Context: an optimization exercise on an open-source flow, tuned for small area. The choices shown serve that exercise and are no tape-out recipe.
Where RTL was checked, it was by simulation tests only, not by an equivalence proof against the original.
Some runs may be left out. An edit can pass the tests and still lose a function that they never use.
The RTL of runs 2 to 5, 10 and 11 was laid out without a check of its function.
Power figures rest on the tool's default switching activity, not on a simulated workload.

$ cat design/flow/design.v
`timescale 1ns / 1ps
module vga_timing(
    input clk,
    input reset,
    output pix_en,
    output reg [9:0] h_pos,
    output reg [9:0] v_pos,
    output reg h_sync,
    output reg v_sync
    );
    reg [1:0] phase;
    assign pix_en = phase[1] & phase[0];
    wire [11:0] hc_inc = {h_pos, phase} + 12'd1;
    wire h_wrap = pix_en & h_pos[9] & h_pos[8] & (&h_pos[4:0]);
    wire [9:0] h_next = hc_inc[11:2] & ~{h_wrap, h_wrap, 2'b00, h_wrap, 5'b00000};
    wire v_last = v_pos[9] & v_pos[3] & v_pos[2];
    wire [9:0] v_inc = v_pos + {9'd0, h_wrap};
    wire vc = h_wrap & v_last;
    wire [9:0] v_next = v_inc & ~{vc, 5'b00000, vc, vc, 1'b0, vc};
    always @(posedge clk or posedge reset)
        if (reset) begin
            phase <= 2'd3;
            h_pos <= 10'd799;
            v_pos <= 10'd524;
            h_sync <= 1'b0;
            v_sync <= 1'b0;
        end
        else begin
            phase <= hc_inc[1:0];
            h_pos <= h_next;
            v_pos <= v_next;
            h_sync <= h_pos[9] & ~h_pos[8] & h_pos[7] & (|h_pos[6:4]) & ~(&h_pos[6:4]);
            v_sync <= (v_pos[8:1] == 8'b11110101);
        end
endmodule
`timescale 1ns / 1ps
module digit_pixel(
    input [3:0] d,
    input rt, ru, rm, rl, rb,
    input cl, cc, cr,
    output p
    );
    wire is1 = d[0] & ~d[1] & ~d[2] & ~d[3];
    wire is4 = d[2] & ~d[1] & ~d[0];
    wire is7 = d[2] & d[1] & d[0];
    wire s_f = d[3] | (d[2] & ~(d[1] & d[0])) | ~(d[2] | d[1] | d[0]);
    wire s_b = ~(d[2] & (d[1] ^ d[0]));
    wire s_e = ~d[0] & (~d[2] | d[1]);
    wire s_c = ~(d[1] & ~d[0] & ~d[2]);
    wire s_g = ~((~d[3] & ~d[2] & ~d[1]) | is7);
    wire s_d = ~(is1 | is4 | is7);
    wire s_a = ~(is1 | is4);
    wire ml = ~(is1 | is7);
    assign p = (cr & (rt | rm | rb | (ru & s_b) | (rl & s_c)))
             | (cl & ((rt & ~is1) | (ru & s_f) | (rm & ml) | (rl & s_e) | (rb & s_d)))
             | (cc & ((rt & s_a) | (rm & s_g) | (rb & s_d)));
endmodule
module glyph_bit(
    input sel_h10, sel_h1, sel_m10, sel_m1, sel_s10, sel_s1, sel_colon, sel_letter,
    input rt, ru, rm, rl, rb,
    input cl, cc, cr,
    input colon_px, letter_px,
    input [3:0] h10, h1, m1, s1,
    input [2:0] m10, s10,
    output bit_o
    );
    wire h10_nz = |h10;
    wire [3:0] d = ({4{sel_h10}} & h10) | ({4{sel_h1}} & h1)
                 | ({4{sel_m10}} & {1'b0, m10}) | ({4{sel_m1}} & m1)
                 | ({4{sel_s10}} & {1'b0, s10}) | ({4{sel_s1}} & s1);
    wire is_digit = (sel_h10 & h10_nz) | sel_h1 | sel_m10 | sel_m1 | sel_s10 | sel_s1;
    wire is_letter = sel_letter | (sel_h10 & ~h10_nz);
    wire dp;
    digit_pixel dpx(.d(d), .rt(rt), .ru(ru), .rm(rm), .rl(rl), .rb(rb),
        .cl(cl), .cc(cc), .cr(cr), .p(dp));
    assign bit_o = (is_digit & dp) | (sel_colon & colon_px) | (is_letter & letter_px);
endmodule
`timescale 1ns / 1ps
module timer_keeper(
    input clk,
    input rst,
    input mode,
    input start,
    input pause,
    output reg [3:0] s1,
    output reg [2:0] s10,
    output reg [3:0] m1,
    output reg [2:0] m10,
    output reg [3:0] h1,
    output reg h10
    );
    reg run;                    
    always @(posedge clk or posedge rst)
        if (rst)
            run <= 1'b0;
        else
            run <= (start & ~run) | (~pause & run);
    wire en = run & mode;
    reg [6:0] base;
    wire tick = en && (base == 7'd49);
    always @(posedge clk or posedge rst)
        if (rst)
            base <= 7'd0;
        else if (en)
            base <= (base == 7'd99) ? 7'd0 : base + 7'd1;
    wire s59 = (s10 == 3'd5) && (s1 == 4'd9);
    wire m59 = (m10 == 3'd5) && (m1 == 4'd9);
    always @(posedge clk or posedge rst)
        if (rst) begin
            s1 <= 4'd0; s10 <= 3'd0;
            m1 <= 4'd0; m10 <= 3'd0;
            h1 <= 4'd0; h10 <= 1'b0;
        end
        else if (tick) begin
            s1 <= (s1 == 4'd9) ? 4'd0 : s1 + 4'd1;
            if (s1 == 4'd9)
                s10 <= (s10 == 3'd5) ? 3'd0 : s10 + 3'd1;
            if (s59) begin
                m1 <= (m1 == 4'd9) ? 4'd0 : m1 + 4'd1;
                if (m1 == 4'd9)
                    m10 <= (m10 == 3'd5) ? 3'd0 : m10 + 3'd1;
                if (m59) begin
                    if (h10 && h1 == 4'd5) begin
                        h1 <= 4'd0; h10 <= 1'b0;
                    end
                    else if (h1 == 4'd9) begin
                        h1 <= 4'd0; h10 <= 1'b1;
                    end
                    else
                        h1 <= h1 + 4'd1;
                end
            end
        end
endmodule
`timescale 1ns / 1ps
module clock_keeper(
    input clk,
    input rst,
    input sec_button,
    input min_button,
    input hour_button,
    output reg [3:0] s1,
    output reg [2:0] s10,
    output reg [3:0] m1,
    output reg [2:0] m10,
    output reg [3:0] h1,
    output reg [1:0] h10
    );
    reg [6:0] base;             
    wire tick = (base == 7'd49);
    always @(posedge clk or posedge rst)
        if (rst)
            base <= 7'd0;
        else
            base <= (base == 7'd99) ? 7'd0 : base + 7'd1;
    reg sb, mb, hb;
    always @(posedge clk)
        if (base == 7'd46) begin
            sb <= sec_button;
            mb <= min_button;
            hb <= hour_button;
        end
    wire s59 = (s10 == 3'd5) && (s1 == 4'd9);
    wire m59 = (m10 == 3'd5) && (m1 == 4'd9);
    wire s_carry = sb ? s1[3] : (s1 == 4'd9);
    wire m_inc = mb | s59;
    wire h_inc = hb | (m59 & s59);
    always @(posedge clk or posedge rst)
        if (rst) begin
            s1 <= 4'd0; s10 <= 3'd0;
            m1 <= 4'd0; m10 <= 3'd0;
            h1 <= 4'd0; h10 <= 2'd0;
        end
        else if (tick) begin
            if (sb)
                s1 <= s1[3] ? {3'b000, s1[0]} : s1 + 4'd2;
            else
                s1 <= (s1 == 4'd9) ? 4'd0 : s1 + 4'd1;
            if (s_carry)
                s10 <= (s10 == 3'd5) ? 3'd0 : s10 + 3'd1;
            if (m_inc) begin
                m1 <= (m1 == 4'd9) ? 4'd0 : m1 + 4'd1;
                if (m1 == 4'd9)
                    m10 <= (m10 == 3'd5) ? 3'd0 : m10 + 3'd1;
            end
            if (h_inc) begin
                if (h10 == 2'd2 && h1 == 4'd3) begin
                    h1 <= 4'd0; h10 <= 2'd0;
                end
                else if (h1 == 4'd9) begin
                    h1 <= 4'd0; h10 <= h10 + 2'd1;
                end
                else
                    h1 <= h1 + 4'd1;
            end
        end
endmodule
`timescale 1ns / 1ps
module overall_top(
    input clk_100MHz,
    input reset,
    input sec_button,
    input min_button,
    input hour_button,
    input start,
    input pause,
    input mode,
    output h_sync,
    output v_sync,
    output [11:0] rgb
    );
    wire pix_en;
    wire [9:0] h_pos, v_pos;
    vga_timing vga(.clk(clk_100MHz), .reset(reset), .pix_en(pix_en),
        .h_pos(h_pos), .v_pos(v_pos), .h_sync(h_sync), .v_sync(v_sync));
    wire [3:0] as1, am1, ah1;
    wire [2:0] as10, am10;
    wire [1:0] ah10;
    clock_keeper ck(.clk(clk_100MHz), .rst(reset & ~mode),
        .sec_button(sec_button), .min_button(min_button), .hour_button(hour_button),
        .s1(as1), .s10(as10), .m1(am1), .m10(am10), .h1(ah1), .h10(ah10));
    wire [3:0] ts1, tm1, th1;
    wire [2:0] ts10, tm10;
    wire th10;
    timer_keeper tk(.clk(clk_100MHz), .rst(reset & mode), .mode(mode),
        .start(start), .pause(pause),
        .s1(ts1), .s10(ts10), .m1(tm1), .m10(tm10), .h1(th1), .h10(th10));
    wire [4:0] slot = h_pos[9:5];
    wire [3:0] row = v_pos[5:2];
    wire [2:0] col = h_pos[4:2];
    wire vband = (v_pos[9:6] == 4'd3);
    wire sel_h10 = (slot == 5'd6), sel_h1 = (slot == 5'd7);
    wire sel_m10 = (slot == 5'd9), sel_m1 = (slot == 5'd10);
    wire sel_s10 = (slot == 5'd12), sel_s1 = (slot == 5'd13);
    wire sel_colon = (slot == 5'd8) | (slot == 5'd11);
    wire sel_letter = (slot == 5'd14);
    wire rt = (row[3:1] == 3'd1), ru = (row[3:1] == 3'd2), rm = (row[3:1] == 3'd3);
    wire rl = (row[3:1] == 3'd4), rb = (row[3:1] == 3'd5);
    wire cl = (col[2:1] == 2'd0), cc = (col >= 3'd2) & (col <= 3'd4), cr = (col == 3'd5) | (col == 3'd6);
    wire colon_px = (ru | rl) & ((col == 3'd3) | (col == 3'd4));
    wire c04 = (col == 3'd0) | (col == 3'd4);
    wire c0to4 = (col <= 3'd4);
    wire a_px = ((row == 4'd7) & (col >= 3'd1) & (col <= 3'd3))
              | (((row == 4'd8) | (row == 4'd10) | (row == 4'd11)) & c04)
              | ((row == 4'd9) & c0to4);
    wire t_px = ((row == 4'd7) & c0to4)
              | ((row >= 4'd8) & (row <= 4'd11) & (col == 3'd2));
    wire letter_px = mode ? t_px : a_px;
    wire nbit_a, nbit_t;
    glyph_bit ga(.sel_h10(sel_h10), .sel_h1(sel_h1), .sel_m10(sel_m10), .sel_m1(sel_m1),
        .sel_s10(sel_s10), .sel_s1(sel_s1), .sel_colon(sel_colon), .sel_letter(sel_letter),
        .rt(rt), .ru(ru), .rm(rm), .rl(rl), .rb(rb), .cl(cl), .cc(cc), .cr(cr),
        .colon_px(colon_px), .letter_px(letter_px),
        .h10({2'b00, ah10}), .h1(ah1), .m10(am10), .m1(am1), .s10(as10), .s1(as1), .bit_o(nbit_a));
    glyph_bit gt(.sel_h10(sel_h10), .sel_h1(sel_h1), .sel_m10(sel_m10), .sel_m1(sel_m1),
        .sel_s10(sel_s10), .sel_s1(sel_s1), .sel_colon(sel_colon), .sel_letter(sel_letter),
        .rt(rt), .ru(ru), .rm(rm), .rl(rl), .rb(rb), .cl(cl), .cc(cc), .cr(cr),
        .colon_px(colon_px), .letter_px(letter_px),
        .h10({3'b000, th10}), .h1(th1), .m10(tm10), .m1(tm1), .s10(ts10), .s1(ts1), .bit_o(nbit_t));
    reg bit_a, bit_t;
    always @(posedge clk_100MHz) begin
        bit_a <= vband & nbit_a;
        bit_t <= vband & nbit_t;
    end
    wire blank_a = sel_h10 && (ah10 == 2'd0);
    wire blank_t = sel_h10 && !th10;
    reg pix_a, pix_t;
    always @(posedge clk_100MHz)
        if (pix_en) begin
            pix_a <= bit_a & vband & ~blank_a;
            pix_t <= bit_t & vband & ~blank_t;
        end
    assign rgb = {12{mode ? pix_t : pix_a}};
endmodule
$ cat design/flow/run.sh
#!/bin/bash
# synth_recipe.tcl (not shown) runs the flow's synth.tcl, then flattens the netlist and writes it again
# the make line also repeats each setting of config.mk as NAME=value (left out here)
make -C /OpenROAD-flow-scripts/flow DESIGN_CONFIG=/design/flow/config.mk WORK_HOME=/design/flow/orfs CLKGATE_MAP_FILE= SYNTH_SCRIPT=/design/flow/synth_recipe.tcl finish
$ cat design/flow/config.mk
export PLATFORM = sky130hd
export DESIGN_NAME = overall_top
export DESIGN_NICKNAME = overall_top
export VERILOG_FILES = /design/flow/design.v
export SDC_FILE = /design/flow/constraint.sdc
export NUM_CORES = 4
export LEC_CHECK = 0
export CAP_MARGIN = 20
export CORE_MARGIN = 2
export CORE_UTILIZATION = 40
export SLEW_MARGIN = 20
export SYNTH_MEMORY_MAX_BITS = 16384
$ cat design/flow/constraint.sdc
create_clock -name core_clock -period 10.0 [get_ports {clk_100MHz}]
set_input_delay 2.0000 -clock core_clock [delete_from_list [all_inputs] [get_ports {clk_100MHz}]]
set_output_delay 2.0000 -clock core_clock [all_outputs]
set_load 0.01 [all_outputs]
### Port wiring, run 1

Scale bar: 20 um.
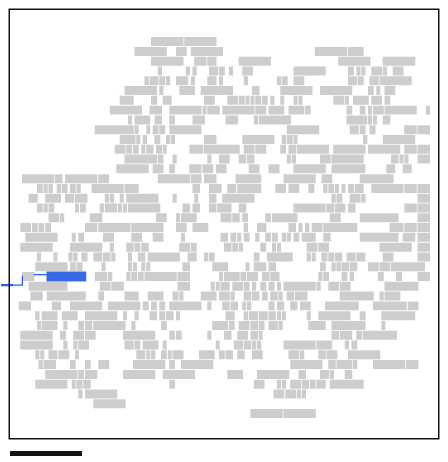
[blue] hour_button | bits: 1 | direction: input | edge: west | end cells: 1 | buffers: 1 | wire: 10.8 um
Ports: 22
PortBufs: 21

### Routed metal, one colour a layer, run 1

Only two layers are drawn.
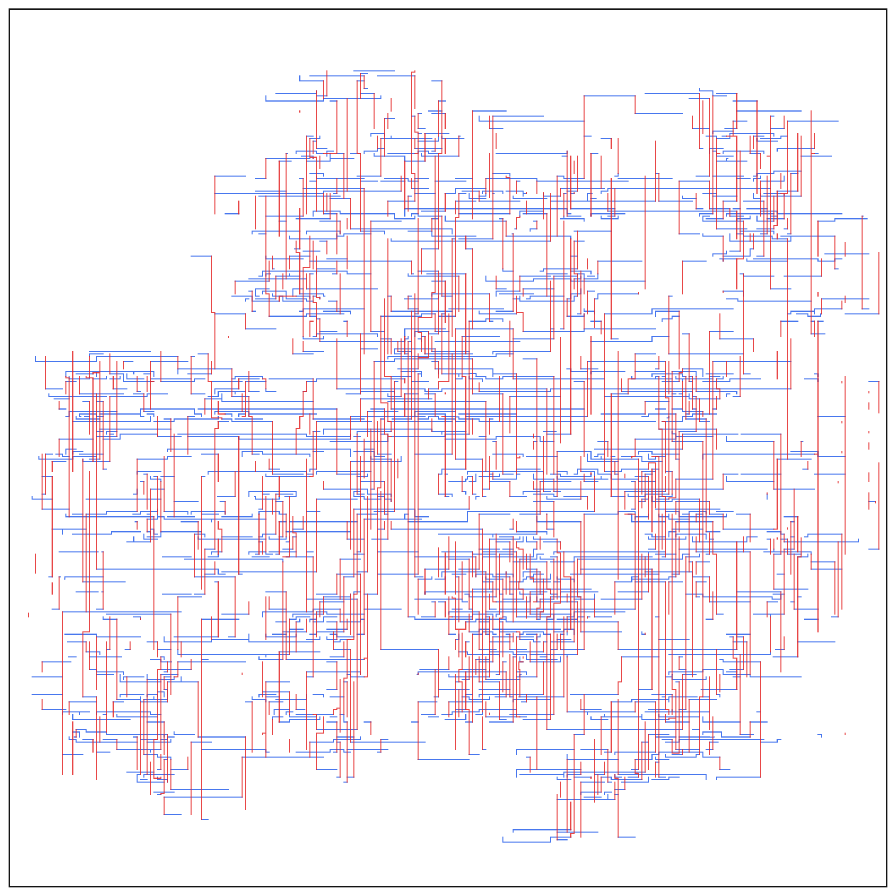
[blue] metal 1 | wire length: 5320 um
[red] metal 2 | wire length: 5070 um
via count: 4071
GRT Total Usage: 16.5%
Total Wirelength: 11000 um
Routed wire per std cell: 14.6 um

### Zoomed window, run 1

Scale bar: 10 um. Region (44, 21) to (74, 51) um. Cells in grey, sequential cells in the stronger grey; small squares are vias.
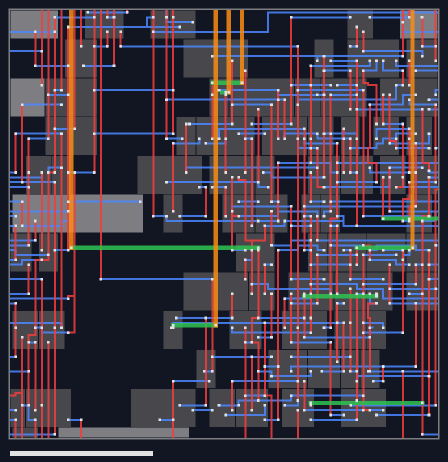
[blue] metal 1
[red] metal 2
[orange] metal 4
[green] metal 3
sequential cells in the window: 1
netlist names of flops here include: ck.h10 (1)
cells with their middle in the window: 73
most frequent: nor2_1 (11), a31oi_1 (6)

==> flow_summary_export.csv, run 1 <==
group,metric,value,unit
setup_path,path_cells,"clkdlybuf4s50_1, mux2_2, clkdlybuf4s50_1",
setup_path,path_class,"input pin to output pin",
setup_path,rr_worst_depth,10,
synth,synth_area_leaders,"dfrtp_1 (31%), dfstp_2 (6.0%), nand2_1 (4.8%), ha_1 (4.5%), xnor2_1 (3.6%)",
route,vias_per_cell,5.39,
synth,synth_top_family_by_area,"simple AND/OR/NAND/NOR gates",
setup_path,critPathMaxFanout,12,
layout,final_area,5810,sq um
synth,syn_area,5290,sq um
placed_design,dp_cells,739,
synth,synth_top_area_share,31.3,%
clock_tree,tritoncts,"done",
setup_path,critPathTopFamily,"buffers and inverters",
route,ant_nets,0,
floorplanning,initial_core_util,41.4,%
grt,overflow,0,
layout,clk_share,4.98,%
layout,n_all_inverters,30,
floorplanning,design.core.area,12800,sq um
route,drc,0,
status,status,"no timing/DRC/antenna violations",
synth,yosys_warnings,4,
setup_path,critical-path-max-stage-delay,0.69,ns
synth,syn_nets,608,
setup_path,crit_path_top_delay_cell,"clkdlybuf4s50_1",
floorplanning,fp.dieW,119,um
route,dr.pass1.iters,4,
pwr,peakVddDrop,0.0000807,V
synth,ys_types,76,
setup_path,crit_top_cell,"clkdlybuf4s50_1",
layout,multi_input_area_share,48.4,%
setup_path,r2r_end,"bit_a",
job,cap_violations,0,
setup_path,cp_num_cells,3,
timing,min_period,5.67,ns
timing,clock-skew-final,0.00961,ns
pwr,power.density,126,nW/um^2
synth,ys_seq_elements,85,
clock_tree,cts.repair.resized,0,
floorplanning,rows,41,
-- run 1: worst min path at each step --
stage	start	to	slack, ns	cells after the start
after floorplan	vga.phase[0]	vga.phase[0]	0.43	1
after global placement	vga.phase[0]	vga.phase[0]	0.44	1
after detailed placement	vga.phase[0]	vga.phase[0]	0.45	1
after CTS	vga.phase[0]	vga.phase[0]	0.46	1
after global routing	vga.phase[0]	vga.phase[0]	0.47	1
final	vga.phase[0]	vga.phase[0]	0.46	1
-- run 1: layer usage --
| layer | wire length, um | global-route usage, % |
|---|---|---|
| met2 | 5070 | 25.8 |
| met5 | 0 | 0 |
| met1 | 5320 | 22.0 |
| met4 | 273 | 7.29 |
| met3 | 380 | 3.59 |
-- run 1: power breakdown --
group	leakage, nW	total (mW)	internal, mW	switching (mW)
clock network	0.141	0.332	0.200	0.132
logic	1.25	0.0289	0.0135	0.0153
registers	1.06	0.368	0.356	0.0124
total	2.44	0.729	0.570	0.160
-- run 1: worst register-to-register path, delay by kind of cell (launching register included) --
kind                       cells  cell delay (ns)
AOI/OAI and AO/OA              6             1.45
adders and majority gates      1             0.30
and+or+nand+nor                2             0.62
buffers and inverters          1             0.14
DFF                            1             0.89
### Clock wires, drivers and flops, run 1

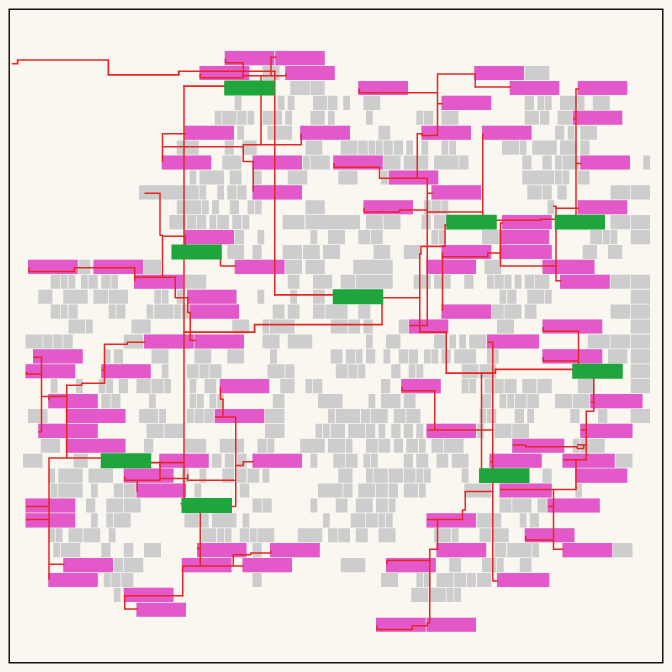

## Run 2: what changed since run 1
--- a/design/flow/design.v
+++ b/design/flow/design.v
@@ -96,40 +96,45 @@
         else
             run <= (start & ~run) | (~pause & run);
     wire en = run & mode;
-    reg [6:0] base;
-    wire tick = en && (base == 7'd49);
-    always @(posedge clk or posedge rst)
-        if (rst)
-            base <= 7'd0;
-        else if (en)
-            base <= (base == 7'd99) ? 7'd0 : base + 7'd1;
-    wire s59 = (s10 == 3'd5) && (s1 == 4'd9);
-    wire m59 = (m10 == 3'd5) && (m1 == 4'd9);
+    reg [5:0] cnt;
+    reg half;
+    wire cnt_end = en & (&cnt);
+    wire tick = cnt_end & ~half;
+    wire [5:0] cnt_inc = cnt + {5'd0, en};
+    always @(posedge clk or posedge rst)
+        if (rst) begin
+            cnt <= 6'd14;
+            half <= 1'b0;
+        end
+        else begin
+            cnt <= cnt_inc | {2'b00, {3{cnt_end}}, 1'b0};
+            half <= half ^ cnt_end;
+        end
+    wire s59 = s10[2] & s10[0] & s1[3] & s1[0];
+    wire m59 = m10[2] & m10[0] & m1[3] & m1[0];
+    wire ks = tick;
+    wire s1_carry = ks & s1[3] & s1[0];
+    wire [3:0] s1_t = {ks & s1[0] & (s1[3] | (s1[2] & s1[1])), ks & s1[0] & s1[1], ks & s1[0] & ~s1[3], ks};
+    wire [2:0] s10_t = {s1_carry & s10[0] & (s10[1] | s10[2]), s1_carry & s10[0] & ~s10[2], s1_carry};
+    wire km = tick & s59;
+    wire m1_carry = km & m1[3] & m1[0];
+    wire [3:0] m1_t = {km & m1[0] & (m1[3] | (m1[2] & m1[1])), km & m1[0] & m1[1], km & m1[0] & ~m1[3], km};
+    wire [2:0] m10_t = {m1_carry & m10[0] & (m10[1] | m10[2]), m1_carry & m10[0] & ~m10[2], m1_carry};
+    wire kh = km & m59;
+    wire h15 = h10 & h1[2];
+    wire [3:0] h1_t = {kh & h1[0] & (h1[3] | (h1[2] & h1[1])), kh & h1[0] & (h1[1] | h15),
+                       kh & h1[0] & ~h1[3] & ~h15, kh};
+    wire h10_t = kh & h1[0] & (h1[3] | h15);
     always @(posedge clk or posedge rst)
         if (rst) begin
             s1 <= 4'd0; s10 <= 3'd0;
             m1 <= 4'd0; m10 <= 3'd0;
             h1 <= 4'd0; h10 <= 1'b0;
         end
-        else if (tick) begin
-            s1 <= (s1 == 4'd9) ? 4'd0 : s1 + 4'd1;
-            if (s1 == 4'd9)
-                s10 <= (s10 == 3'd5) ? 3'd0 : s10 + 3'd1;
-            if (s59) begin
-                m1 <= (m1 == 4'd9) ? 4'd0 : m1 + 4'd1;
-                if (m1 == 4'd9)
-                    m10 <= (m10 == 3'd5) ? 3'd0 : m10 + 3'd1;
-                if (m59) begin
-                    if (h10 && h1 == 4'd5) begin
-                        h1 <= 4'd0; h10 <= 1'b0;
-                    end
-                    else if (h1 == 4'd9) begin
-                        h1 <= 4'd0; h10 <= 1'b1;
-                    end
-                    else
-                        h1 <= h1 + 4'd1;
-                end
-            end
+        else begin
+            s1 <= s1 ^ s1_t; s10 <= s10 ^ s10_t;
+            m1 <= m1 ^ m1_t; m10 <= m10 ^ m10_t;
+            h1 <= h1 ^ h1_t; h10 <= h10 ^ h10_t;
         end
 endmodule
 `timescale 1ns / 1ps
@@ -146,53 +151,53 @@
     output reg [3:0] h1,
     output reg [1:0] h10
     );
-    reg [6:0] base;             
-    wire tick = (base == 7'd49);
-    always @(posedge clk or posedge rst)
-        if (rst)
-            base <= 7'd0;
-        else
-            base <= (base == 7'd99) ? 7'd0 : base + 7'd1;
+    reg [5:0] cnt;
+    reg half;
+    wire cnt_end = &cnt;
+    wire tick = cnt_end & ~half;
+    wire [5:0] cnt_inc = cnt + 6'd1;
+    always @(posedge clk or posedge rst)
+        if (rst) begin
+            cnt <= 6'd14;
+            half <= 1'b0;
+        end
+        else begin
+            cnt <= cnt_inc | {2'b00, {3{cnt_end}}, 1'b0};
+            half <= half ^ cnt_end;
+        end
     reg sb, mb, hb;
     always @(posedge clk)
-        if (base == 7'd46) begin
+        if (cnt[5] & cnt[4] & cnt[3] & cnt[2] & ~cnt[1] & ~cnt[0]) begin
             sb <= sec_button;
             mb <= min_button;
             hb <= hour_button;
         end
-    wire s59 = (s10 == 3'd5) && (s1 == 4'd9);
-    wire m59 = (m10 == 3'd5) && (m1 == 4'd9);
-    wire s_carry = sb ? s1[3] : (s1 == 4'd9);
-    wire m_inc = mb | s59;
-    wire h_inc = hb | (m59 & s59);
+    wire ks = tick & (sb | s1[0]);
+    wire s1_carry = ks & s1[3];
+    wire [3:0] s1_t = {ks & (s1[3] | (s1[2] & s1[1])), ks & s1[1], ks & ~s1[3], tick & ~sb};
+    wire [2:0] s10_t = {s1_carry & s10[0] & (s10[1] | s10[2]), s1_carry & s10[0] & ~s10[2], s1_carry};
+    wire s59 = s10[2] & s10[0] & s1[3] & s1[0];
+    wire m59 = m10[2] & m10[0] & m1[3] & m1[0];
+    wire km = tick & (mb | s59);
+    wire m1_carry = km & m1[3] & m1[0];
+    wire [3:0] m1_t = {km & m1[0] & (m1[3] | (m1[2] & m1[1])), km & m1[0] & m1[1], km & m1[0] & ~m1[3], km};
+    wire [2:0] m10_t = {m1_carry & m10[0] & (m10[1] | m10[2]), m1_carry & m10[0] & ~m10[2], m1_carry};
+    wire kh = tick & (hb | (m59 & s59));
+    wire h23 = h10[1] & h1[1] & h1[0];
+    wire h1_9 = h1[3] & h1[0];
+    wire [3:0] h1_t = {kh & h1[0] & (h1[3] | (h1[2] & h1[1])), kh & h1[0] & h1[1] & ~h10[1],
+                       kh & h1[0] & ~h1[3], kh};
+    wire [1:0] h10_t = {kh & ((h1_9 & h10[0]) | h23), kh & h1_9};
     always @(posedge clk or posedge rst)
         if (rst) begin
             s1 <= 4'd0; s10 <= 3'd0;
             m1 <= 4'd0; m10 <= 3'd0;
             h1 <= 4'd0; h10 <= 2'd0;
         end
-        else if (tick) begin
-            if (sb)
-                s1 <= s1[3] ? {3'b000, s1[0]} : s1 + 4'd2;
-            else
-                s1 <= (s1 == 4'd9) ? 4'd0 : s1 + 4'd1;
-            if (s_carry)
-                s10 <= (s10 == 3'd5) ? 3'd0 : s10 + 3'd1;
-            if (m_inc) begin
-                m1 <= (m1 == 4'd9) ? 4'd0 : m1 + 4'd1;
-                if (m1 == 4'd9)
-                    m10 <= (m10 == 3'd5) ? 3'd0 : m10 + 3'd1;
-            end
-            if (h_inc) begin
-                if (h10 == 2'd2 && h1 == 4'd3) begin
-                    h1 <= 4'd0; h10 <= 2'd0;
-                end
-                else if (h1 == 4'd9) begin
-                    h1 <= 4'd0; h10 <= h10 + 2'd1;
-                end
-                else
-                    h1 <= h1 + 4'd1;
-            end
+        else begin
+            s1 <= s1 ^ s1_t; s10 <= s10 ^ s10_t;
+            m1 <= m1 ^ m1_t; m10 <= m10 ^ m10_t;
+            h1 <= h1 ^ h1_t; h10 <= h10 ^ h10_t;
         end
 endmodule
 `timescale 1ns / 1ps
### Clock wires, drivers and flops, run 2

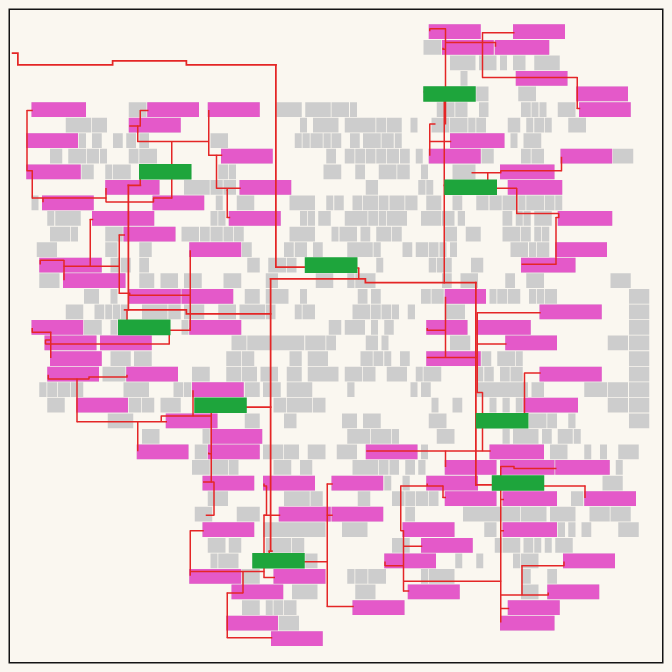
[red] clock wires | length: 1090 um
[magenta] flip-flops | count: 85
[green] clock drivers | count: 9
flops lie: widely spread
routed clock nets: 10
clk pwr: 349 uW
Clk pwr share: 46.5%
skew final: 0.00887 ns
Clk Latency, worst-skew pair: 0.35 ns

### IR drop over the die, run 2

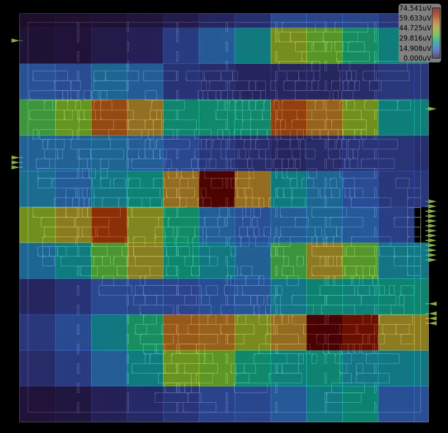
power per cell area: 138 nW/um^2
total net switching power: 163 uW
total power: 750 uW
Int Pwr: 587 uW

==> run 2 against run 1 <==
Power increased by 2.9%. Synthesized cell count decreased by 15%. Worst setup slack better by 0.20 ns. Highest routed layer unchanged. Synthesized area is 8.5% lower.
==> flow_summary_export.csv, run 2 <==
group,metric,value,unit
synth,ys_seq_elements,85,
route,drt-total-wl,9660,um
pwr,p_seq_share,49.7,%
worst_hold_path,hold_end,"vga.phase[0]",
grt,grt-busiest-layer,"met2",
status,status,"no timing/DRC/antenna violations",
clock_tree,cts.repair.resized,0,
floorplanning,rows,40,
route,drc,0,
route,wl_met1,4630,um
route,ant_nets,0,
setup_path,path_class,"input pin to output pin",
setup_path,r2r_end,"bit_a",
grt,use_met1,21.7,%
synth,syn_nets,522,
pwr,comb_power_share,3.8,%
setup_path,rr_worst_depth,10,
setup_path,critPathMaxFanout,12,
setup_path,critical-path-max-stage-delay,0.53,ns
synth,ys_types,69,
job,cap_violations,0,
synth,synth_top_family_by_area,"simple AND/OR/NAND/NOR gates",
route,vias,3546,
pwr,peakVddDrop,0.0000750,V
route,dr.pass1.iters,4,
setup_path,path_cells,"clkdlybuf4s50_1, mux2_2, clkdlybuf4s50_1",
synth,synth_area_leaders,"dfrtp_1 (31%), dfstp_2 (9.8%), ha_1 (6.0%), xnor2_1 (5.6%), nand2_1 (3.6%)",
timing,min_period,5.47,ns
grt,overflow,0,
worst_hold_path,min-delay-start,"vga.phase[0]",
floorplanning,design.core.area,11900,sq um
synth,syn_area,4840,sq um
### Port wiring, run 2

Scale bar: 20 um.
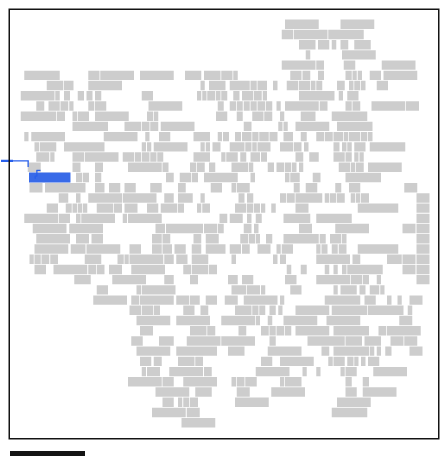
[blue] hour_button | bits: 1 | direction: input | edge: west | end cells: 1 | buffers: 1 | wire: 9.50 um

### Routed metal, one colour a layer, run 2

Only two layers are drawn.
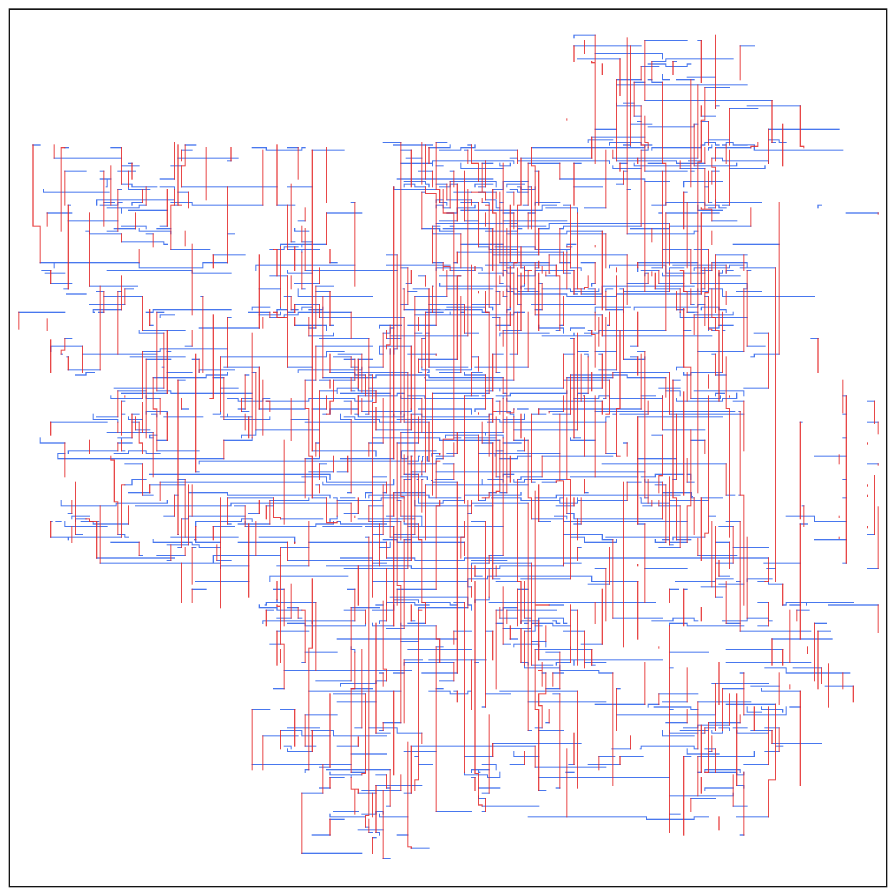
[red] metal 2 | wire length: 4430 um
[blue] metal 1 | wire length: 4630 um
GRT Total Usage: 16.2%
Routed wire per std cell: 14.9 um

[run 2: power by group through the flow]
stage | sequential (mW) | combinational (mW) | clock, mW
after global placement | 0.378 | 0.0266 | 0
after CTS | 0.373 | 0.0298 | 0.359
after global routing | 0.374 | 0.0328 | 0.374
after detailed placement | 0.379 | 0.0295 | 0
final | 0.373 | 0.0287 | 0.349
after floorplan | 0.377 | 0.0195 | 0
[run 2: worst max path at each step]
stage	startpoint	to	slack (ns)
2_1_floorplan	mode	rgb[10]	5.42
3_3_place_gp	mode	rgb[2]	4.55
3_5_place_dp	mode	rgb[9]	4.52
4_1_cts	mode	rgb[9]	4.51
5_1_grt	mode	rgb[8]	4.46
6_report	mode	rgb[9]	4.53
[run 2: final cells by class]
type	instances	area [sq um]	area share [%]
inverters	23	86.3	1.59
repair buffers	23	245	4.52
multi-input cells	355	2430	44.7
well taps	147	184	3.39
clock inverters	6	68.8	1.27
flip-flops and latches	85	2160	39.9
clock buffers	10	250	4.61
[run 2: critical path: cells and delay by family]
family	cells	cell delay (ns)
buf+inv	2	1.04
mux	1	0.43
## Run 3: what changed since run 2
--- a/design/flow/config.mk
+++ b/design/flow/config.mk
@@ -8,5 +8,7 @@
 export CAP_MARGIN = 20
 export CORE_MARGIN = 2
 export CORE_UTILIZATION = 40
+export CTS_CLUSTER_DIAMETER = 500
+export CTS_CLUSTER_SIZE = 100
 export SLEW_MARGIN = 20
 export SYNTH_MEMORY_MAX_BITS = 16384
### Zoomed window, run 3

Scale bar: 10 um. Region (42, 19) to (72, 49) um. Cells in grey, sequential cells in the stronger grey; small squares are vias.
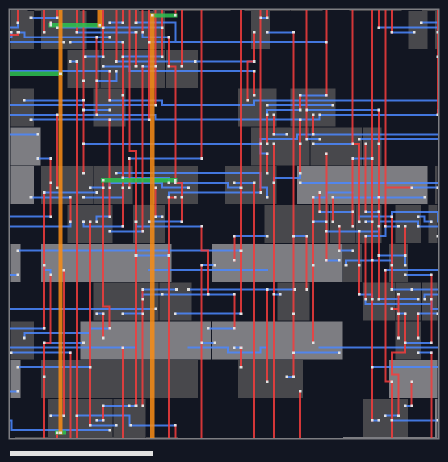
[blue] metal 1
[green] metal 3
[orange] metal 4
[red] metal 2
netlist names of flops here include: tk.h1 (2)
cells with their middle in the window: 45
most frequent: nand2_1 (5), dfrtp_1 (5)
sequential cells in the window: 5

==> run 3 against run 2 <==
Synthesized area stayed put. Via count unchanged. Sequential cell count stayed put. Utilization unchanged. Critical path type unchanged. Largest cell class unchanged.
==> flow_summary_export.csv, run 3 <==
group,metric,value,unit
pwr,powerSeq,373,uW
pwr,comb_power_share,3.8,%
synth,ys_seq_elements,85,
route,ant_nets,0,
synth,syn_nets,522,
floorplanning,rows,40,
pwr,p_seq_share,49.7,%
grt,overflow,0,
pwr,peakVddDrop,0.0000750,V
synth,ys_types,69,
route,vias,3546,
setup_path,path_class,"input pin to output pin",
job,cap_violations,0,
timing,min_period,5.47,ns
clock_tree,clock_latency,0.35,ns
synth,syn_area,4840,sq um
setup_path,cp-startpoint,"mode",
synth,synth_area_leaders,"dfrtp_1 (31%), dfstp_2 (9.8%), ha_1 (6.0%), xnor2_1 (5.6%), nand2_1 (3.6%)",
status,status,"no timing/DRC/antenna violations",
setup_path,critical-path-max-stage-delay,0.53,ns
pwr,power_leader,"sequential cells",
setup_path,path_cells,"clkdlybuf4s50_1, mux2_2, clkdlybuf4s50_1",
floorplanning,design.core.area,11900,sq um
timing,clock-skew-final,0.00887,ns
route,wl_met1,4630,um
route,dr.pass1.iters,4,
worst_hold_path,min-delay-start,"vga.phase[0]",
pwr,power,750,uW
pwr,comb-power,28.7,uW
pwr,internal_power,587,uW
route,drt-total-wl,9660,um
clock_tree,cts.repair.resized,0,
pwr,power_frac_clock,46.5,%
pwr,switchingPower,163,uW
## run 3: cell counts in the layout (fill, tap and decap cells not counted)
No cell type changed its count.
## run 3: worst max-delay path, delay by kind of cell
kind / cells / cell delay (ns)
mux: 1 / 0.43
buf+inv: 2 / 1.04
## run 3: final cells by class
| class | count | area [sq um] | area share [%] |
|---|---|---|---|
| clock inverter | 6 | 68.8 | 1.27 |
| timing repair buffer | 23 | 245 | 4.52 |
| tap | 147 | 184 | 3.39 |
| sequential | 85 | 2160 | 39.9 |
| multi-input combinational | 355 | 2430 | 44.7 |
| clock buffer | 10 | 250 | 4.61 |
| inverter | 23 | 86.3 | 1.59 |
## run 3: worst paths after layout
kind / endpoint / depth (start not counted)
max: rgb[9] / 3
min reg2reg: vga.phase[0] / 1
min in group asynchronous: tk.half / 2
min: vga.phase[0] / 1
max reg2reg: bit_a / 10
max in group asynchronous: vga.v_pos[7] / 2
## run 3: layer usage
| metal | vias up | global-route usage [%] |
|---|---|---|
| li1 | 1737 | - |
| met1 | 1719 | 21.7 |
| met2 | 70 | 25.3 |
| met3 | 20 | 3.29 |
| met4 | 0 | 7.72 |
| met5 | - | 0 |
## Run 4: what changed since run 3
--- a/design/flow/config.mk
+++ b/design/flow/config.mk
@@ -8,6 +8,7 @@
 export CAP_MARGIN = 20
 export CORE_MARGIN = 2
 export CORE_UTILIZATION = 40
+export CTS_BUF_LIST = sky130_fd_sc_hd__clkbuf_8
 export CTS_CLUSTER_DIAMETER = 500
 export CTS_CLUSTER_SIZE = 100
 export SLEW_MARGIN = 20
### Clock wires, drivers and flops, run 4

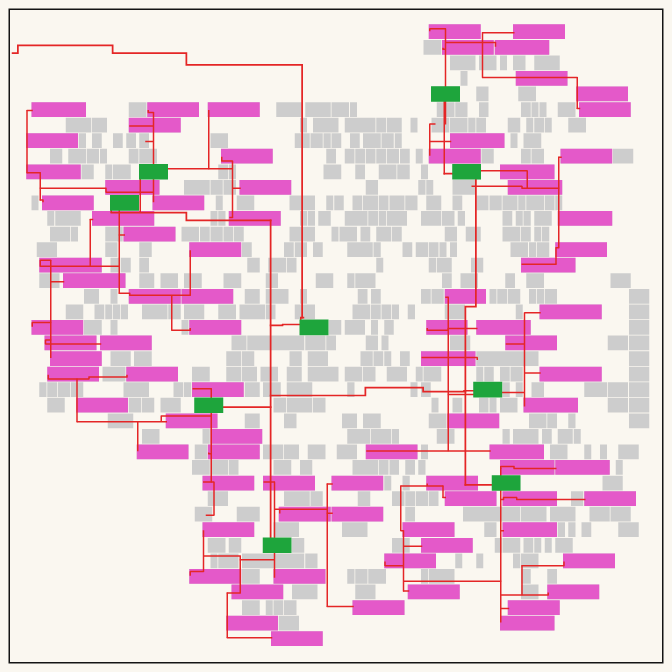
[green] clock drivers | count: 9
[red] clock wires | length: 1110 um
[magenta] flip-flops | count: 85
routed clock nets: 10
Clk pwr share: 40.3%
clk pwr: 271 uW
skew final: 0.0128 ns
Clk Latency, worst-skew pair: 0.38 ns

### IR drop over the die, run 4

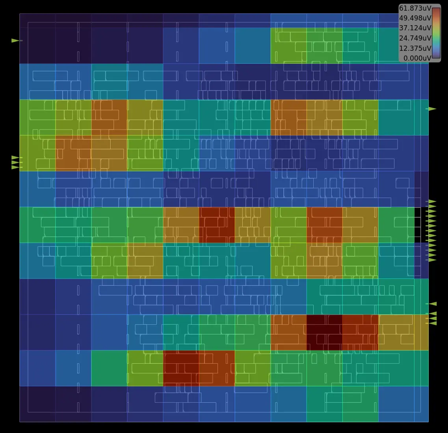
power per cell area: 126 nW/um^2
total net switching power: 153 uW

### Routed metal, one colour a layer, run 4

Only two layers are drawn.
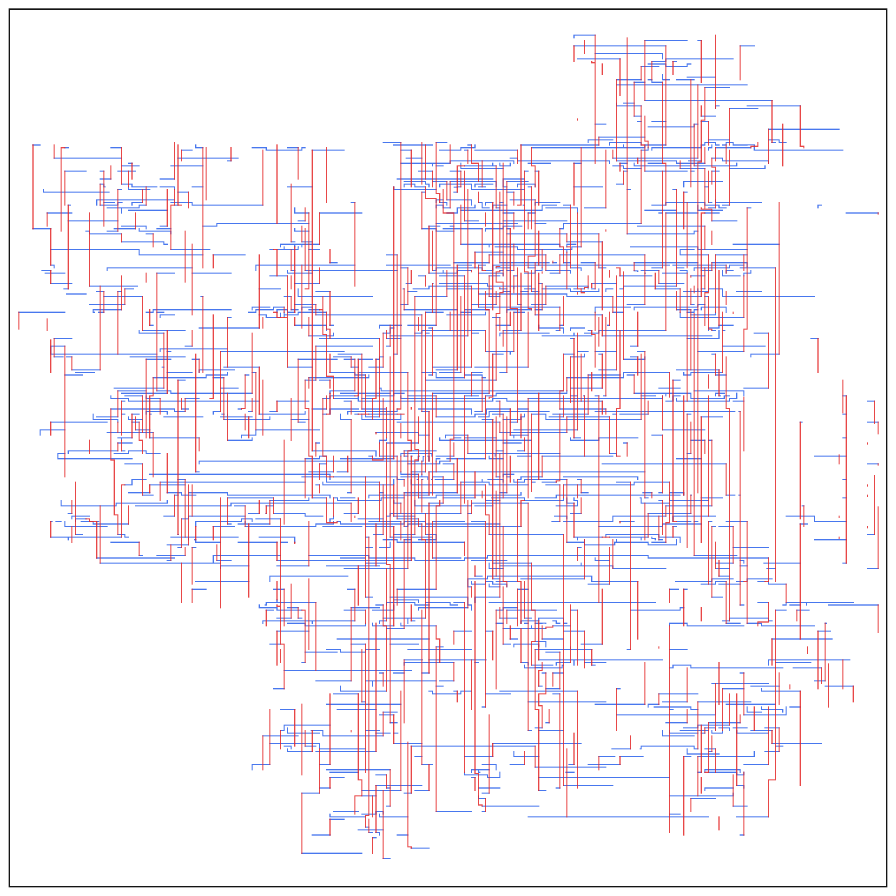
[blue] metal 1 | wire length: 4630 um
[red] metal 2 | wire length: 4470 um
via count: 3517
Total Wirelength: 9680 um
GRT Total Usage: 16.2%
Routed wire per std cell: 14.9 um

### Port wiring, run 4

Scale bar: 20 um.
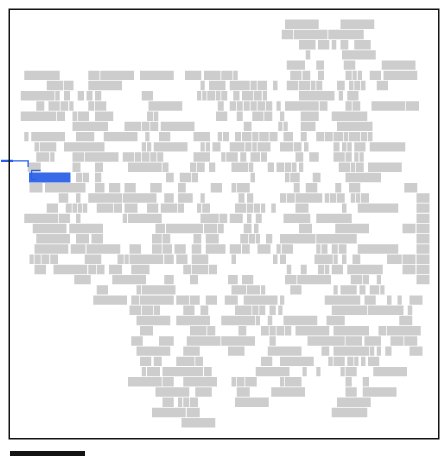
[blue] hour_button | bits: 1 | direction: input | edge: west | end cells: 1 | buffers: 1 | wire: 11.7 um

==> run 4 against run 3 <==
Still clean on timing, DRC and antenna. Non-clock buffer count did not move. Clock power fell by 22%. Sequential cell count did not move. Register-to-register slack barely moved. Critical path depth did not move. Power fell by 10%. Global-route usage barely moved. Largest power group unchanged. Highest routed layer unchanged.
==> flow_summary_export.csv, run 4 <==
group,metric,value,unit
setup_path,path_cells,"clkdlybuf4s50_1, mux2_2, clkdlybuf4s50_1",
setup_path,crit_buf_inv,2,
setup_path,critPathMaxFanout,12,
pwr,comb-power,28.8,uW
timing,min_period,5.47,ns
setup_path,critPathTopFamily,"buffers and inverters",
synth,synthXorXnorAreaFrac,7.97,%
pwr,p_seq_share,55.4,%
status,status,"no timing/DRC/antenna violations",
grt,grt_use_met3,3.45,%
synth,synth_cells,491,
grt,use_met1,21.6,%
synth,synthMuxAreaShare,3.00,%
setup_path,worst_ep_arrival_time,3.47,ns
synth,syn_area,4840,sq um
floorplanning,design.core.area,11900,sq um
grt,grtUsageMet2,25.4,%
synth,ys_seq_elements,85,
timing,setup_viol,0,
route,ant_nets,0,
setup_path,path_class,"input pin to output pin",
timing,finalMaxSlewViolations,0,
setup_path,critical-path-max-stage-delay,0.53,ns
pwr,internal_power,518,uW
pwr,power_leader,"sequential cells",
pwr,peakVddDrop,0.0000730,V
job,cap_violations,0,
clock_tree,cts.repair.resized,0,
synth,yosys_warnings,4,
placed_design,hpwl,7100,um
synth,ys_types,69,
timing,timing.final.crit_share,54.7,%
pwr,comb_power_share,4.3,%
pwr,powerSeq,372,uW
route,dr.pass1.iters,5,
synth,yosys-top-cells-count,"dfrtp_1 (60), nand2_1 (46), xnor2_1 (31), nor2_1 (30), nand3_1 (29)",
pwr,power,672,uW
floorplanning,rows,40,
synth,synth_area_leaders,"dfrtp_1 (31%), dfstp_2 (9.8%), ha_1 (6.0%), xnor2_1 (5.6%), nand2_1 (3.6%)",
grt,grt-busiest-layer,"met2",
==> run 4: cell types whose count changed in the layout (fill, tap and decap cells not counted), sizes merged <==
cell,before,now
bufinv,1,2
clkbuf,10,9
==> run 4: final cells by class <==
type / instances / area [sq um] / share of cell area [%]
multi-input cells: 355 / 2430 / 45.5
inverters: 23 / 86.3 / 1.62
clock buffers: 9 / 124 / 2.32
flip-flops and latches: 85 / 2160 / 40.6
well taps: 147 / 184 / 3.45
clock inverters: 7 / 98.8 / 1.85
repair buffers: 23 / 245 / 4.60
==> run 4: final timing paths <==
check                               end         start  cells past startpoint  slack [ns]
hold reg to reg            vga.phase[0]  vga.phase[0]                      1        0.47
setup reg to reg                  bit_a  vga.h_pos[5]                     10        6.70
hold / removal             vga.phase[0]  vga.phase[0]                      1        0.47
setup / recovery                 rgb[9]          mode                      3        4.53
max in group asynchronous  vga.v_pos[7]         reset                      2        7.28
min in group asynchronous     tk.cnt[5]         reset                      2        2.05
==> run 4: worst register-to-register path, delay by kind of cell (launching register included) <==
kind	cells	cell delay, ns
AO/OA/AOI/OAI	4	1.18
flip-flops	1	0.90
AND/OR/NAND/NOR	5	0.77
adder cells (fa/ha/maj)	1	0.32
## Run 5: what changed since run 4
--- a/design/flow/config.mk
+++ b/design/flow/config.mk
@@ -9,7 +9,7 @@
 export CORE_MARGIN = 2
 export CORE_UTILIZATION = 40
 export CTS_BUF_LIST = sky130_fd_sc_hd__clkbuf_8
-export CTS_CLUSTER_DIAMETER = 500
-export CTS_CLUSTER_SIZE = 100
+export CTS_CLUSTER_DIAMETER = 200
+export CTS_CLUSTER_SIZE = 30
 export SLEW_MARGIN = 20
 export SYNTH_MEMORY_MAX_BITS = 16384
### Zoomed window, run 5

Scale bar: 10 um. Region (42, 19) to (72, 49) um. Cells in grey, sequential cells in the stronger grey; small squares are vias.
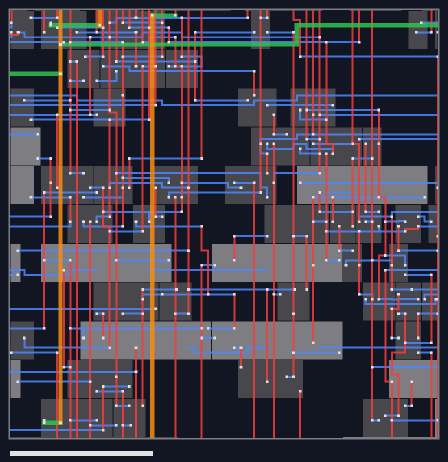
[green] metal 3
[orange] metal 4
[red] metal 2
[blue] metal 1
cells with their middle in the window: 45
most frequent: nand2_1 (5), dfrtp_1 (5)
sequential cells in the window: 5
netlist names of flops here include: tk.h1 (2)

==> run 5 against run 4 <==
Worst hold slack is the same. Utilization did not move. Sequential share of layout area stayed put. Clock skew is the same. Synthesized area unchanged. Synthesized cell count is the same. Wire length unchanged. Critical path depth stayed put. Highest routed layer unchanged. Register-to-register slack is essentially flat. Clock power about the same.
==> flow_summary_export.csv, run 5 <==
group,metric,value,unit
status,status,"no timing/DRC/antenna violations",
timing,clock-skew-final,0.0128,ns
layout,n_antenna_cell,0,
setup_path,critical-path-max-stage-delay,0.53,ns
worst_hold_path,worstHoldPathCells,1,
synth,ys_seq_area_share,44.8,%
synth,yosys_warnings,4,
setup_path,r2r_end,"bit_a",
worst_hold_path,min-delay-start,"vga.phase[0]",
pwr,power,672,uW
route,vias,3517,
grt,grt-busiest-layer,"met2",
setup_path,timing.rr.start,"vga.h_pos[5]",
setup_path,path_class,"input pin to output pin",
timing,setup_viol,0,
setup_path,endpoint,"rgb[9]",
job,cap_violations,0,
pwr,switchingPower,153,uW
floorplanning,rows,40,
route,drt-total-wl,9680,um
floorplanning,design.core.area,11900,sq um
setup_path,worst_ep_arrival_time,3.47,ns
pwr,power_frac_clock,40.3,%
placed_design,hpwl,7100,um
setup_path,crit_buf_inv,2,
timing,fin_ws,4.53,ns
clock_tree,tritoncts,"done",
route,dr.pass1.iters,5,
setup_path,critPathTopFamily,"buffers and inverters",
clock_tree,clock_latency,0.38,ns
grt,use_met1,21.6,%
grt,grtUsageMet2,25.4,%
pwr,power.density,126,nW/um^2
setup_path,cp-startpoint,"mode",
synth,ys_seq_elements,85,
worst_hold_path,hold_end,"vga.phase[0]",
timing,min_period,5.47,ns
route,wire_per_inst,14.9,um
setup_path,reg2reg_slack,6.70,ns
synth,yosys-top-cells-count,"dfrtp_1 (60), nand2_1 (46), xnor2_1 (31), nor2_1 (30), nand3_1 (29)",
setup_path,critPathMaxFanout,12,
synth,ys_types,69,
synth,synth_cells,491,
setup_path,rr_worst_depth,10,
synth,synth_area_leaders,"dfrtp_1 (31%), dfstp_2 (9.8%), ha_1 (6.0%), xnor2_1 (5.6%), nand2_1 (3.6%)",
clock_tree,cts.repair.resized,0,
route,ant_nets,0,
placed_design,dp_slack,4.52,ns
synth,ys.flop_type,"dfrtp_1",
grt,grt_util_all_layers,16.2,%
layout,fill_cells,1150,
pwr,p_seq_share,55.4,%
setup_path,cp_num_cells,3,
setup_path,path_cells,"clkdlybuf4s50_1, mux2_2, clkdlybuf4s50_1",
pwr,peakVddDrop,0.0000730,V
synth,syn_area,4840,sq um
timing,timing.final.crit_share,54.7,%
grt,grt_use_met3,3.45,%
## run 5: cell counts in the layout (fill, tap and decap cells not counted)
Identical to the previous run, type by type.
## run 5: logic make-up after synthesis
| kind of cell | count (synthesis) | share of synthesized area [%] |
|---|---|---|
| compound gates | 76 | 11.2 |
| xor+xnor | 44 | 7.97 |
| fa+ha+maj | 23 | 5.95 |
| buf+inv | 51 | 5.07 |
| flops | 85 | 44.8 |
| mux | 14 | 3.00 |
| simple gates | 198 | 22.1 |
## run 5: power by group through the flow
stage	clock network (mW)	logic [mW]	registers [mW]
4_1_cts	0.281	0.0299	0.373
3_3_place_gp	0	0.0266	0.378
6_report	0.271	0.0288	0.372
5_1_grt	0.294	0.0329	0.374
3_5_place_dp	0	0.0295	0.379
2_1_floorplan	0	0.0195	0.377
## run 5: metal layers
metal	routed length [um]	up-vias
met3	351	16
li1	-	1739
met1	4630	1700
met5	0	-
met2	4470	62
met4	225	0
## run 5: area by class of cell
cell class                 instances  area [sq um]  share of cell area [%]
inverter                          23          86.3                    1.62
multi-input combinational        355          2430                    45.5
clock buffer                       9           124                    2.32
tap                              147           184                    3.45
timing repair buffer              23           245                    4.60
sequential                        85          2160                    40.6
clock inverter                     7          98.8                    1.85
## Run 6: what changed since run 5
--- a/design/flow/design.v
+++ b/design/flow/design.v
@@ -8,25 +8,33 @@
     output reg h_sync,
     output reg v_sync
     );
-    reg [1:0] phase;
-    assign pix_en = phase[1] & phase[0];
-    wire [11:0] hc_inc = {h_pos, phase} + 12'd1;
-    wire h_wrap = pix_en & h_pos[9] & h_pos[8] & (&h_pos[4:0]);
-    wire [9:0] h_next = hc_inc[11:2] & ~{h_wrap, h_wrap, 2'b00, h_wrap, 5'b00000};
-    wire v_last = v_pos[9] & v_pos[3] & v_pos[2];
-    wire [9:0] v_inc = v_pos + {9'd0, h_wrap};
-    wire vc = h_wrap & v_last;
-    wire [9:0] v_next = v_inc & ~{vc, 5'b00000, vc, vc, 1'b0, vc};
+    reg [1:0] phase;            
+    assign pix_en = phase[1] & ~phase[0];
+    wire [10:0] hc;
+    assign hc[0] = pix_en;
+    genvar i;
+    generate for (i = 0; i < 10; i = i + 1) begin : hcarry
+        assign hc[i + 1] = hc[i] & h_pos[i];
+    end endgenerate
+    wire h_wrap = hc[5] & h_pos[9] & h_pos[8];
+    wire [9:0] h_next = (h_pos ^ hc[9:0]) & ~{h_wrap, h_wrap, 2'b00, h_wrap, 5'b00000};
+    wire [10:0] vcy;
+    assign vcy[0] = h_wrap;
+    generate for (i = 0; i < 10; i = i + 1) begin : vcarry
+        assign vcy[i + 1] = vcy[i] & v_pos[i];
+    end endgenerate
+    wire vc = h_wrap & v_pos[9] & v_pos[3] & v_pos[2];
+    wire [9:0] v_next = (v_pos ^ vcy[9:0]) & ~{vc, 5'b00000, vc, vc, 1'b0, vc};
     always @(posedge clk or posedge reset)
         if (reset) begin
-            phase <= 2'd3;
+            phase <= 2'b10;
             h_pos <= 10'd799;
             v_pos <= 10'd524;
             h_sync <= 1'b0;
             v_sync <= 1'b0;
         end
         else begin
-            phase <= hc_inc[1:0];
+            phase <= {phase[0], ~phase[1]};
             h_pos <= h_next;
             v_pos <= v_next;
             h_sync <= h_pos[9] & ~h_pos[8] & h_pos[7] & (|h_pos[6:4]) & ~(&h_pos[6:4]);
@@ -100,7 +108,8 @@
     reg half;
     wire cnt_end = en & (&cnt);
     wire tick = cnt_end & ~half;
-    wire [5:0] cnt_inc = cnt + {5'd0, en};
+    wire [5:0] cc = {5'b11111 & {&cnt[4:0], &cnt[3:0], &cnt[2:0], &cnt[1:0], cnt[0]}, 1'b1} & {6{en}};
+    wire [5:0] cnt_inc = cnt ^ cc;
     always @(posedge clk or posedge rst)
         if (rst) begin
             cnt <= 6'd14;
@@ -155,7 +164,8 @@
     reg half;
     wire cnt_end = &cnt;
     wire tick = cnt_end & ~half;
-    wire [5:0] cnt_inc = cnt + 6'd1;
+    wire [5:0] cc = {&cnt[4:0], &cnt[3:0], &cnt[2:0], &cnt[1:0], cnt[0], 1'b1};
+    wire [5:0] cnt_inc = cnt ^ cc;
     always @(posedge clk or posedge rst)
         if (rst) begin
             cnt <= 6'd14;
--- a/design/flow/config.mk
+++ b/design/flow/config.mk
@@ -9,7 +9,5 @@
 export CORE_MARGIN = 2
 export CORE_UTILIZATION = 40
 export CTS_BUF_LIST = sky130_fd_sc_hd__clkbuf_8
-export CTS_CLUSTER_DIAMETER = 200
-export CTS_CLUSTER_SIZE = 30
 export SLEW_MARGIN = 20
 export SYNTH_MEMORY_MAX_BITS = 16384
### Routed metal, one colour a layer, run 6

Only two layers are drawn.
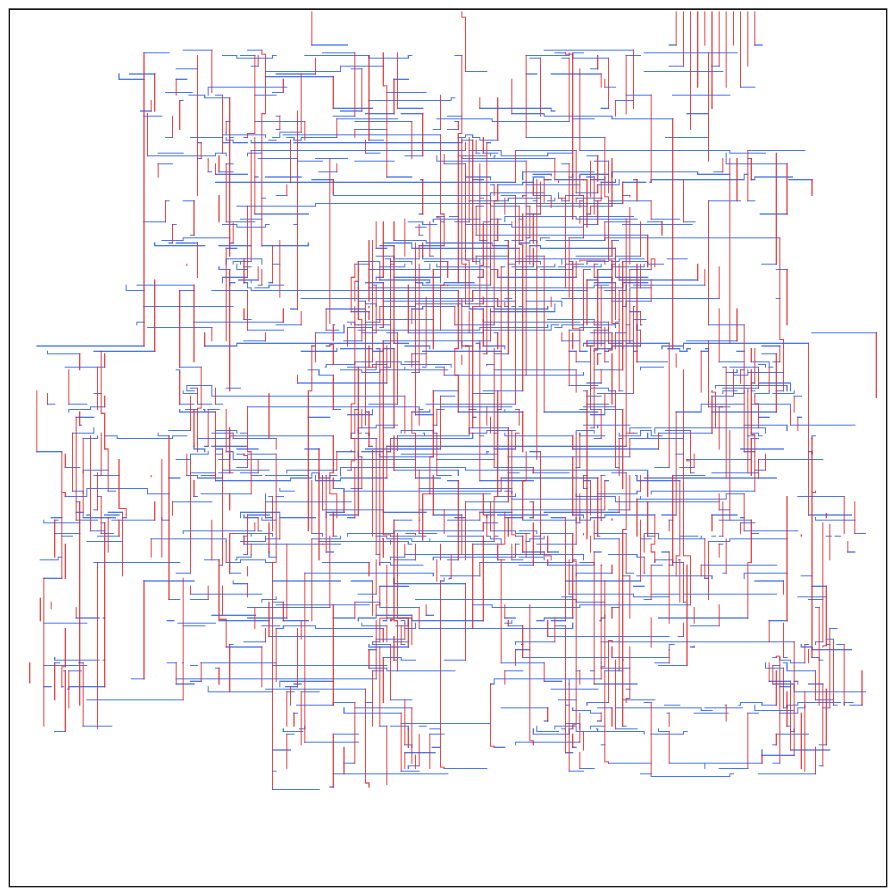
[red] metal 2 | wire length: 4490 um
[blue] metal 1 | wire length: 4670 um
Routed wire per std cell: 15.7 um
via count: 3301

### Port wiring, run 6

Scale bar: 20 um.
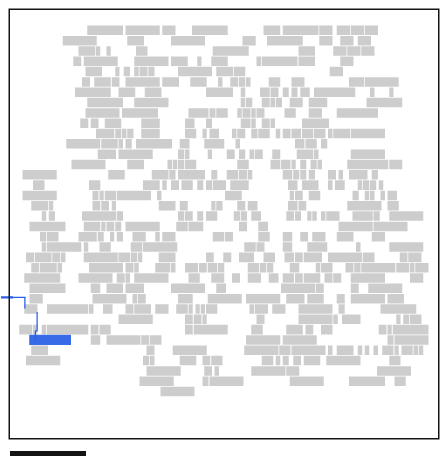
[blue] hour_button | bits: 1 | direction: input | edge: west | end cells: 1 | buffers: 1 | wire: 14.4 um

### Clock wires, drivers and flops, run 6

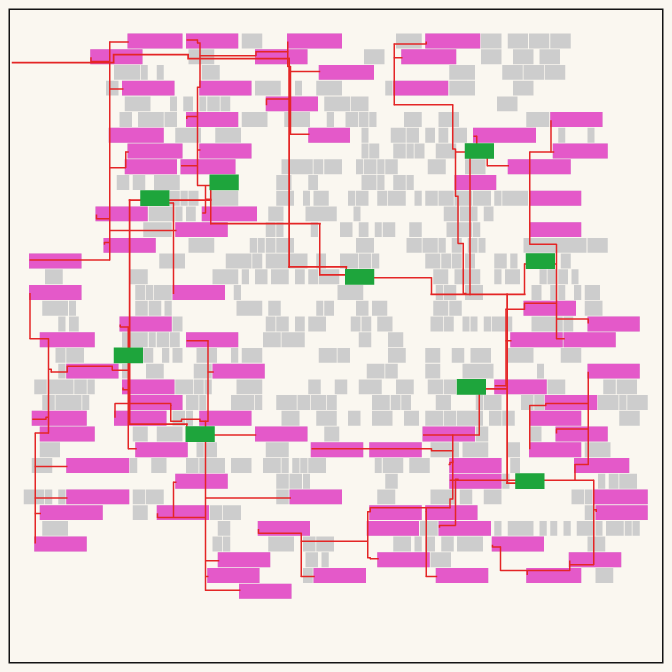
[red] clock wires | length: 1130 um
[magenta] flip-flops | count: 85
[green] clock drivers | count: 9
routed clock nets: 10
skew final: 0.0100 ns
Clk Latency, worst-skew pair: 0.37 ns
Clk pwr share: 39.0%

### Zoomed window, run 6

Scale bar: 10 um. Region (41, 19) to (71, 49) um. Cells in grey, sequential cells in the stronger grey; small squares are vias.
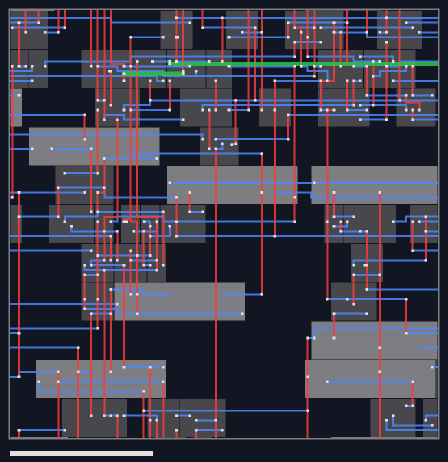
[blue] metal 1
[red] metal 2
[green] metal 3
sequential cells in the window: 7
netlist names of flops here include: ck.s1 (3), tk.s10 (2)
cells with their middle in the window: 46
most frequent: dfrtp_1 (7), nand2_1 (5), xnor2_1 (5)

==> run 6 against run 5 <==
Register-to-register slack got worse by 0.35 ns. Final cell count shrank 5.5%. Sequential power hardly changed. Worst setup slack got worse by 0.15 ns. Global-route usage is 0.19 points higher. Largest cell class unchanged. Design area down 2.3%. Largest power group unchanged.
==> flow_summary_export.csv, run 6 <==
group,metric,value,unit
route,maxUsedRoutingLayer,"met4",
floorplanning,rows,39,
synth,synth_area_leaders,"dfrtp_1 (32%), ha_1 (10%), dfstp_2 (9.4%), xnor2_1 (4.6%), edfxtp_1 (3.2%)",
synth,ys_types,66,
clock_tree,tritoncts,"done",
setup_path,cp-startpoint,"mode",
synth,yosys_warnings,4,
synth,ys_seq_elements,85,
synth,ys_seq_area_share,45.7,%
pwr,peakVddDrop,0.000114,V
synth,ys.flop_type,"dfrtp_1",
grt,grtUsageMet2,25.3,%
setup_path,critPathMaxFanout,12,
route,ant_nets,0,
grt,grt-busiest-layer,"met2",
timing,setup_viol,0,
setup_path,reg2reg_slack,6.35,ns
timing,finalMaxSlewViolations,0,
setup_path,worst_ep_arrival_time,3.62,ns
timing,min_period,5.62,ns
grt,grt_util_all_layers,16.4,%
pwr,power,658,uW
synth,syn_area,4730,sq um
layout,seq_area,2160,sq um
grt,grt_use_met3,3.59,%
status,status,"no timing/DRC/antenna violations",
floorplanning,design.core.area,11500,sq um
timing,fin_ws,4.38,ns
layout,multi_input_area,2310,sq um
job,cap_violations,0,
setup_path,rr_worst_depth,20,
synth,synth_cells,456,
route,wl_met3,345,um
grt,use_met1,23.1,%
clock_tree,cts.repair.resized,0,
placed_design,place.gp.congestion,0.853,
setup_path,r2r_end,"vga.v_pos[9]",
layout,n_antenna_cell,0,
placed_design,dp_slack,4.35,ns
route,wl_met1,4670,um
worst_hold_path,worstHoldPathCells,0,
route,wl_met2,4490,um
setup_path,timing.rr.start,"vga.phase[1]",
route,drt-total-wl,9630,um
worst_hold_path,min-delay-start,"vga.phase[0]",
run 6: cell count changes in the layout (fill, tap and decap cells not counted), sizes merged, moves of 8 or more:
cell	change
o21ai	-8
nor2	-11
ha	+16
nand2	-8
xor2	-10
nand3	-11
run 6: worst max-delay path: stages:
cell and delay [ns]:
clkdlybuf4s50_1 0.65, mux2_2 0.46, clkdlybuf4s50_1 0.51
run 6: cell families (layout without fill, tap and decap cells):
logic type	after synthesis	in the layout	synth area share [%]
flip-flops	85	85	45.7
buffers and inverters	53	67	5.42
adder cells (fa/ha/maj)	39	39	10.3
AND/OR/NAND/NOR	162	162	18.9
multiplexers	11	11	2.38
AO/OA/AOI/OAI	78	78	12.1
XOR/XNOR	28	28	5.18
run 6: power breakdown:
group	internal [mW]	switching (mW)	total (mW)
Combinational	0.0141	0.0161	0.0303
Clock	0.135	0.121	0.257
Sequential	0.363	0.00864	0.371
run 6: area by class of cell:
class | count | share of cell area, %
timing repair buffer | 23 | 4.47
tap | 143 | 3.44
sequential | 85 | 41.6
inverter | 28 | 2.02
clock inverter | 4 | 0.889
multi-input combinational | 318 | 44.5
clock buffer | 12 | 3.17
### IR drop over the die, run 6

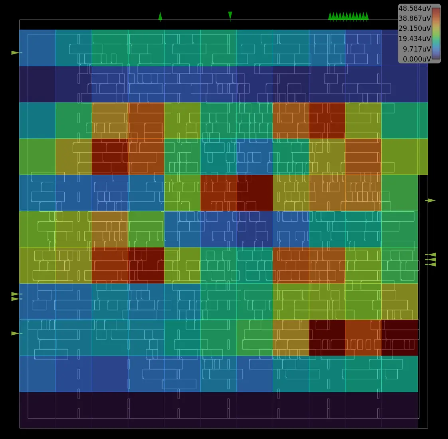

## Run 7: what changed since run 6
==> design/flow/flow/run.sh (new file) <==
#!/bin/bash
# Own layout flow: the standard flow (standard.sh) with two changes:
#  - the port buffers are sky130_fd_sc_hd__buf_1 (every port still gets one);
#  - the clock tree is built from clkbuf_8 without dummy balancing loads.
# The make output goes to standard.log in the work folder; ORFS's own step
# logs stay under orfs/logs.
set -euo pipefail
export BUFFER_PORTS_ARGS="-buffer_cell sky130_fd_sc_hd__buf_1"
export CTS_ARGS="-sink_clustering_enable -repair_clock_nets -dont_use_dummy_load -buf_list sky130_fd_sc_hd__clkbuf_8"
bash standard.sh > standard.log 2>&1
==> design/flow/standard.sh (new file) <==
#!/bin/bash
# synth_recipe.tcl (not shown) runs the flow's synth.tcl, then flattens the netlist and writes it again
# the make line also repeats each setting of config.mk as NAME=value (left out here)
make -C /OpenROAD-flow-scripts/flow DESIGN_CONFIG=/design/flow/config.mk WORK_HOME=/design/flow/orfs CLKGATE_MAP_FILE= SYNTH_SCRIPT=/design/flow/synth_recipe.tcl "${@:-finish}"
--- a/design/flow/config.mk
+++ b/design/flow/config.mk
@@ -8,6 +8,5 @@
 export CAP_MARGIN = 20
 export CORE_MARGIN = 2
 export CORE_UTILIZATION = 40
-export CTS_BUF_LIST = sky130_fd_sc_hd__clkbuf_8
 export SLEW_MARGIN = 20
 export SYNTH_MEMORY_MAX_BITS = 16384
removed: design/flow/run.sh
### IR drop over the die, run 7

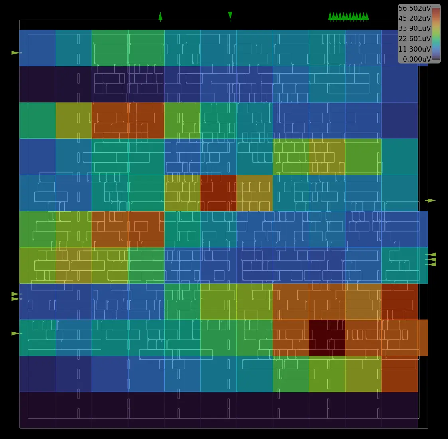
power per cell area: 117 nW/um^2
total net switching power: 130 uW
total power: 586 uW
Int Pwr: 456 uW

### Clock wires, drivers and flops, run 7

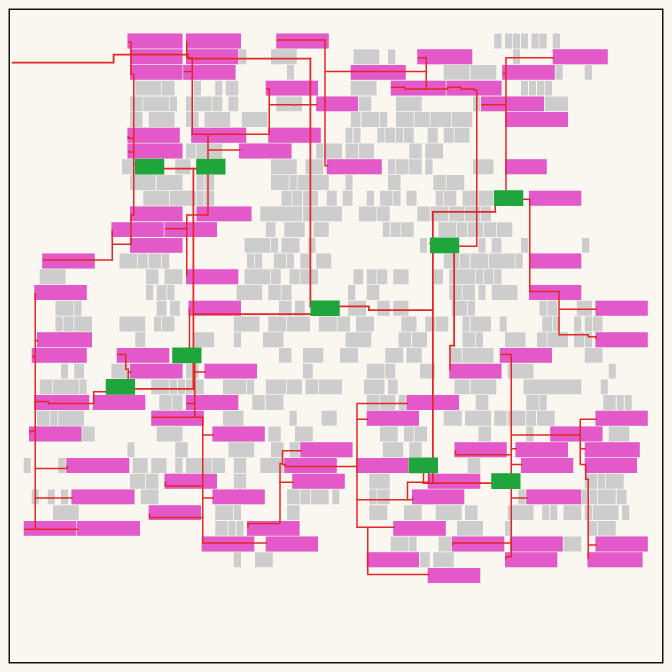
[green] clock drivers | count: 9
[magenta] flip-flops | count: 85
[red] clock wires | length: 1050 um
routed clock nets: 10
flops lie: widely spread
clk pwr: 186 uW
skew final: 0.0166 ns
Clk Latency, worst-skew pair: 0.35 ns
Clk pwr share: 31.7%

==> run 7 against run 6 <==
Worst setup slack better by 0.69 ns. Final cell count fell by 0.98%. Die area did not move. Largest power group unchanged. Synthesized cell count unchanged. Critical path type unchanged. Clock skew up 0.0066 ns. Non-clock buffer count rose by 1. Critical path depth unchanged. Critical endpoint is now rgb[5]. Highest routed layer unchanged. Clock power decreased by 28%. Wire length is 2.4% lower. Combinational power decreased by 4%. Sequential cell count stayed put. Design area is 3.8% lower.
==> flow_summary_export.csv, run 7 <==
group,metric,value,unit
timing,fin_ws,5.06,ns
setup_path,worst_ep_arrival_time,2.94,ns
synth,ys_seq_area_share,45.7,%
clock_tree,clk_path_buf_depth,2,
setup_path,reg2reg_slack,6.29,ns
placed_design,place.gp.congestion,0.879,
worst_hold_path,min-delay-start,"vga.phase[0]",
route,vias,3306,
worst_hold_path,hold_end,"vga.phase[1]",
floorplanning,design.core.area,11500,sq um
setup_path,critical-path-max-stage-delay,0.47,ns
route,maxUsedRoutingLayer,"met4",
pwr,power_leader,"sequential cells",
placed_design,hpwl,7020,um
grt,use_met1,21.6,%
pwr,p_seq_share,63.3,%
job,cap_violations,0,
floorplanning,rows,39,
route,drt-total-wl,9400,um
route,wl_met1,4350,um
grt,grtUsageMet2,26.1,%
setup_path,timing.rr.start,"vga.phase[1]",
setup_path,rr_worst_depth,20,
setup_path,crit_path_top_delay_cell,"mux2_2",
grt,grt_use_met3,3.27,%
timing,setup_viol,0,
pwr,switching_share,22.1,%
route,wl_met2,4490,um
pwr,comb_power_share,5.0,%
floorplanning,fp.dieW,113,um
synth,syn_area,4730,sq um
synth,ys_types,66,
clock_tree,root_buffer,"clkbuf_8",
grt,grt_pass1_wl,16400,um
route,wl_met3,384,um
pwr,peakVddDrop,0.000101,V
layout,n_antenna_cell,0,
synth,ys_seq_elements,85,
synth,synth_area_leaders,"dfrtp_1 (32%), ha_1 (10%), dfstp_2 (9.4%), xnor2_1 (4.6%), edfxtp_1 (3.2%)",
worst_hold_path,worstHoldPathCells,0,
setup_path,critPathMaxFanout,12,
synth,ys.flop_type,"dfrtp_1",
timing,timing.final.crit_share,49.4,%
setup_path,crit_top_cell,"buf_1",
clock_tree,cts_hold_buffers,0,
clock_tree,tritoncts,"done",
pwr,comb-power,29.1,uW
setup_path,r2r_end,"vga.v_pos[9]",
synth,synth_cells,456,
synth,yosys_warnings,4,
timing,min_period,4.94,ns
route,ant_nets,0,
clock_tree,cts.repair.resized,0,
setup_path,cp-startpoint,"mode",
setup_path,path_cells,"buf_1, mux2_2, buf_1",
status,status,"no timing/DRC/antenna violations",
pwr,powerSeq,371,uW
grt,grt-busiest-layer,"met2",
timing,finalMaxSlewViolations,0,
placed_design,dp_slack,5.05,ns
### Routed metal, one colour a layer, run 7

Only two layers are drawn.
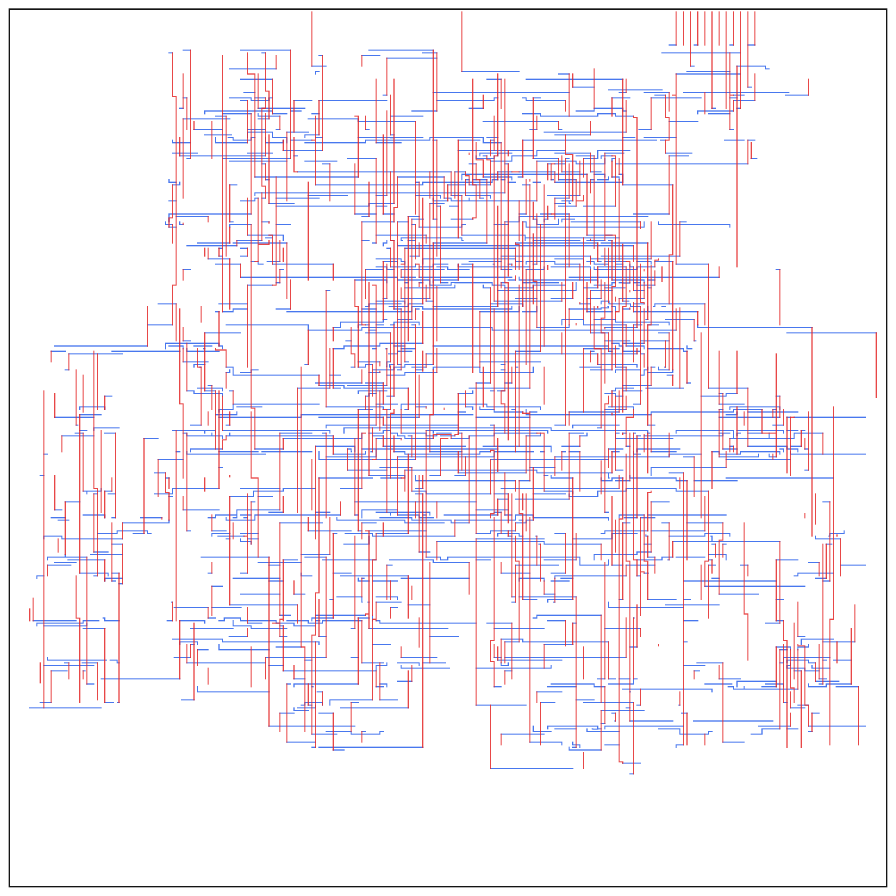
[red] metal 2 | wire length: 4490 um
[blue] metal 1 | wire length: 4350 um
Routed wire per std cell: 15.5 um
GRT Total Usage: 16.2%

### Zoomed window, run 7

Scale bar: 10 um. Region (41, 19) to (71, 49) um. Cells in grey, sequential cells in the stronger grey; small squares are vias.
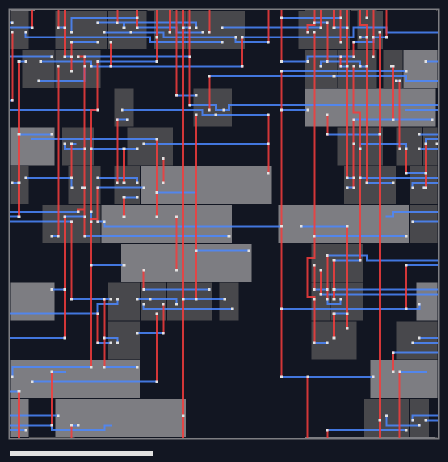
[red] metal 2
[blue] metal 1
most frequent: dfrtp_1 (8), xnor2_1 (6), nand2b_1 (6)
cells with their middle in the window: 43
netlist names of flops here include: ck.m10 (2), ck.s10 (2)
sequential cells in the window: 8

-- run 7: cell counts after synthesis --
No cell type changed its count.
-- run 7: worst max-delay path, delay by kind of cell --
family                 cells  cell delay [ns]
buffers and inverters      2             0.47
muxes                      1             0.47
-- run 7: cell type report --
cell class,count,area (sq um)
Fill cell,1081,6460
Timing Repair Buffer,24,121
Clock buffer,9,124
Multi-Input combinational cell,318,2310
Tap cell,143,179
Sequential cell,85,2160
Inverter,28,105
-- run 7: stage by stage --
| stage | cell area, sq um | std cells |
|---|---|---|
| 2_1_floorplan | 4730 | 456 |
| 3_3_place_gp | 4860 | 597 |
| 3_5_place_dp | 4880 | 598 |
| 4_1_cts | 5010 | 607 |
| 5_1_grt | 5010 | 607 |
| 6_report | 5010 | 607 |
-- run 7: cell families (layout without fill, tap and decap cells) --
kind of cell	after synthesis	in the layout	synth area share, %
compound gates	78	78	12.1
simple gates	162	162	18.9
fa+ha+maj	39	39	10.3
flops	85	85	45.7
xor+xnor	28	28	5.18
mux	11	11	2.38
buf+inv	53	61	5.42
## Run 8: what changed since run 7
==> design/flow/flow/run.sh (replaced) <==
#!/bin/bash
# Own layout flow: the standard flow (standard.sh) with three changes.
#  1. After the standard synthesis, the combinational logic between the
#     (untouched) registers is re-mapped by ABC for area (remap.abc); a
#     Yosys equivalence check against the standard netlist guards it, and the
#     standard netlist is kept if the check does not pass.
#  2. The port buffers are sky130_fd_sc_hd__buf_1 (every port still gets one).
#  3. The clock tree is built from clkbuf_8 without dummy balancing loads.
# Each tool's output goes to a log file of its own in the work folder.
set -euo pipefail
WORK=$(pwd)
FLOWDIR=$WORK/flow
RES=$WORK/orfs/results/$FLOW_PLATFORM/overall_top/base
PLAT=$FLOW_HOME/platforms/$FLOW_PLATFORM
LIB=$PLAT/lib/sky130_fd_sc_hd__tt_025C_1v80.lib
YOSYS=${YOSYS_EXE:-$(command -v yosys || echo $FLOW_HOME/../tools/install/yosys/bin/yosys)}

export BUFFER_PORTS_ARGS="-buffer_cell sky130_fd_sc_hd__buf_1"
export CTS_ARGS="-sink_clustering_enable -repair_clock_nets -dont_use_dummy_load -buf_list sky130_fd_sc_hd__clkbuf_8"

bash standard.sh synth > standard_synth.log 2>&1
cp "$RES/1_2_yosys.v" "$WORK/netlist_standard.v"

DONT_USE=$(sed -n '/DONT_USE_CELLS +=/,/^$/p' "$PLAT/config.mk" | grep -o 'sky130_fd_sc_hd__[A-Za-z0-9_]*' | sed 's/^/-dont_use /' | tr '\n' ' ')
SEQ="sky130_fd_sc_hd__df* sky130_fd_sc_hd__edf* sky130_fd_sc_hd__sdf* sky130_fd_sc_hd__dl*"

cat > "$WORK/remap.ys" <<EOS
read_liberty -ignore_miss_func -ignore_miss_dir -ignore_miss_data_latch $LIB
read_verilog $WORK/netlist_standard.v
hierarchy -top $FLOW_TOP
setattr -mod -set keep_hierarchy 1 $SEQ
flatten
opt_clean
setattr -mod -set blackbox 1 $SEQ
techmap
opt -fast
abc -liberty $LIB $DONT_USE -script $FLOWDIR/remap.abc
setundef -zero
splitnets
opt_clean -purge
hilomap -singleton -hicell sky130_fd_sc_hd__conb_1 HI -locell sky130_fd_sc_hd__conb_1 LO
insbuf -buf sky130_fd_sc_hd__buf_4 A X
check -assert -mapped
tee -o $WORK/remap_stat.txt stat -liberty $LIB
write_verilog -noattr -nohex -nodec -selected $WORK/netlist_remap.v
EOS

cat > "$WORK/equiv.ys" <<EOS
read_liberty -ignore_miss_func -ignore_miss_dir -ignore_miss_data_latch $LIB
read_verilog $WORK/netlist_standard.v
rename $FLOW_TOP gold
read_verilog $WORK/netlist_remap.v
rename $FLOW_TOP gate
hierarchy -check
flatten gold gate
opt_clean
async2sync
equiv_make gold gate eq
hierarchy -top eq
equiv_simple -seq 1
equiv_induct -seq 1
equiv_status -assert
EOS

use_remap=0
if "$YOSYS" -s "$WORK/remap.ys" > "$WORK/remap.log" 2>&1 \
   && "$YOSYS" -s "$WORK/equiv.ys" > "$WORK/equiv.log" 2>&1; then
  # the same registers, by name and cell type
  if diff <(grep -o 'sky130_fd_sc_hd__[de]*df[a-z0-9_]* [^ ]*' "$WORK/netlist_standard.v" | sort) \
          <(grep -o 'sky130_fd_sc_hd__[de]*df[a-z0-9_]* [^ ]*' "$WORK/netlist_remap.v" | sort) > "$WORK/regs_diff.log"; then
    use_remap=1
  fi
fi
echo "use_remap=$use_remap" > "$WORK/remap_used.txt"
if [[ $use_remap == 1 ]]; then
  cp "$WORK/netlist_remap.v" "$RES/1_2_yosys.v"
  rm -f "$RES/1_synth.odb" "$RES/1_synth.sdc"
fi

bash standard.sh > standard.log 2>&1
==> design/flow/flow/remap.abc (new file) <==
strash
balance; rewrite; refactor; balance; rewrite; rewrite -z; balance; refactor -z; rewrite -z; balance
&get -n
&deepsyn -T 60
&put
dch
amap
topo
### Port wiring, run 8

Scale bar: 20 um.
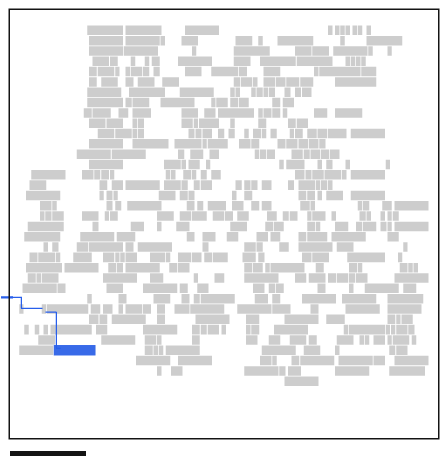
[blue] hour_button | bits: 1 | direction: input | edge: west | end cells: 1 | buffers: 1 | wire: 24.4 um

==> run 8 against run 7 <==
Design area unchanged. Critical endpoint unchanged. Still clean on timing, DRC and antenna. Sequential cell count unchanged. Via count unchanged.
==> flow_summary_export.csv, run 8 <==
group,metric,value,unit
synth,synthMuxAreaShare,2.38,%
layout,multi_input_gates,318,
layout,n_all_buffers,24,
grt,grt_util_all_layers,16.2,%
pwr,internal_power,456,uW
floorplanning,rows,39,
layout,buf_share,2.42,%
placed_design,dpl_cell_area,4880,sq um
grt,grt_pass1_wl,16400,um
synth,synth_top_family_by_area,"simple AND/OR/NAND/NOR gates",
synth,ys_types,66,
clock_tree,clk_path_buf_depth,2,
layout,multi_input_area_share,46.2,%
status,status,"no timing/DRC/antenna violations",
layout,seq_cell_count,85,
floorplanning,n_tap_cell,143,
layout,final_area,5010,sq um
layout,clk_share,2.47,%
route,wl_met1,4350,um
synth,ys_seq_elements,85,
synth,synth_cells,456,
placed_design,hpwl,7020,um
layout,n_all_inverters,28,
pwr,p_seq_share,63.3,%
route,ant_nets,0,
synth,ys.flop_type,"dfrtp_1",
layout,largest_cell_class,"multi-input combinational cells",
layout,nClkBuffers,9,
pwr,powerSeq,371,uW
pwr,power,586,uW
clock_tree,tritoncts,"done",
layout,n_antenna_cell,0,
timing,min_period,4.94,ns
layout,fill_cells,1081,
pwr,comb_power_share,5.0,%
layout,seq_area,2160,sq um
pwr,switching_share,22.1,%
synth,yosys.area_share.simple,18.9,%
synth,synth_compound_area_share,12.1,%
## run 8: final timing paths
check                                  start      endpoint  slack, ns  cells past startpoint
worst max-delay path                    mode        rgb[5]       5.06                      3
max in group asynchronous              reset  vga.v_pos[1]       7.53                      2
worst min register to register  vga.phase[0]  vga.phase[1]       0.39                      0
min in group asynchronous              reset      tk.h1[0]       1.76                      2
worst min-delay path            vga.phase[0]  vga.phase[1]       0.39                      0
worst max register to register  vga.phase[1]  vga.v_pos[9]       6.29                     20
## run 8: critical path: stages
cell,delay [ns]
buf_1,0.31
mux2_2,0.47
buf_1,0.16
## run 8: metrics by stage
| step | std cells | worst slack, ns | util (%) | hold WS [ns] |
|---|---|---|---|---|
| finish | 607 | 5.06 | 43.7 | 0.388 |
| global route | 607 | 5.02 | 43.7 | 0.403 |
| CTS | 607 | 5.05 | 43.7 | 0.389 |
| detailed placement | 598 | 5.05 | 42.6 | 0.372 |
| global placement | 597 | 5.09 | 42.3 | 0.362 |
| floorplan | 456 | 5.42 | - | 0.355 |
## run 8: routing by layer
metal  up-vias  track usage, %
met5         -               0
met1      1601            21.6
met2        69            26.1
li1       1618               -
met3        18            3.27
met4         0            6.02
## Run 9: what changed since run 8
--- a/design/flow/flow/run.sh
+++ b/design/flow/flow/run.sh
@@ -40,7 +40,6 @@
 opt_clean -purge
 hilomap -singleton -hicell sky130_fd_sc_hd__conb_1 HI -locell sky130_fd_sc_hd__conb_1 LO
 insbuf -buf sky130_fd_sc_hd__buf_4 A X
-check -assert -mapped
 tee -o $WORK/remap_stat.txt stat -liberty $LIB
 write_verilog -noattr -nohex -nodec -selected $WORK/netlist_remap.v
 EOS
### Routed metal, one colour a layer, run 9

Only two layers are drawn.
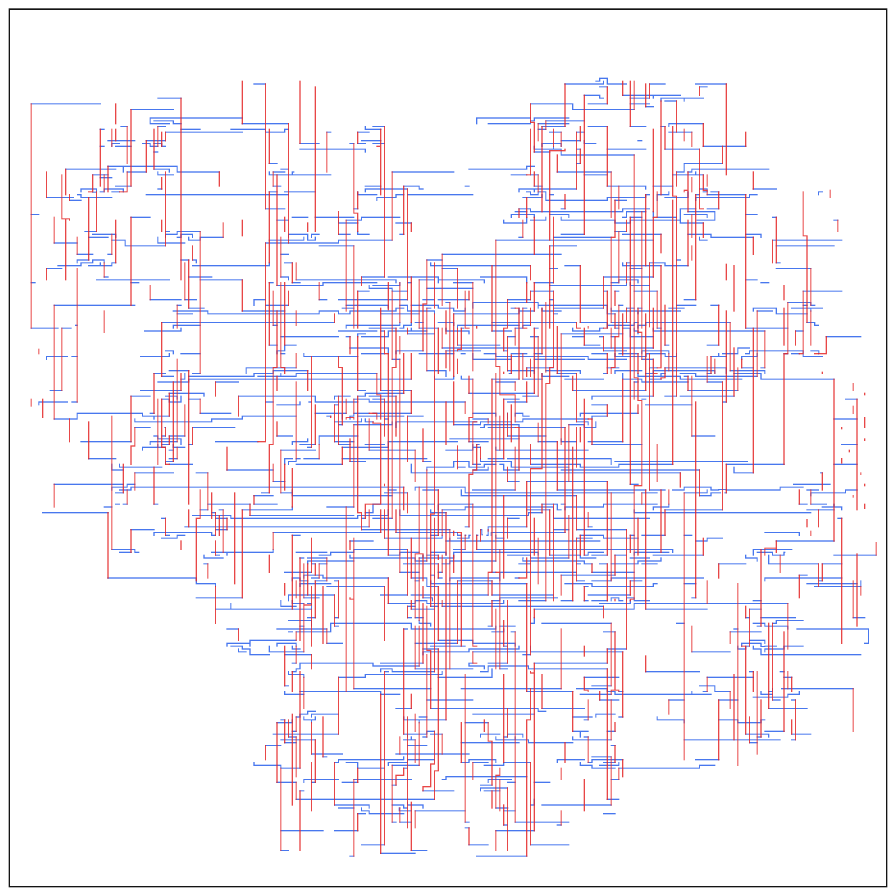
[red] metal 2 | wire length: 3710 um
[blue] metal 1 | wire length: 4000 um
Total Wirelength: 8140 um
via count: 3219
Routed wire per std cell: 12.9 um
GRT Total Usage: 16.5%

### Port wiring, run 9

Scale bar: 20 um.
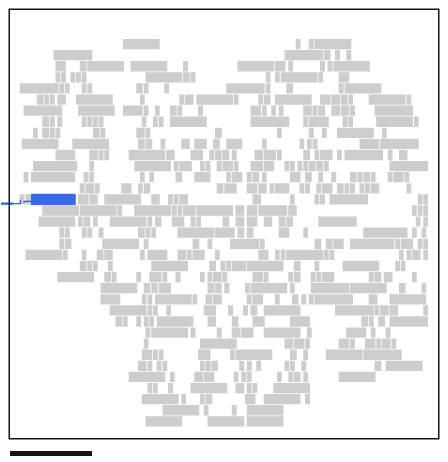
[blue] hour_button | bits: 1 | direction: input | edge: west | end cells: 1 | buffers: 1 | wire: 6.70 um

### Clock wires, drivers and flops, run 9

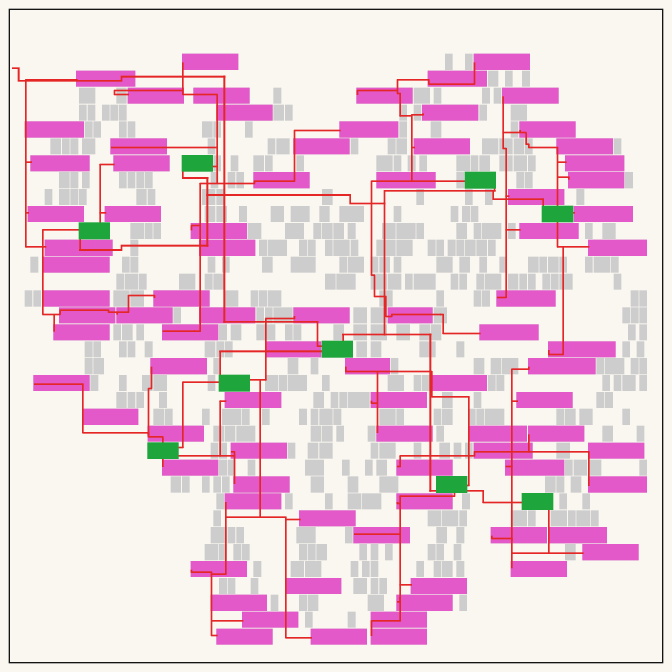
[red] clock wires | length: 1140 um
[magenta] flip-flops | count: 85
[green] clock drivers | count: 9
routed clock nets: 10
flops lie: widely spread
Clk pwr share: 32.2%
skew final: 0.0175 ns

### Zoomed window, run 9

Scale bar: 10 um. Region (37, 16) to (67, 46) um. Cells in grey, sequential cells in the stronger grey; small squares are vias.
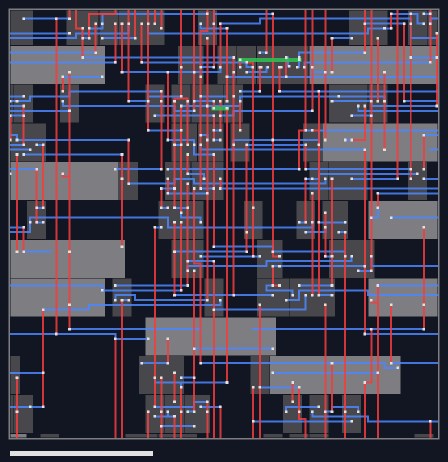
[red] metal 2
[green] metal 3
[blue] metal 1
most frequent: nor2_1 (13), dfrtp_1 (10), clkinv_1 (9)
sequential cells in the window: 10
cells with their middle in the window: 62
netlist names of flops here include: tk.h1 (3), tk.s1 (2), vga.h_pos (2)

==> run 9 against run 8 <==
Still clean on timing, DRC and antenna. Design area shrank 13%. Die area fell by 14%. Clock power up 2%. Critical path type unchanged.
==> flow_summary_export.csv, run 9 <==
group,metric,value,unit
status,status,"no timing/DRC/antenna violations",
grt,overflow,0,
setup_path,crit_buf_inv,3,
grt,grt_max_degree,28,
clock_tree,clock_sinks,85,
timing,hold_slack,0.390,ns
layout,n_antenna_cell,0,
layout,final_area,4380,sq um
clock_tree,clock_latency,0.36,ns
pwr,peakVddDrop,0.0000961,V
placed_design,dp_slack,4.98,ns
clock_tree,clk_path_buf_depth,2,
setup_path,critPathMaxFanout,12,
layout,fin_cells,633,
setup_path,cp_num_cells,4,
placed_design,port_buffers,21,
worst_hold_path,worstHoldPathCells,0,
setup_path,reg2reg_slack,6.44,ns
timing,min_period,4.86,ns
setup_path,crit_top_cell,"buf_1",
placed_design,hpwl,6150,um
layout,final_layout_size_suffix_gt1_share,5.80,%
worst_hold_path,min-delay-start,"vga.phase[0]",
clock_tree,root_buffer,"clkbuf_8",
setup_path,critPathTopFamily,"buffers and inverters",
floorplanning,rows,36,
clock_tree,cts_buffers,9,
setup_path,path_cells,"buf_1, clkinv_1, o22a_1, buf_1",
floorplanning,die-area,11000,sq um
timing,hold_violations,0,
setup_path,rr_worst_depth,18,
floorplanning,design.core.area,9820,sq um
pwr,power,591,uW
route,ant_nets,0,
setup_path,crit_path_top_delay_cell,"o22a_1",
route,dr.pass1.iters,5,
setup_path,r2r_end,"vga.v_pos[9]",
grt,grt_antenna_before_repair,0,
layout,final_common_cell,"nor2_1",
grt,grt_pass1_wl,14600,um
setup_path,critical-path-max-stage-delay,0.31,ns
worst_hold_path,hp-class,"flop to flop",
synth,synth_cells,479,
worst_hold_path,hold_end,"vga.phase[1]",
setup_path,timing.rr.start,"vga.phase[1]",
floorplanning,io-pin-count,22,
layout,reg.largest.list,"vga.h_pos: 10 flops, vga.v_pos: 10 flops",
placed_design,dp_cells,624,
synth,syn_nets,487,
placed_design,dpl_cell_area,4250,sq um
route,drc,0,
timing,fin_ws,5.14,ns
synth,syn_avg_cell_area,8.50,sq um
floorplanning,initial_core_util,41.5,%
clock_tree,cts_hold_buffers,0,
layout,post-route-util,44.6,%
clock_tree,tritoncts,"done",
## run 9: how the worst max path moves through the flow
stage	from	to	slack, ns
after floorplan	mode	rgb[10]	5.43
after global placement	mode	tk.h1[3]	5.12
after detailed placement	mode	tk.h1[3]	4.98
after CTS	mode	rgb[9]	5.14
after global routing	mode	tk.h1[3]	4.90
final	mode	rgb[3]	5.14
## run 9: final cells by class
type / count / area (sq um)
Clock buffer: 9 / 124
Fill cell: 1003 / 5440
Inverter: 74 / 278
Multi-Input combinational cell: 309 / 1550
Sequential cell: 85 / 2160
Tap cell: 133 / 166
Timing Repair Buffer: 23 / 93.8
## run 9: per-layer routing
metal | part of all wire [%] | up-vias | track usage, %
li1 | - | 1659 | -
met1 | 49 | 1497 | 21.9
met2 | 46 | 52 | 25.9
met3 | 3.9 | 11 | 4.05
met4 | 1.4 | 0 | 6.48
met5 | 0 | - | 0
## run 9: power breakdown
part           internal [mW]  leakage, nW  switching, mW
logic                 0.0109        0.629         0.0158
registers              0.366        0.989        0.00883
clock network         0.0806       0.0647          0.110
## run 9: worst register-to-register path, delay by kind of cell, from the launching register on
family,cells,cell delay [ns]
AND/OR/NAND/NOR,14,2.50
flip-flops,1,0.52
buffers and inverters,4,0.46
## Run 10: what changed since run 9
--- a/design/flow/design.v
+++ b/design/flow/design.v
@@ -3,6 +3,7 @@
     input clk,
     input reset,
     output pix_en,
+    output pre_en,
     output reg [9:0] h_pos,
     output reg [9:0] v_pos,
     output reg h_sync,
@@ -10,6 +11,7 @@
     );
     reg [1:0] phase;            
     assign pix_en = phase[1] & ~phase[0];
+    assign pre_en = ~phase[1] & phase[0];      
     wire [10:0] hc;
     assign hc[0] = pix_en;
     genvar i;
@@ -67,21 +69,22 @@
     input sel_h10, sel_h1, sel_m10, sel_m1, sel_s10, sel_s1, sel_colon, sel_letter,
     input rt, ru, rm, rl, rb,
     input cl, cc, cr,
-    input colon_px, letter_px,
+    input colon_px,
     input [3:0] h10, h1, m1, s1,
     input [2:0] m10, s10,
-    output bit_o
+    output part,
+    output is_letter
     );
     wire h10_nz = |h10;
     wire [3:0] d = ({4{sel_h10}} & h10) | ({4{sel_h1}} & h1)
                  | ({4{sel_m10}} & {1'b0, m10}) | ({4{sel_m1}} & m1)
                  | ({4{sel_s10}} & {1'b0, s10}) | ({4{sel_s1}} & s1);
     wire is_digit = (sel_h10 & h10_nz) | sel_h1 | sel_m10 | sel_m1 | sel_s10 | sel_s1;
-    wire is_letter = sel_letter | (sel_h10 & ~h10_nz);
+    assign is_letter = sel_letter | (sel_h10 & ~h10_nz);
     wire dp;
     digit_pixel dpx(.d(d), .rt(rt), .ru(ru), .rm(rm), .rl(rl), .rb(rb),
         .cl(cl), .cc(cc), .cr(cr), .p(dp));
-    assign bit_o = (is_digit & dp) | (sel_colon & colon_px) | (is_letter & letter_px);
+    assign part = (is_digit & dp) | (sel_colon & colon_px);
 endmodule
 `timescale 1ns / 1ps
 module timer_keeper(
@@ -158,7 +161,13 @@
     output reg [3:0] m1,
     output reg [2:0] m10,
     output reg [3:0] h1,
-    output reg [1:0] h10
+    output reg [1:0] h10,
+    output [3:0] n_s1,
+    output [2:0] n_s10,
+    output [3:0] n_m1,
+    output [2:0] n_m10,
+    output [3:0] n_h1,
+    output [1:0] n_h10
     );
     reg [5:0] cnt;
     reg half;
@@ -198,6 +207,12 @@
     wire [3:0] h1_t = {kh & h1[0] & (h1[3] | (h1[2] & h1[1])), kh & h1[0] & h1[1] & ~h10[1],
                        kh & h1[0] & ~h1[3], kh};
     wire [1:0] h10_t = {kh & ((h1_9 & h10[0]) | h23), kh & h1_9};
+    assign n_s1 = s1 ^ s1_t;
+    assign n_s10 = s10 ^ s10_t;
+    assign n_m1 = m1 ^ m1_t;
+    assign n_m10 = m10 ^ m10_t;
+    assign n_h1 = h1 ^ h1_t;
+    assign n_h10 = h10 ^ h10_t;
     always @(posedge clk or posedge rst)
         if (rst) begin
             s1 <= 4'd0; s10 <= 3'd0;
@@ -205,9 +220,9 @@
             h1 <= 4'd0; h10 <= 2'd0;
         end
         else begin
-            s1 <= s1 ^ s1_t; s10 <= s10 ^ s10_t;
-            m1 <= m1 ^ m1_t; m10 <= m10 ^ m10_t;
-            h1 <= h1 ^ h1_t; h10 <= h10 ^ h10_t;
+            s1 <= n_s1; s10 <= n_s10;
+            m1 <= n_m1; m10 <= n_m10;
+            h1 <= n_h1; h10 <= n_h10;
         end
 endmodule
 `timescale 1ns / 1ps
@@ -224,16 +239,20 @@
     output v_sync,
     output [11:0] rgb
     );
-    wire pix_en;
+    wire pix_en, pre_en;
     wire [9:0] h_pos, v_pos;
-    vga_timing vga(.clk(clk_100MHz), .reset(reset), .pix_en(pix_en),
+    vga_timing vga(.clk(clk_100MHz), .reset(reset), .pix_en(pix_en), .pre_en(pre_en),
         .h_pos(h_pos), .v_pos(v_pos), .h_sync(h_sync), .v_sync(v_sync));
     wire [3:0] as1, am1, ah1;
     wire [2:0] as10, am10;
     wire [1:0] ah10;
+    wire [3:0] ns1, nm1, nh1;
+    wire [2:0] ns10, nm10;
+    wire [1:0] nh10;
     clock_keeper ck(.clk(clk_100MHz), .rst(reset & ~mode),
         .sec_button(sec_button), .min_button(min_button), .hour_button(hour_button),
-        .s1(as1), .s10(as10), .m1(am1), .m10(am10), .h1(ah1), .h10(ah10));
+        .s1(as1), .s10(as10), .m1(am1), .m10(am10), .h1(ah1), .h10(ah10),
+        .n_s1(ns1), .n_s10(ns10), .n_m1(nm1), .n_m10(nm10), .n_h1(nh1), .n_h10(nh10));
     wire [3:0] ts1, tm1, th1;
     wire [2:0] ts10, tm10;
     wire th10;
@@ -261,21 +280,25 @@
     wire t_px = ((row == 4'd7) & c0to4)
               | ((row >= 4'd8) & (row <= 4'd11) & (col == 3'd2));
     wire letter_px = mode ? t_px : a_px;
-    wire nbit_a, nbit_t;
-    glyph_bit ga(.sel_h10(sel_h10), .sel_h1(sel_h1), .sel_m10(sel_m10), .sel_m1(sel_m1),
-        .sel_s10(sel_s10), .sel_s1(sel_s1), .sel_colon(sel_colon), .sel_letter(sel_letter),
-        .rt(rt), .ru(ru), .rm(rm), .rl(rl), .rb(rb), .cl(cl), .cc(cc), .cr(cr),
-        .colon_px(colon_px), .letter_px(letter_px),
-        .h10({2'b00, ah10}), .h1(ah1), .m10(am10), .m1(am1), .s10(as10), .s1(as1), .bit_o(nbit_a));
-    glyph_bit gt(.sel_h10(sel_h10), .sel_h1(sel_h1), .sel_m10(sel_m10), .sel_m1(sel_m1),
+    wire [1:0] u_h10 = pre_en ? nh10 : {1'b0, th10};
+    wire [3:0] u_h1 = pre_en ? nh1 : th1;
+    wire [2:0] u_m10 = pre_en ? nm10 : tm10;
+    wire [3:0] u_m1 = pre_en ? nm1 : tm1;
+    wire [2:0] u_s10 = pre_en ? ns10 : ts10;
+    wire [3:0] u_s1 = pre_en ? ns1 : ts1;
+    wire part, is_letter;
+    glyph_bit gu(.sel_h10(sel_h10), .sel_h1(sel_h1), .sel_m10(sel_m10), .sel_m1(sel_m1),
         .sel_s10(sel_s10), .sel_s1(sel_s1), .sel_colon(sel_colon), .sel_letter(sel_letter),
         .rt(rt), .ru(ru), .rm(rm), .rl(rl), .rb(rb), .cl(cl), .cc(cc), .cr(cr),
-        .colon_px(colon_px), .letter_px(letter_px),
-        .h10({3'b000, th10}), .h1(th1), .m10(tm10), .m1(tm1), .s10(ts10), .s1(ts1), .bit_o(nbit_t));
-    reg bit_a, bit_t;
+        .colon_px(colon_px),
+        .h10({2'b00, u_h10}), .h1(u_h1), .m10(u_m10), .m1(u_m1), .s10(u_s10), .s1(u_s1),
+        .part(part), .is_letter(is_letter));
+    reg part_a, letter_a, bit_a, bit_t;
     always @(posedge clk_100MHz) begin
-        bit_a <= vband & nbit_a;
-        bit_t <= vband & nbit_t;
+        part_a <= part;                                 
+        letter_a <= is_letter;                          
+        bit_a <= part_a | (letter_a & letter_px);       
+        bit_t <= part | (is_letter & letter_px);        
     end
     wire blank_a = sel_h10 && (ah10 == 2'd0);
     wire blank_t = sel_h10 && !th10;
### Routed metal, one colour a layer, run 10

Only two layers are drawn.
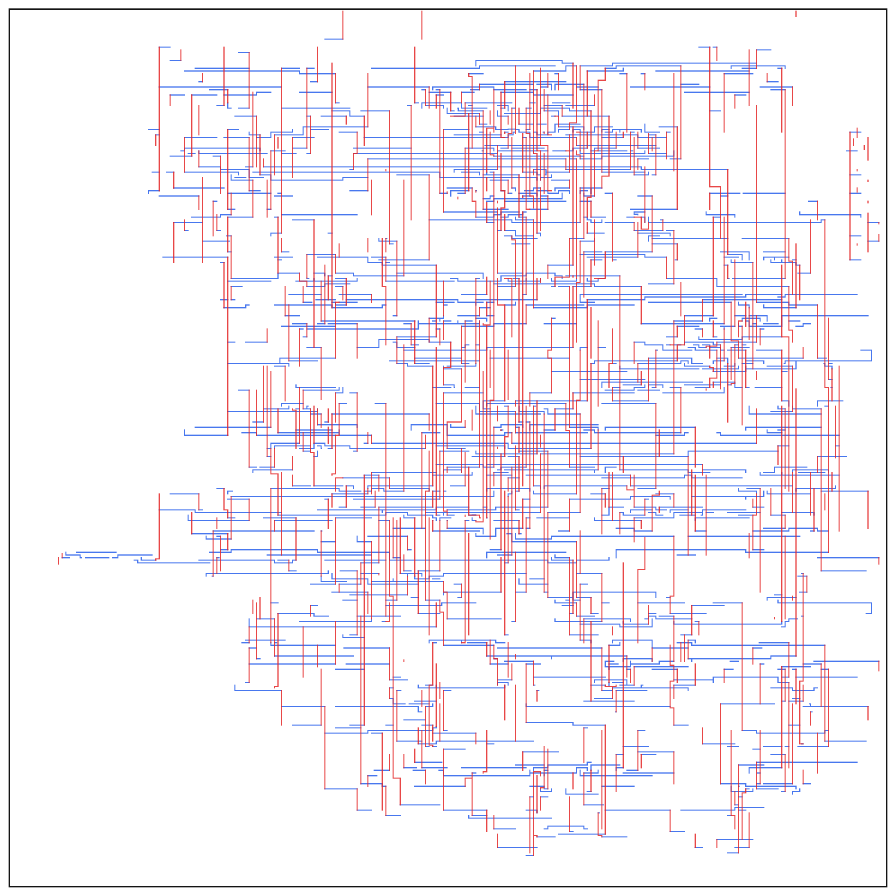
[red] metal 2 | wire length: 3930 um
[blue] metal 1 | wire length: 4550 um
via count: 3143
Total Wirelength: 8980 um
Routed wire per std cell: 15.2 um
GRT Total Usage: 15.4%

### IR drop over the die, run 10

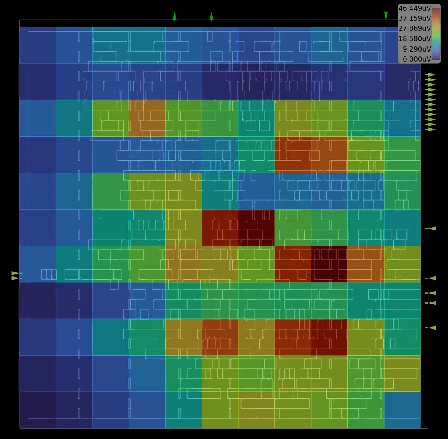
total power: 592 uW
Int Pwr: 463 uW

==> run 10 against run 9 <==
Still clean. Sequential cell count increased by 2. Clock power shrank 3%. Combinational power is 4% higher. Maximum frequency fell by 0.39%. Largest power group unchanged.
==> flow_summary_export.csv, run 10 <==
group,metric,value,unit
synth,syn_nets,482,
layout,seq_area,2200,sq um
pwr,comb_power_share,4.7,%
timing,fin_ws,5.12,ns
setup_path,timing.rr.start,"ck.cnt[1]",
grt,overflow,0,
placed_design,hpwl,6740,um
layout,final_common_cell,"dfrtp_1",
route,dr.pass1.iters,4,
timing,hold_violations,0,
route,drc,0,
clock_tree,root_buffer,"clkbuf_8",
synth,synth_cells,438,
setup_path,endpoint,"rgb[3]",
synth,syn_avg_cell_area,10.7,sq um
clock_tree,cts_buffers,9,
pwr,power_leader,"sequential cells",
layout,n_antenna_cell,0,
status,status,"no timing/DRC/antenna violations",
setup_path,rr_worst_depth,18,
floorplanning,design.core.area,11400,sq um
layout,multi_input_area,2200,sq um
pwr,switchingPower,128,uW
worst_hold_path,hp-class,"flop to flop",
floorplanning,die-area,12500,sq um
### Clock wires, drivers and flops, run 10

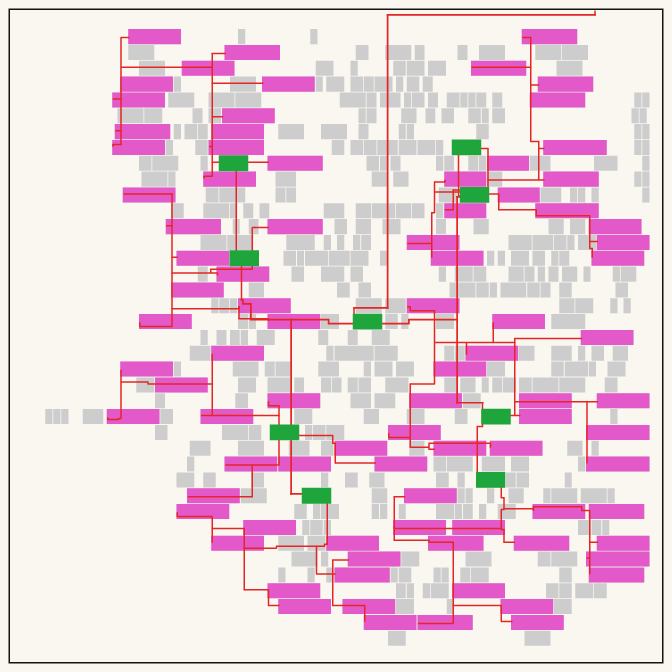
[red] clock wires | length: 998 um
[green] clock drivers | count: 9
[magenta] flip-flops | count: 87
flops lie: widely spread
Clk pwr share: 31.3%
skew final: 0.0270 ns
clk pwr: 185 uW

### Port wiring, run 10

Scale bar: 20 um.
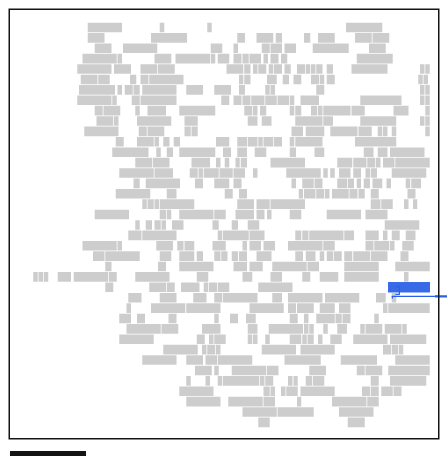
[blue] hour_button | bits: 1 | direction: input | edge: east | end cells: 1 | buffers: 1 | wire: 16.4 um

==> run 10: per-stage QoR <==
stage          utilization, %  cells  power (mW)  cell area (sq um)
6_report                 42.8    591       0.592               4890
5_1_grt                  42.8    591       0.625               4890
4_1_cts                  42.8    591       0.603               4890
3_5_place_dp             41.8    582       0.414               4770
3_3_place_gp             41.8    582       0.413               4770
2_1_floorplan               -    438       0.405               4670
==> run 10: worst min path at each step <==
stage	from	end	slack, ns	cells after the start
finish	part_a	bit_a	0.41	1
global route	vga.phase[0]	vga.phase[1]	0.43	0
CTS	part_a	bit_a	0.41	1
detailed placement	part_a	bit_a	0.39	1
global placement	part_a	bit_a	0.39	1
floorplan	part_a	bit_a	0.38	1
==> run 10: metal layers <==
metal / track usage, % / share of wire (%)
met5: 0 / 0
met1: 21.9 / 51
met3: 2.54 / 3.9
met2: 23.6 / 44
met4: 6.02 / 1.6
==> run 10: cell type report <==
type / instances / share of cell area (%)
inverters: 24 / 1.84
flip-flops and latches: 87 / 45.0
clock buffers: 9 / 2.53
repair buffers: 23 / 1.92
well taps: 143 / 3.66
multi-input cells: 305 / 45.0
==> run 10: worst max-delay path, cell delays in order <==
cell and delay (ns):
buf_1 0.27, mux2_2 0.46, buf_1 0.15
### Zoomed window, run 10

Scale bar: 10 um. Region (41, 19) to (71, 49) um. Cells in grey, sequential cells in the stronger grey; small squares are vias.
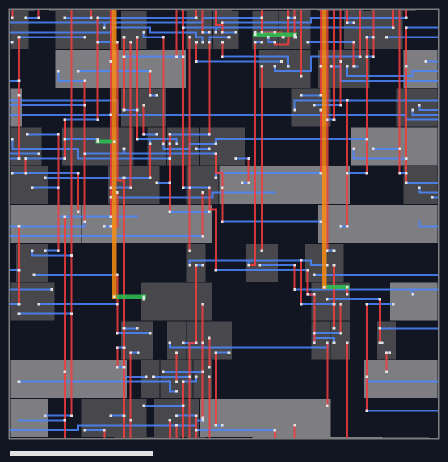

## Run 11: what changed since run 10
--- a/design/flow/flow/run.sh
+++ b/design/flow/flow/run.sh
@@ -39,30 +39,30 @@
 splitnets
 opt_clean -purge
 hilomap -singleton -hicell sky130_fd_sc_hd__conb_1 HI -locell sky130_fd_sc_hd__conb_1 LO
-insbuf -buf sky130_fd_sc_hd__buf_4 A X
+insbuf -buf sky130_fd_sc_hd__buf_1 A X
 tee -o $WORK/remap_stat.txt stat -liberty $LIB
 write_verilog -noattr -nohex -nodec -selected $WORK/netlist_remap.v
 EOS
 
+# Equivalence: both netlists with their (identical) registers cut into
+# inputs and outputs must compute the same functions (SAT proof).
+python3 "$FLOWDIR/cut_ffs.py" "$WORK/netlist_standard.v" "$WORK/cut_standard.v" > "$WORK/cut.log" 2>&1 || true
 cat > "$WORK/equiv.ys" <<EOS
 read_liberty -ignore_miss_func -ignore_miss_dir -ignore_miss_data_latch $LIB
-read_verilog $WORK/netlist_standard.v
+read_verilog $WORK/cut_standard.v
 rename $FLOW_TOP gold
-read_verilog $WORK/netlist_remap.v
+read_verilog $WORK/cut_remap.v
 rename $FLOW_TOP gate
-hierarchy -check
 flatten gold gate
 opt_clean
-async2sync
-equiv_make gold gate eq
-hierarchy -top eq
-equiv_simple -seq 1
-equiv_induct -seq 1
-equiv_status -assert
+miter -equiv -flatten -make_outputs gold gate miter
+hierarchy -top miter
+sat -verify -prove trigger 0 miter
 EOS
 
 use_remap=0
 if "$YOSYS" -s "$WORK/remap.ys" > "$WORK/remap.log" 2>&1 \
+   && python3 "$FLOWDIR/cut_ffs.py" "$WORK/netlist_remap.v" "$WORK/cut_remap.v" >> "$WORK/cut.log" 2>&1 \
    && "$YOSYS" -s "$WORK/equiv.ys" > "$WORK/equiv.log" 2>&1; then
   # the same registers, by name and cell type
   if diff <(grep -o 'sky130_fd_sc_hd__[de]*df[a-z0-9_]* [^ ]*' "$WORK/netlist_standard.v" | sort) \
==> design/flow/flow/cut_ffs.py (new file) <==
# Cut the flip-flops of a mapped netlist: each register's Q becomes a new
# input and its D, reset, set and enable pins new outputs, so that two
# netlists with the same registers can be compared combinationally.
import re, sys
# Replace flip-flop instances by cut points: Q from a new input, D/reset/set/enable to new outputs.
src, dst = sys.argv[1], sys.argv[2]
t = open(src).read()
inst_re = re.compile(r'\n\s*(sky130_fd_sc_hd__(?:e?df\w+))\s+(\\\S+|\w+)\s*\((.*?)\);', re.S)
flops = []
for m in inst_re.finditer(t):
    pins = dict(re.findall(r'\.(\w+)\(([^()]*?)\)', m.group(3)))
    flops.append((m.group(2), m.group(1), pins, m.span()))
flops.sort(key=lambda f: f[0])
names = {f[0]: i for i, f in enumerate(flops)}
newports, decls, assigns = [], [], []
for name, typ, pins, span in flops:
    i = names[name]
    for p, net in pins.items():
        net = net.strip()
        if net.startswith("\\"): net = net + " "
        if p == 'CLK': continue
        if p in ('Q',):
            newports.append(f'cutq{i}'); decls.append(f'  input cutq{i};'); assigns.append(f'  assign {net} = cutq{i};')
        elif p == 'Q_N':
            newports.append(f'cutqn{i}'); decls.append(f'  input cutqn{i};'); assigns.append(f'  assign {net} = cutqn{i};')
        else:
            newports.append(f'cut{p}{i}'); decls.append(f'  output cut{p}{i};'); assigns.append(f'  assign cut{p}{i} = {net};')
# remove instances (from the end)
for name, typ, pins, span in sorted(flops, key=lambda f: -f[3][0]):
    t = t[:span[0]] + '\n' + t[span[1]:]
# add ports to module header
t = re.sub(r'(module\s+' + re.escape(sys.argv[3] if len(sys.argv) > 3 else 'overall_top') + r'\s*\()', r'\1' + ', '.join(newports) + ', ', t, count=1)
t = t.replace('endmodule', '\n'.join(decls + assigns) + '\nendmodule', 1)
open(dst, 'w').write(t)
print(len(flops), 'flops cut')
### Zoomed window, run 11

Scale bar: 10 um. Region (37, 16) to (67, 46) um. Cells in grey, sequential cells in the stronger grey; small squares are vias.
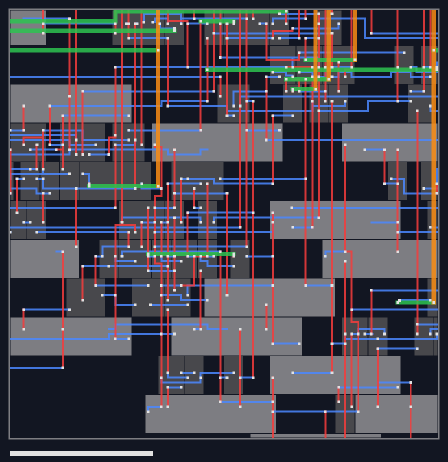
[green] metal 3
[blue] metal 1
[red] metal 2
[orange] metal 4
cells with their middle in the window: 59
netlist names of flops here include: tk.h1 (4), ck.s10 (2), ck.s1 (2)
sequential cells in the window: 12
most frequent: dfrtp_1 (12), nor2_1 (10), clkinv_1 (9)

### Clock wires, drivers and flops, run 11

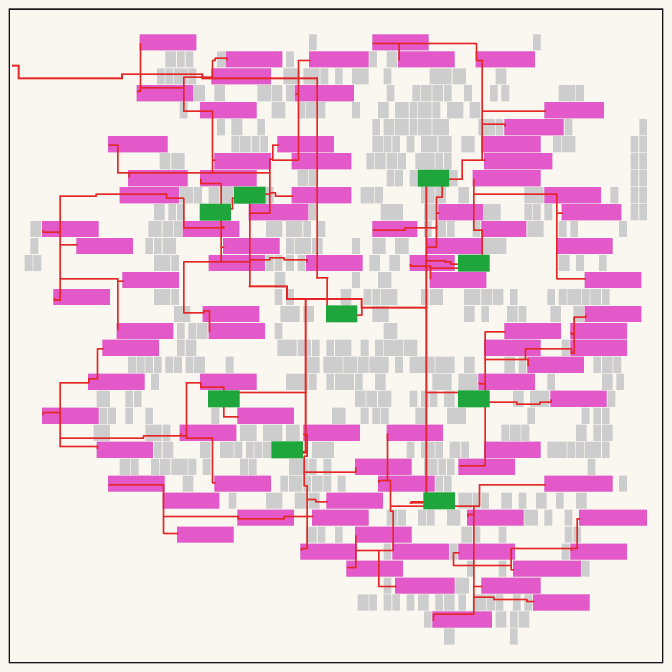
[green] clock drivers | count: 9
[magenta] flip-flops | count: 87
[red] clock wires | length: 1050 um
flops lie: widely spread
skew final: 0.0306 ns
Clk pwr share: 31.6%
Clk Latency, worst-skew pair: 0.36 ns
clk pwr: 189 uW

==> run 11 against run 10 <==
Still clean on timing, DRC and antenna. Maximum frequency decreased by 3.1%. Die area decreased by 13%. Design area decreased by 11%. Sequential power increased by 1%. Utilization increased by 1.9 points. Non-clock buffer count decreased by 1. Sequential share of layout area increased by 5.3 points. Clock power increased by 2%. Final cell count increased by 4.4%. Clock skew increased by 0.0036 ns. Register-to-register slack got worse by 0.64 ns. Critical path depth increased by 14. Critical endpoint is now tk.h1[2]. Largest cell class unchanged. Highest routed layer unchanged.
==> flow_summary_export.csv, run 11 <==
group,metric,value,unit
status,status,"no timing/DRC/antenna violations",
grt,grt_antenna_before_repair,0,
clock_tree,htree_levels,3,
grt,grt_pass1_wl,14200,um
grt,overflow,0,
worst_hold_path,worstHoldPathCells,0,
setup_path,setup.worst_path.end_class,"flop",
layout,reg.largest.list,"vga.h_pos: 10 flops, vga.v_pos: 10 flops",
timing,relSlewSlack,43.8,%
timing,hold_slack,0.403,ns
route,wl_met1,4180,um
timing,fin_ws,4.96,ns
route,wl_met2,3500,um
setup_path,endpoint,"tk.h1[2]",
floorplanning,design.core.area,9770,sq um
floorplanning,initial_core_util,41.3,%
pwr,power,599,uW
setup_path,required,10.21,ns
synth,syn_nets,472,
route,dr.pass1.iters,4,
worst_hold_path,hold_end,"vga.phase[1]",
route,wl_met3,368,um
grt,use_met1,23.5,%
route,drt-initial-drc-count,211,
clock_tree,tritoncts,"done",
floorplanning,die-area,10900,sq um
grt,grt_use_met3,3.45,%
layout,syn2layout_area_growth,8.37,%
placed_design,hpwl,6370,um
placed_design,place.gp.congestion,0.898,
grt,grt-busiest-layer,"met2",
placed_design,dp_cells,608,
floorplanning,io-pin-count,22,
worst_hold_path,min-delay-start,"vga.phase[0]",
timing,hold_violations,0,
layout,n_antenna_cell,0,
clock_tree,clock_sinks,87,
setup_path,rr_worst_depth,25,
layout,fin_cells,617,
clock_tree,cts_buffers,9,
pwr,peakVddDrop,0.0000670,V
clock_tree,root_buffer,"clkbuf_8",
route,drc,0,
worst_hold_path,hp-class,"flop to flop",
setup_path,timing.rr.start,"ck.cnt[2]",
timing,rsz0062_at_grt,"false",
setup_path,startpoint_type,"input pin",
layout,final_common_cell,"nor2_1",
route,maxUsedRoutingLayer,"met4",
timing,finalMaxSlewViolations,0,
synth,syn_avg_cell_area,8.70,sq um
pwr,power.density,137,nW/um^2
grt,grtUsageMet2,23.8,%
synth,synth_cells,464,
synth,syn_area,4040,sq um
placed_design,port_buffers,21,
### Routed metal, one colour a layer, run 11

Only two layers are drawn.
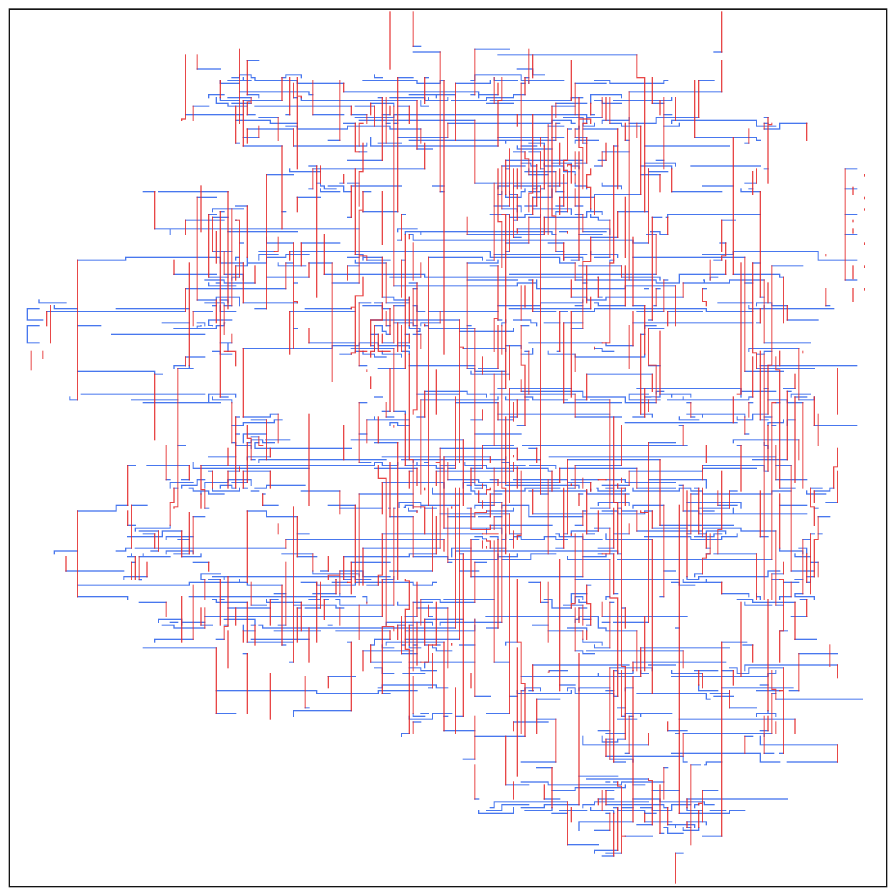
[red] metal 2 | wire length: 3500 um
[blue] metal 1 | wire length: 4180 um
Routed wire per std cell: 13.4 um
Total Wirelength: 8300 um
GRT Total Usage: 16.4%
via count: 3209

### Port wiring, run 11

Scale bar: 20 um.
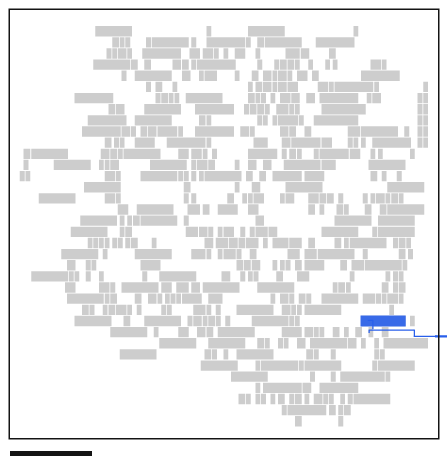
[blue] hour_button | bits: 1 | direction: input | edge: east | end cells: 1 | buffers: 1 | wire: 21.8 um

[run 11: where the power goes]
part           total [mW]  switching (mW)  leakage, nW  internal, mW
Combinational      0.0270          0.0164        0.612        0.0106
Sequential          0.383         0.00903         1.01         0.374
Clock               0.189           0.109       0.0647        0.0807
[run 11: area by class of cell]
type                    count  area, sq um  area share (%)
inverters                  70          263            6.01
clock buffers               9          124            2.83
multi-input cells         296         1530            35.0
well taps                 133          166            3.80
flip-flops and latches     87         2200            50.4
repair buffers             22         86.3            1.97
[run 11: worst max-delay path, stage by stage]
cell and delay [ns]:
buf_1 0.33, and3_1 0.29, and3_1 0.23, and3_1 0.21, nand2_1 0.13, nor2_1 0.23, nand2_1 0.13, nor2_1 0.17
nand2_1 0.12, nor2_1 0.21, nand3_1 0.16, nor2_1 0.21, clkinv_1 0.11, nor2_1 0.24, nand2_1 0.16, nor3_1 0.24
a311oi_1 0.09
[run 11: through the flow]
| step | cell area [sq um] | utilization, % |
|---|---|---|
| 3_5_place_dp | 4250 | 43.5 |
| 6_report | 4370 | 44.8 |
| 3_3_place_gp | 4250 | 43.5 |
| 4_1_cts | 4370 | 44.8 |
| 5_1_grt | 4370 | 44.8 |
| 2_1_floorplan | 4040 | - |

-- separate check: timing with driven ports --
The flow's constraints put no driver on any port. The routed layouts listed below were extracted and timed again, unchanged, in two steps.
Step 1 assumes that a clkbuf_16 drives the clock port and a buf_2 every other input.
Step 2 times the ports against the registers' clock, not the clock port: input delays grow and output delays shrink by t, the midpoint of the rising clock arrivals with the driver on.
Slacks: ideal / step 1 / step 2; pairs: ideal / step 1.
| run | shift t [ns] | setup slack, ns | slew at the worst register clock pin (ns) |
|---|---|---|---|
| run 1 | 0.380 | 4.330 / 4.303 / 4.303 | 0.06 / 0.06 |
| run 2 | 0.379 | 4.527 / 4.498 / 4.498 | 0.07 / 0.07 |
| run 3 | 0.379 | 4.527 / 4.498 / 4.498 | 0.07 / 0.07 |
| run 4 | 0.401 | 4.526 / 4.497 / 4.497 | 0.09 / 0.09 |
| run 5 | 0.401 | 4.526 / 4.497 / 4.497 | 0.09 / 0.09 |
| run 6 | 0.396 | 4.376 / 4.351 / 4.351 | 0.09 / 0.09 |
| run 7 | 0.381 | 5.065 / 5.038 / 5.038 | 0.08 / 0.08 |
| run 8 | 0.381 | 5.065 / 5.038 / 5.038 | 0.08 / 0.08 |
| run 9 | 0.385 | 5.140 / 5.115 / 4.953 | 0.08 / 0.08 |
| run 10 | 0.373 | 5.121 / 5.096 / 5.096 | 0.09 / 0.09 |
| run 11 | 0.380 | 4.965 / 4.974 / 4.594 | 0.10 / 0.10 |
After both steps every run listed still meets setup and hold. For run 11, which loses most, drivers alone change the setup slack by +0.009 ns; drivers and shift together by -0.371 ns.
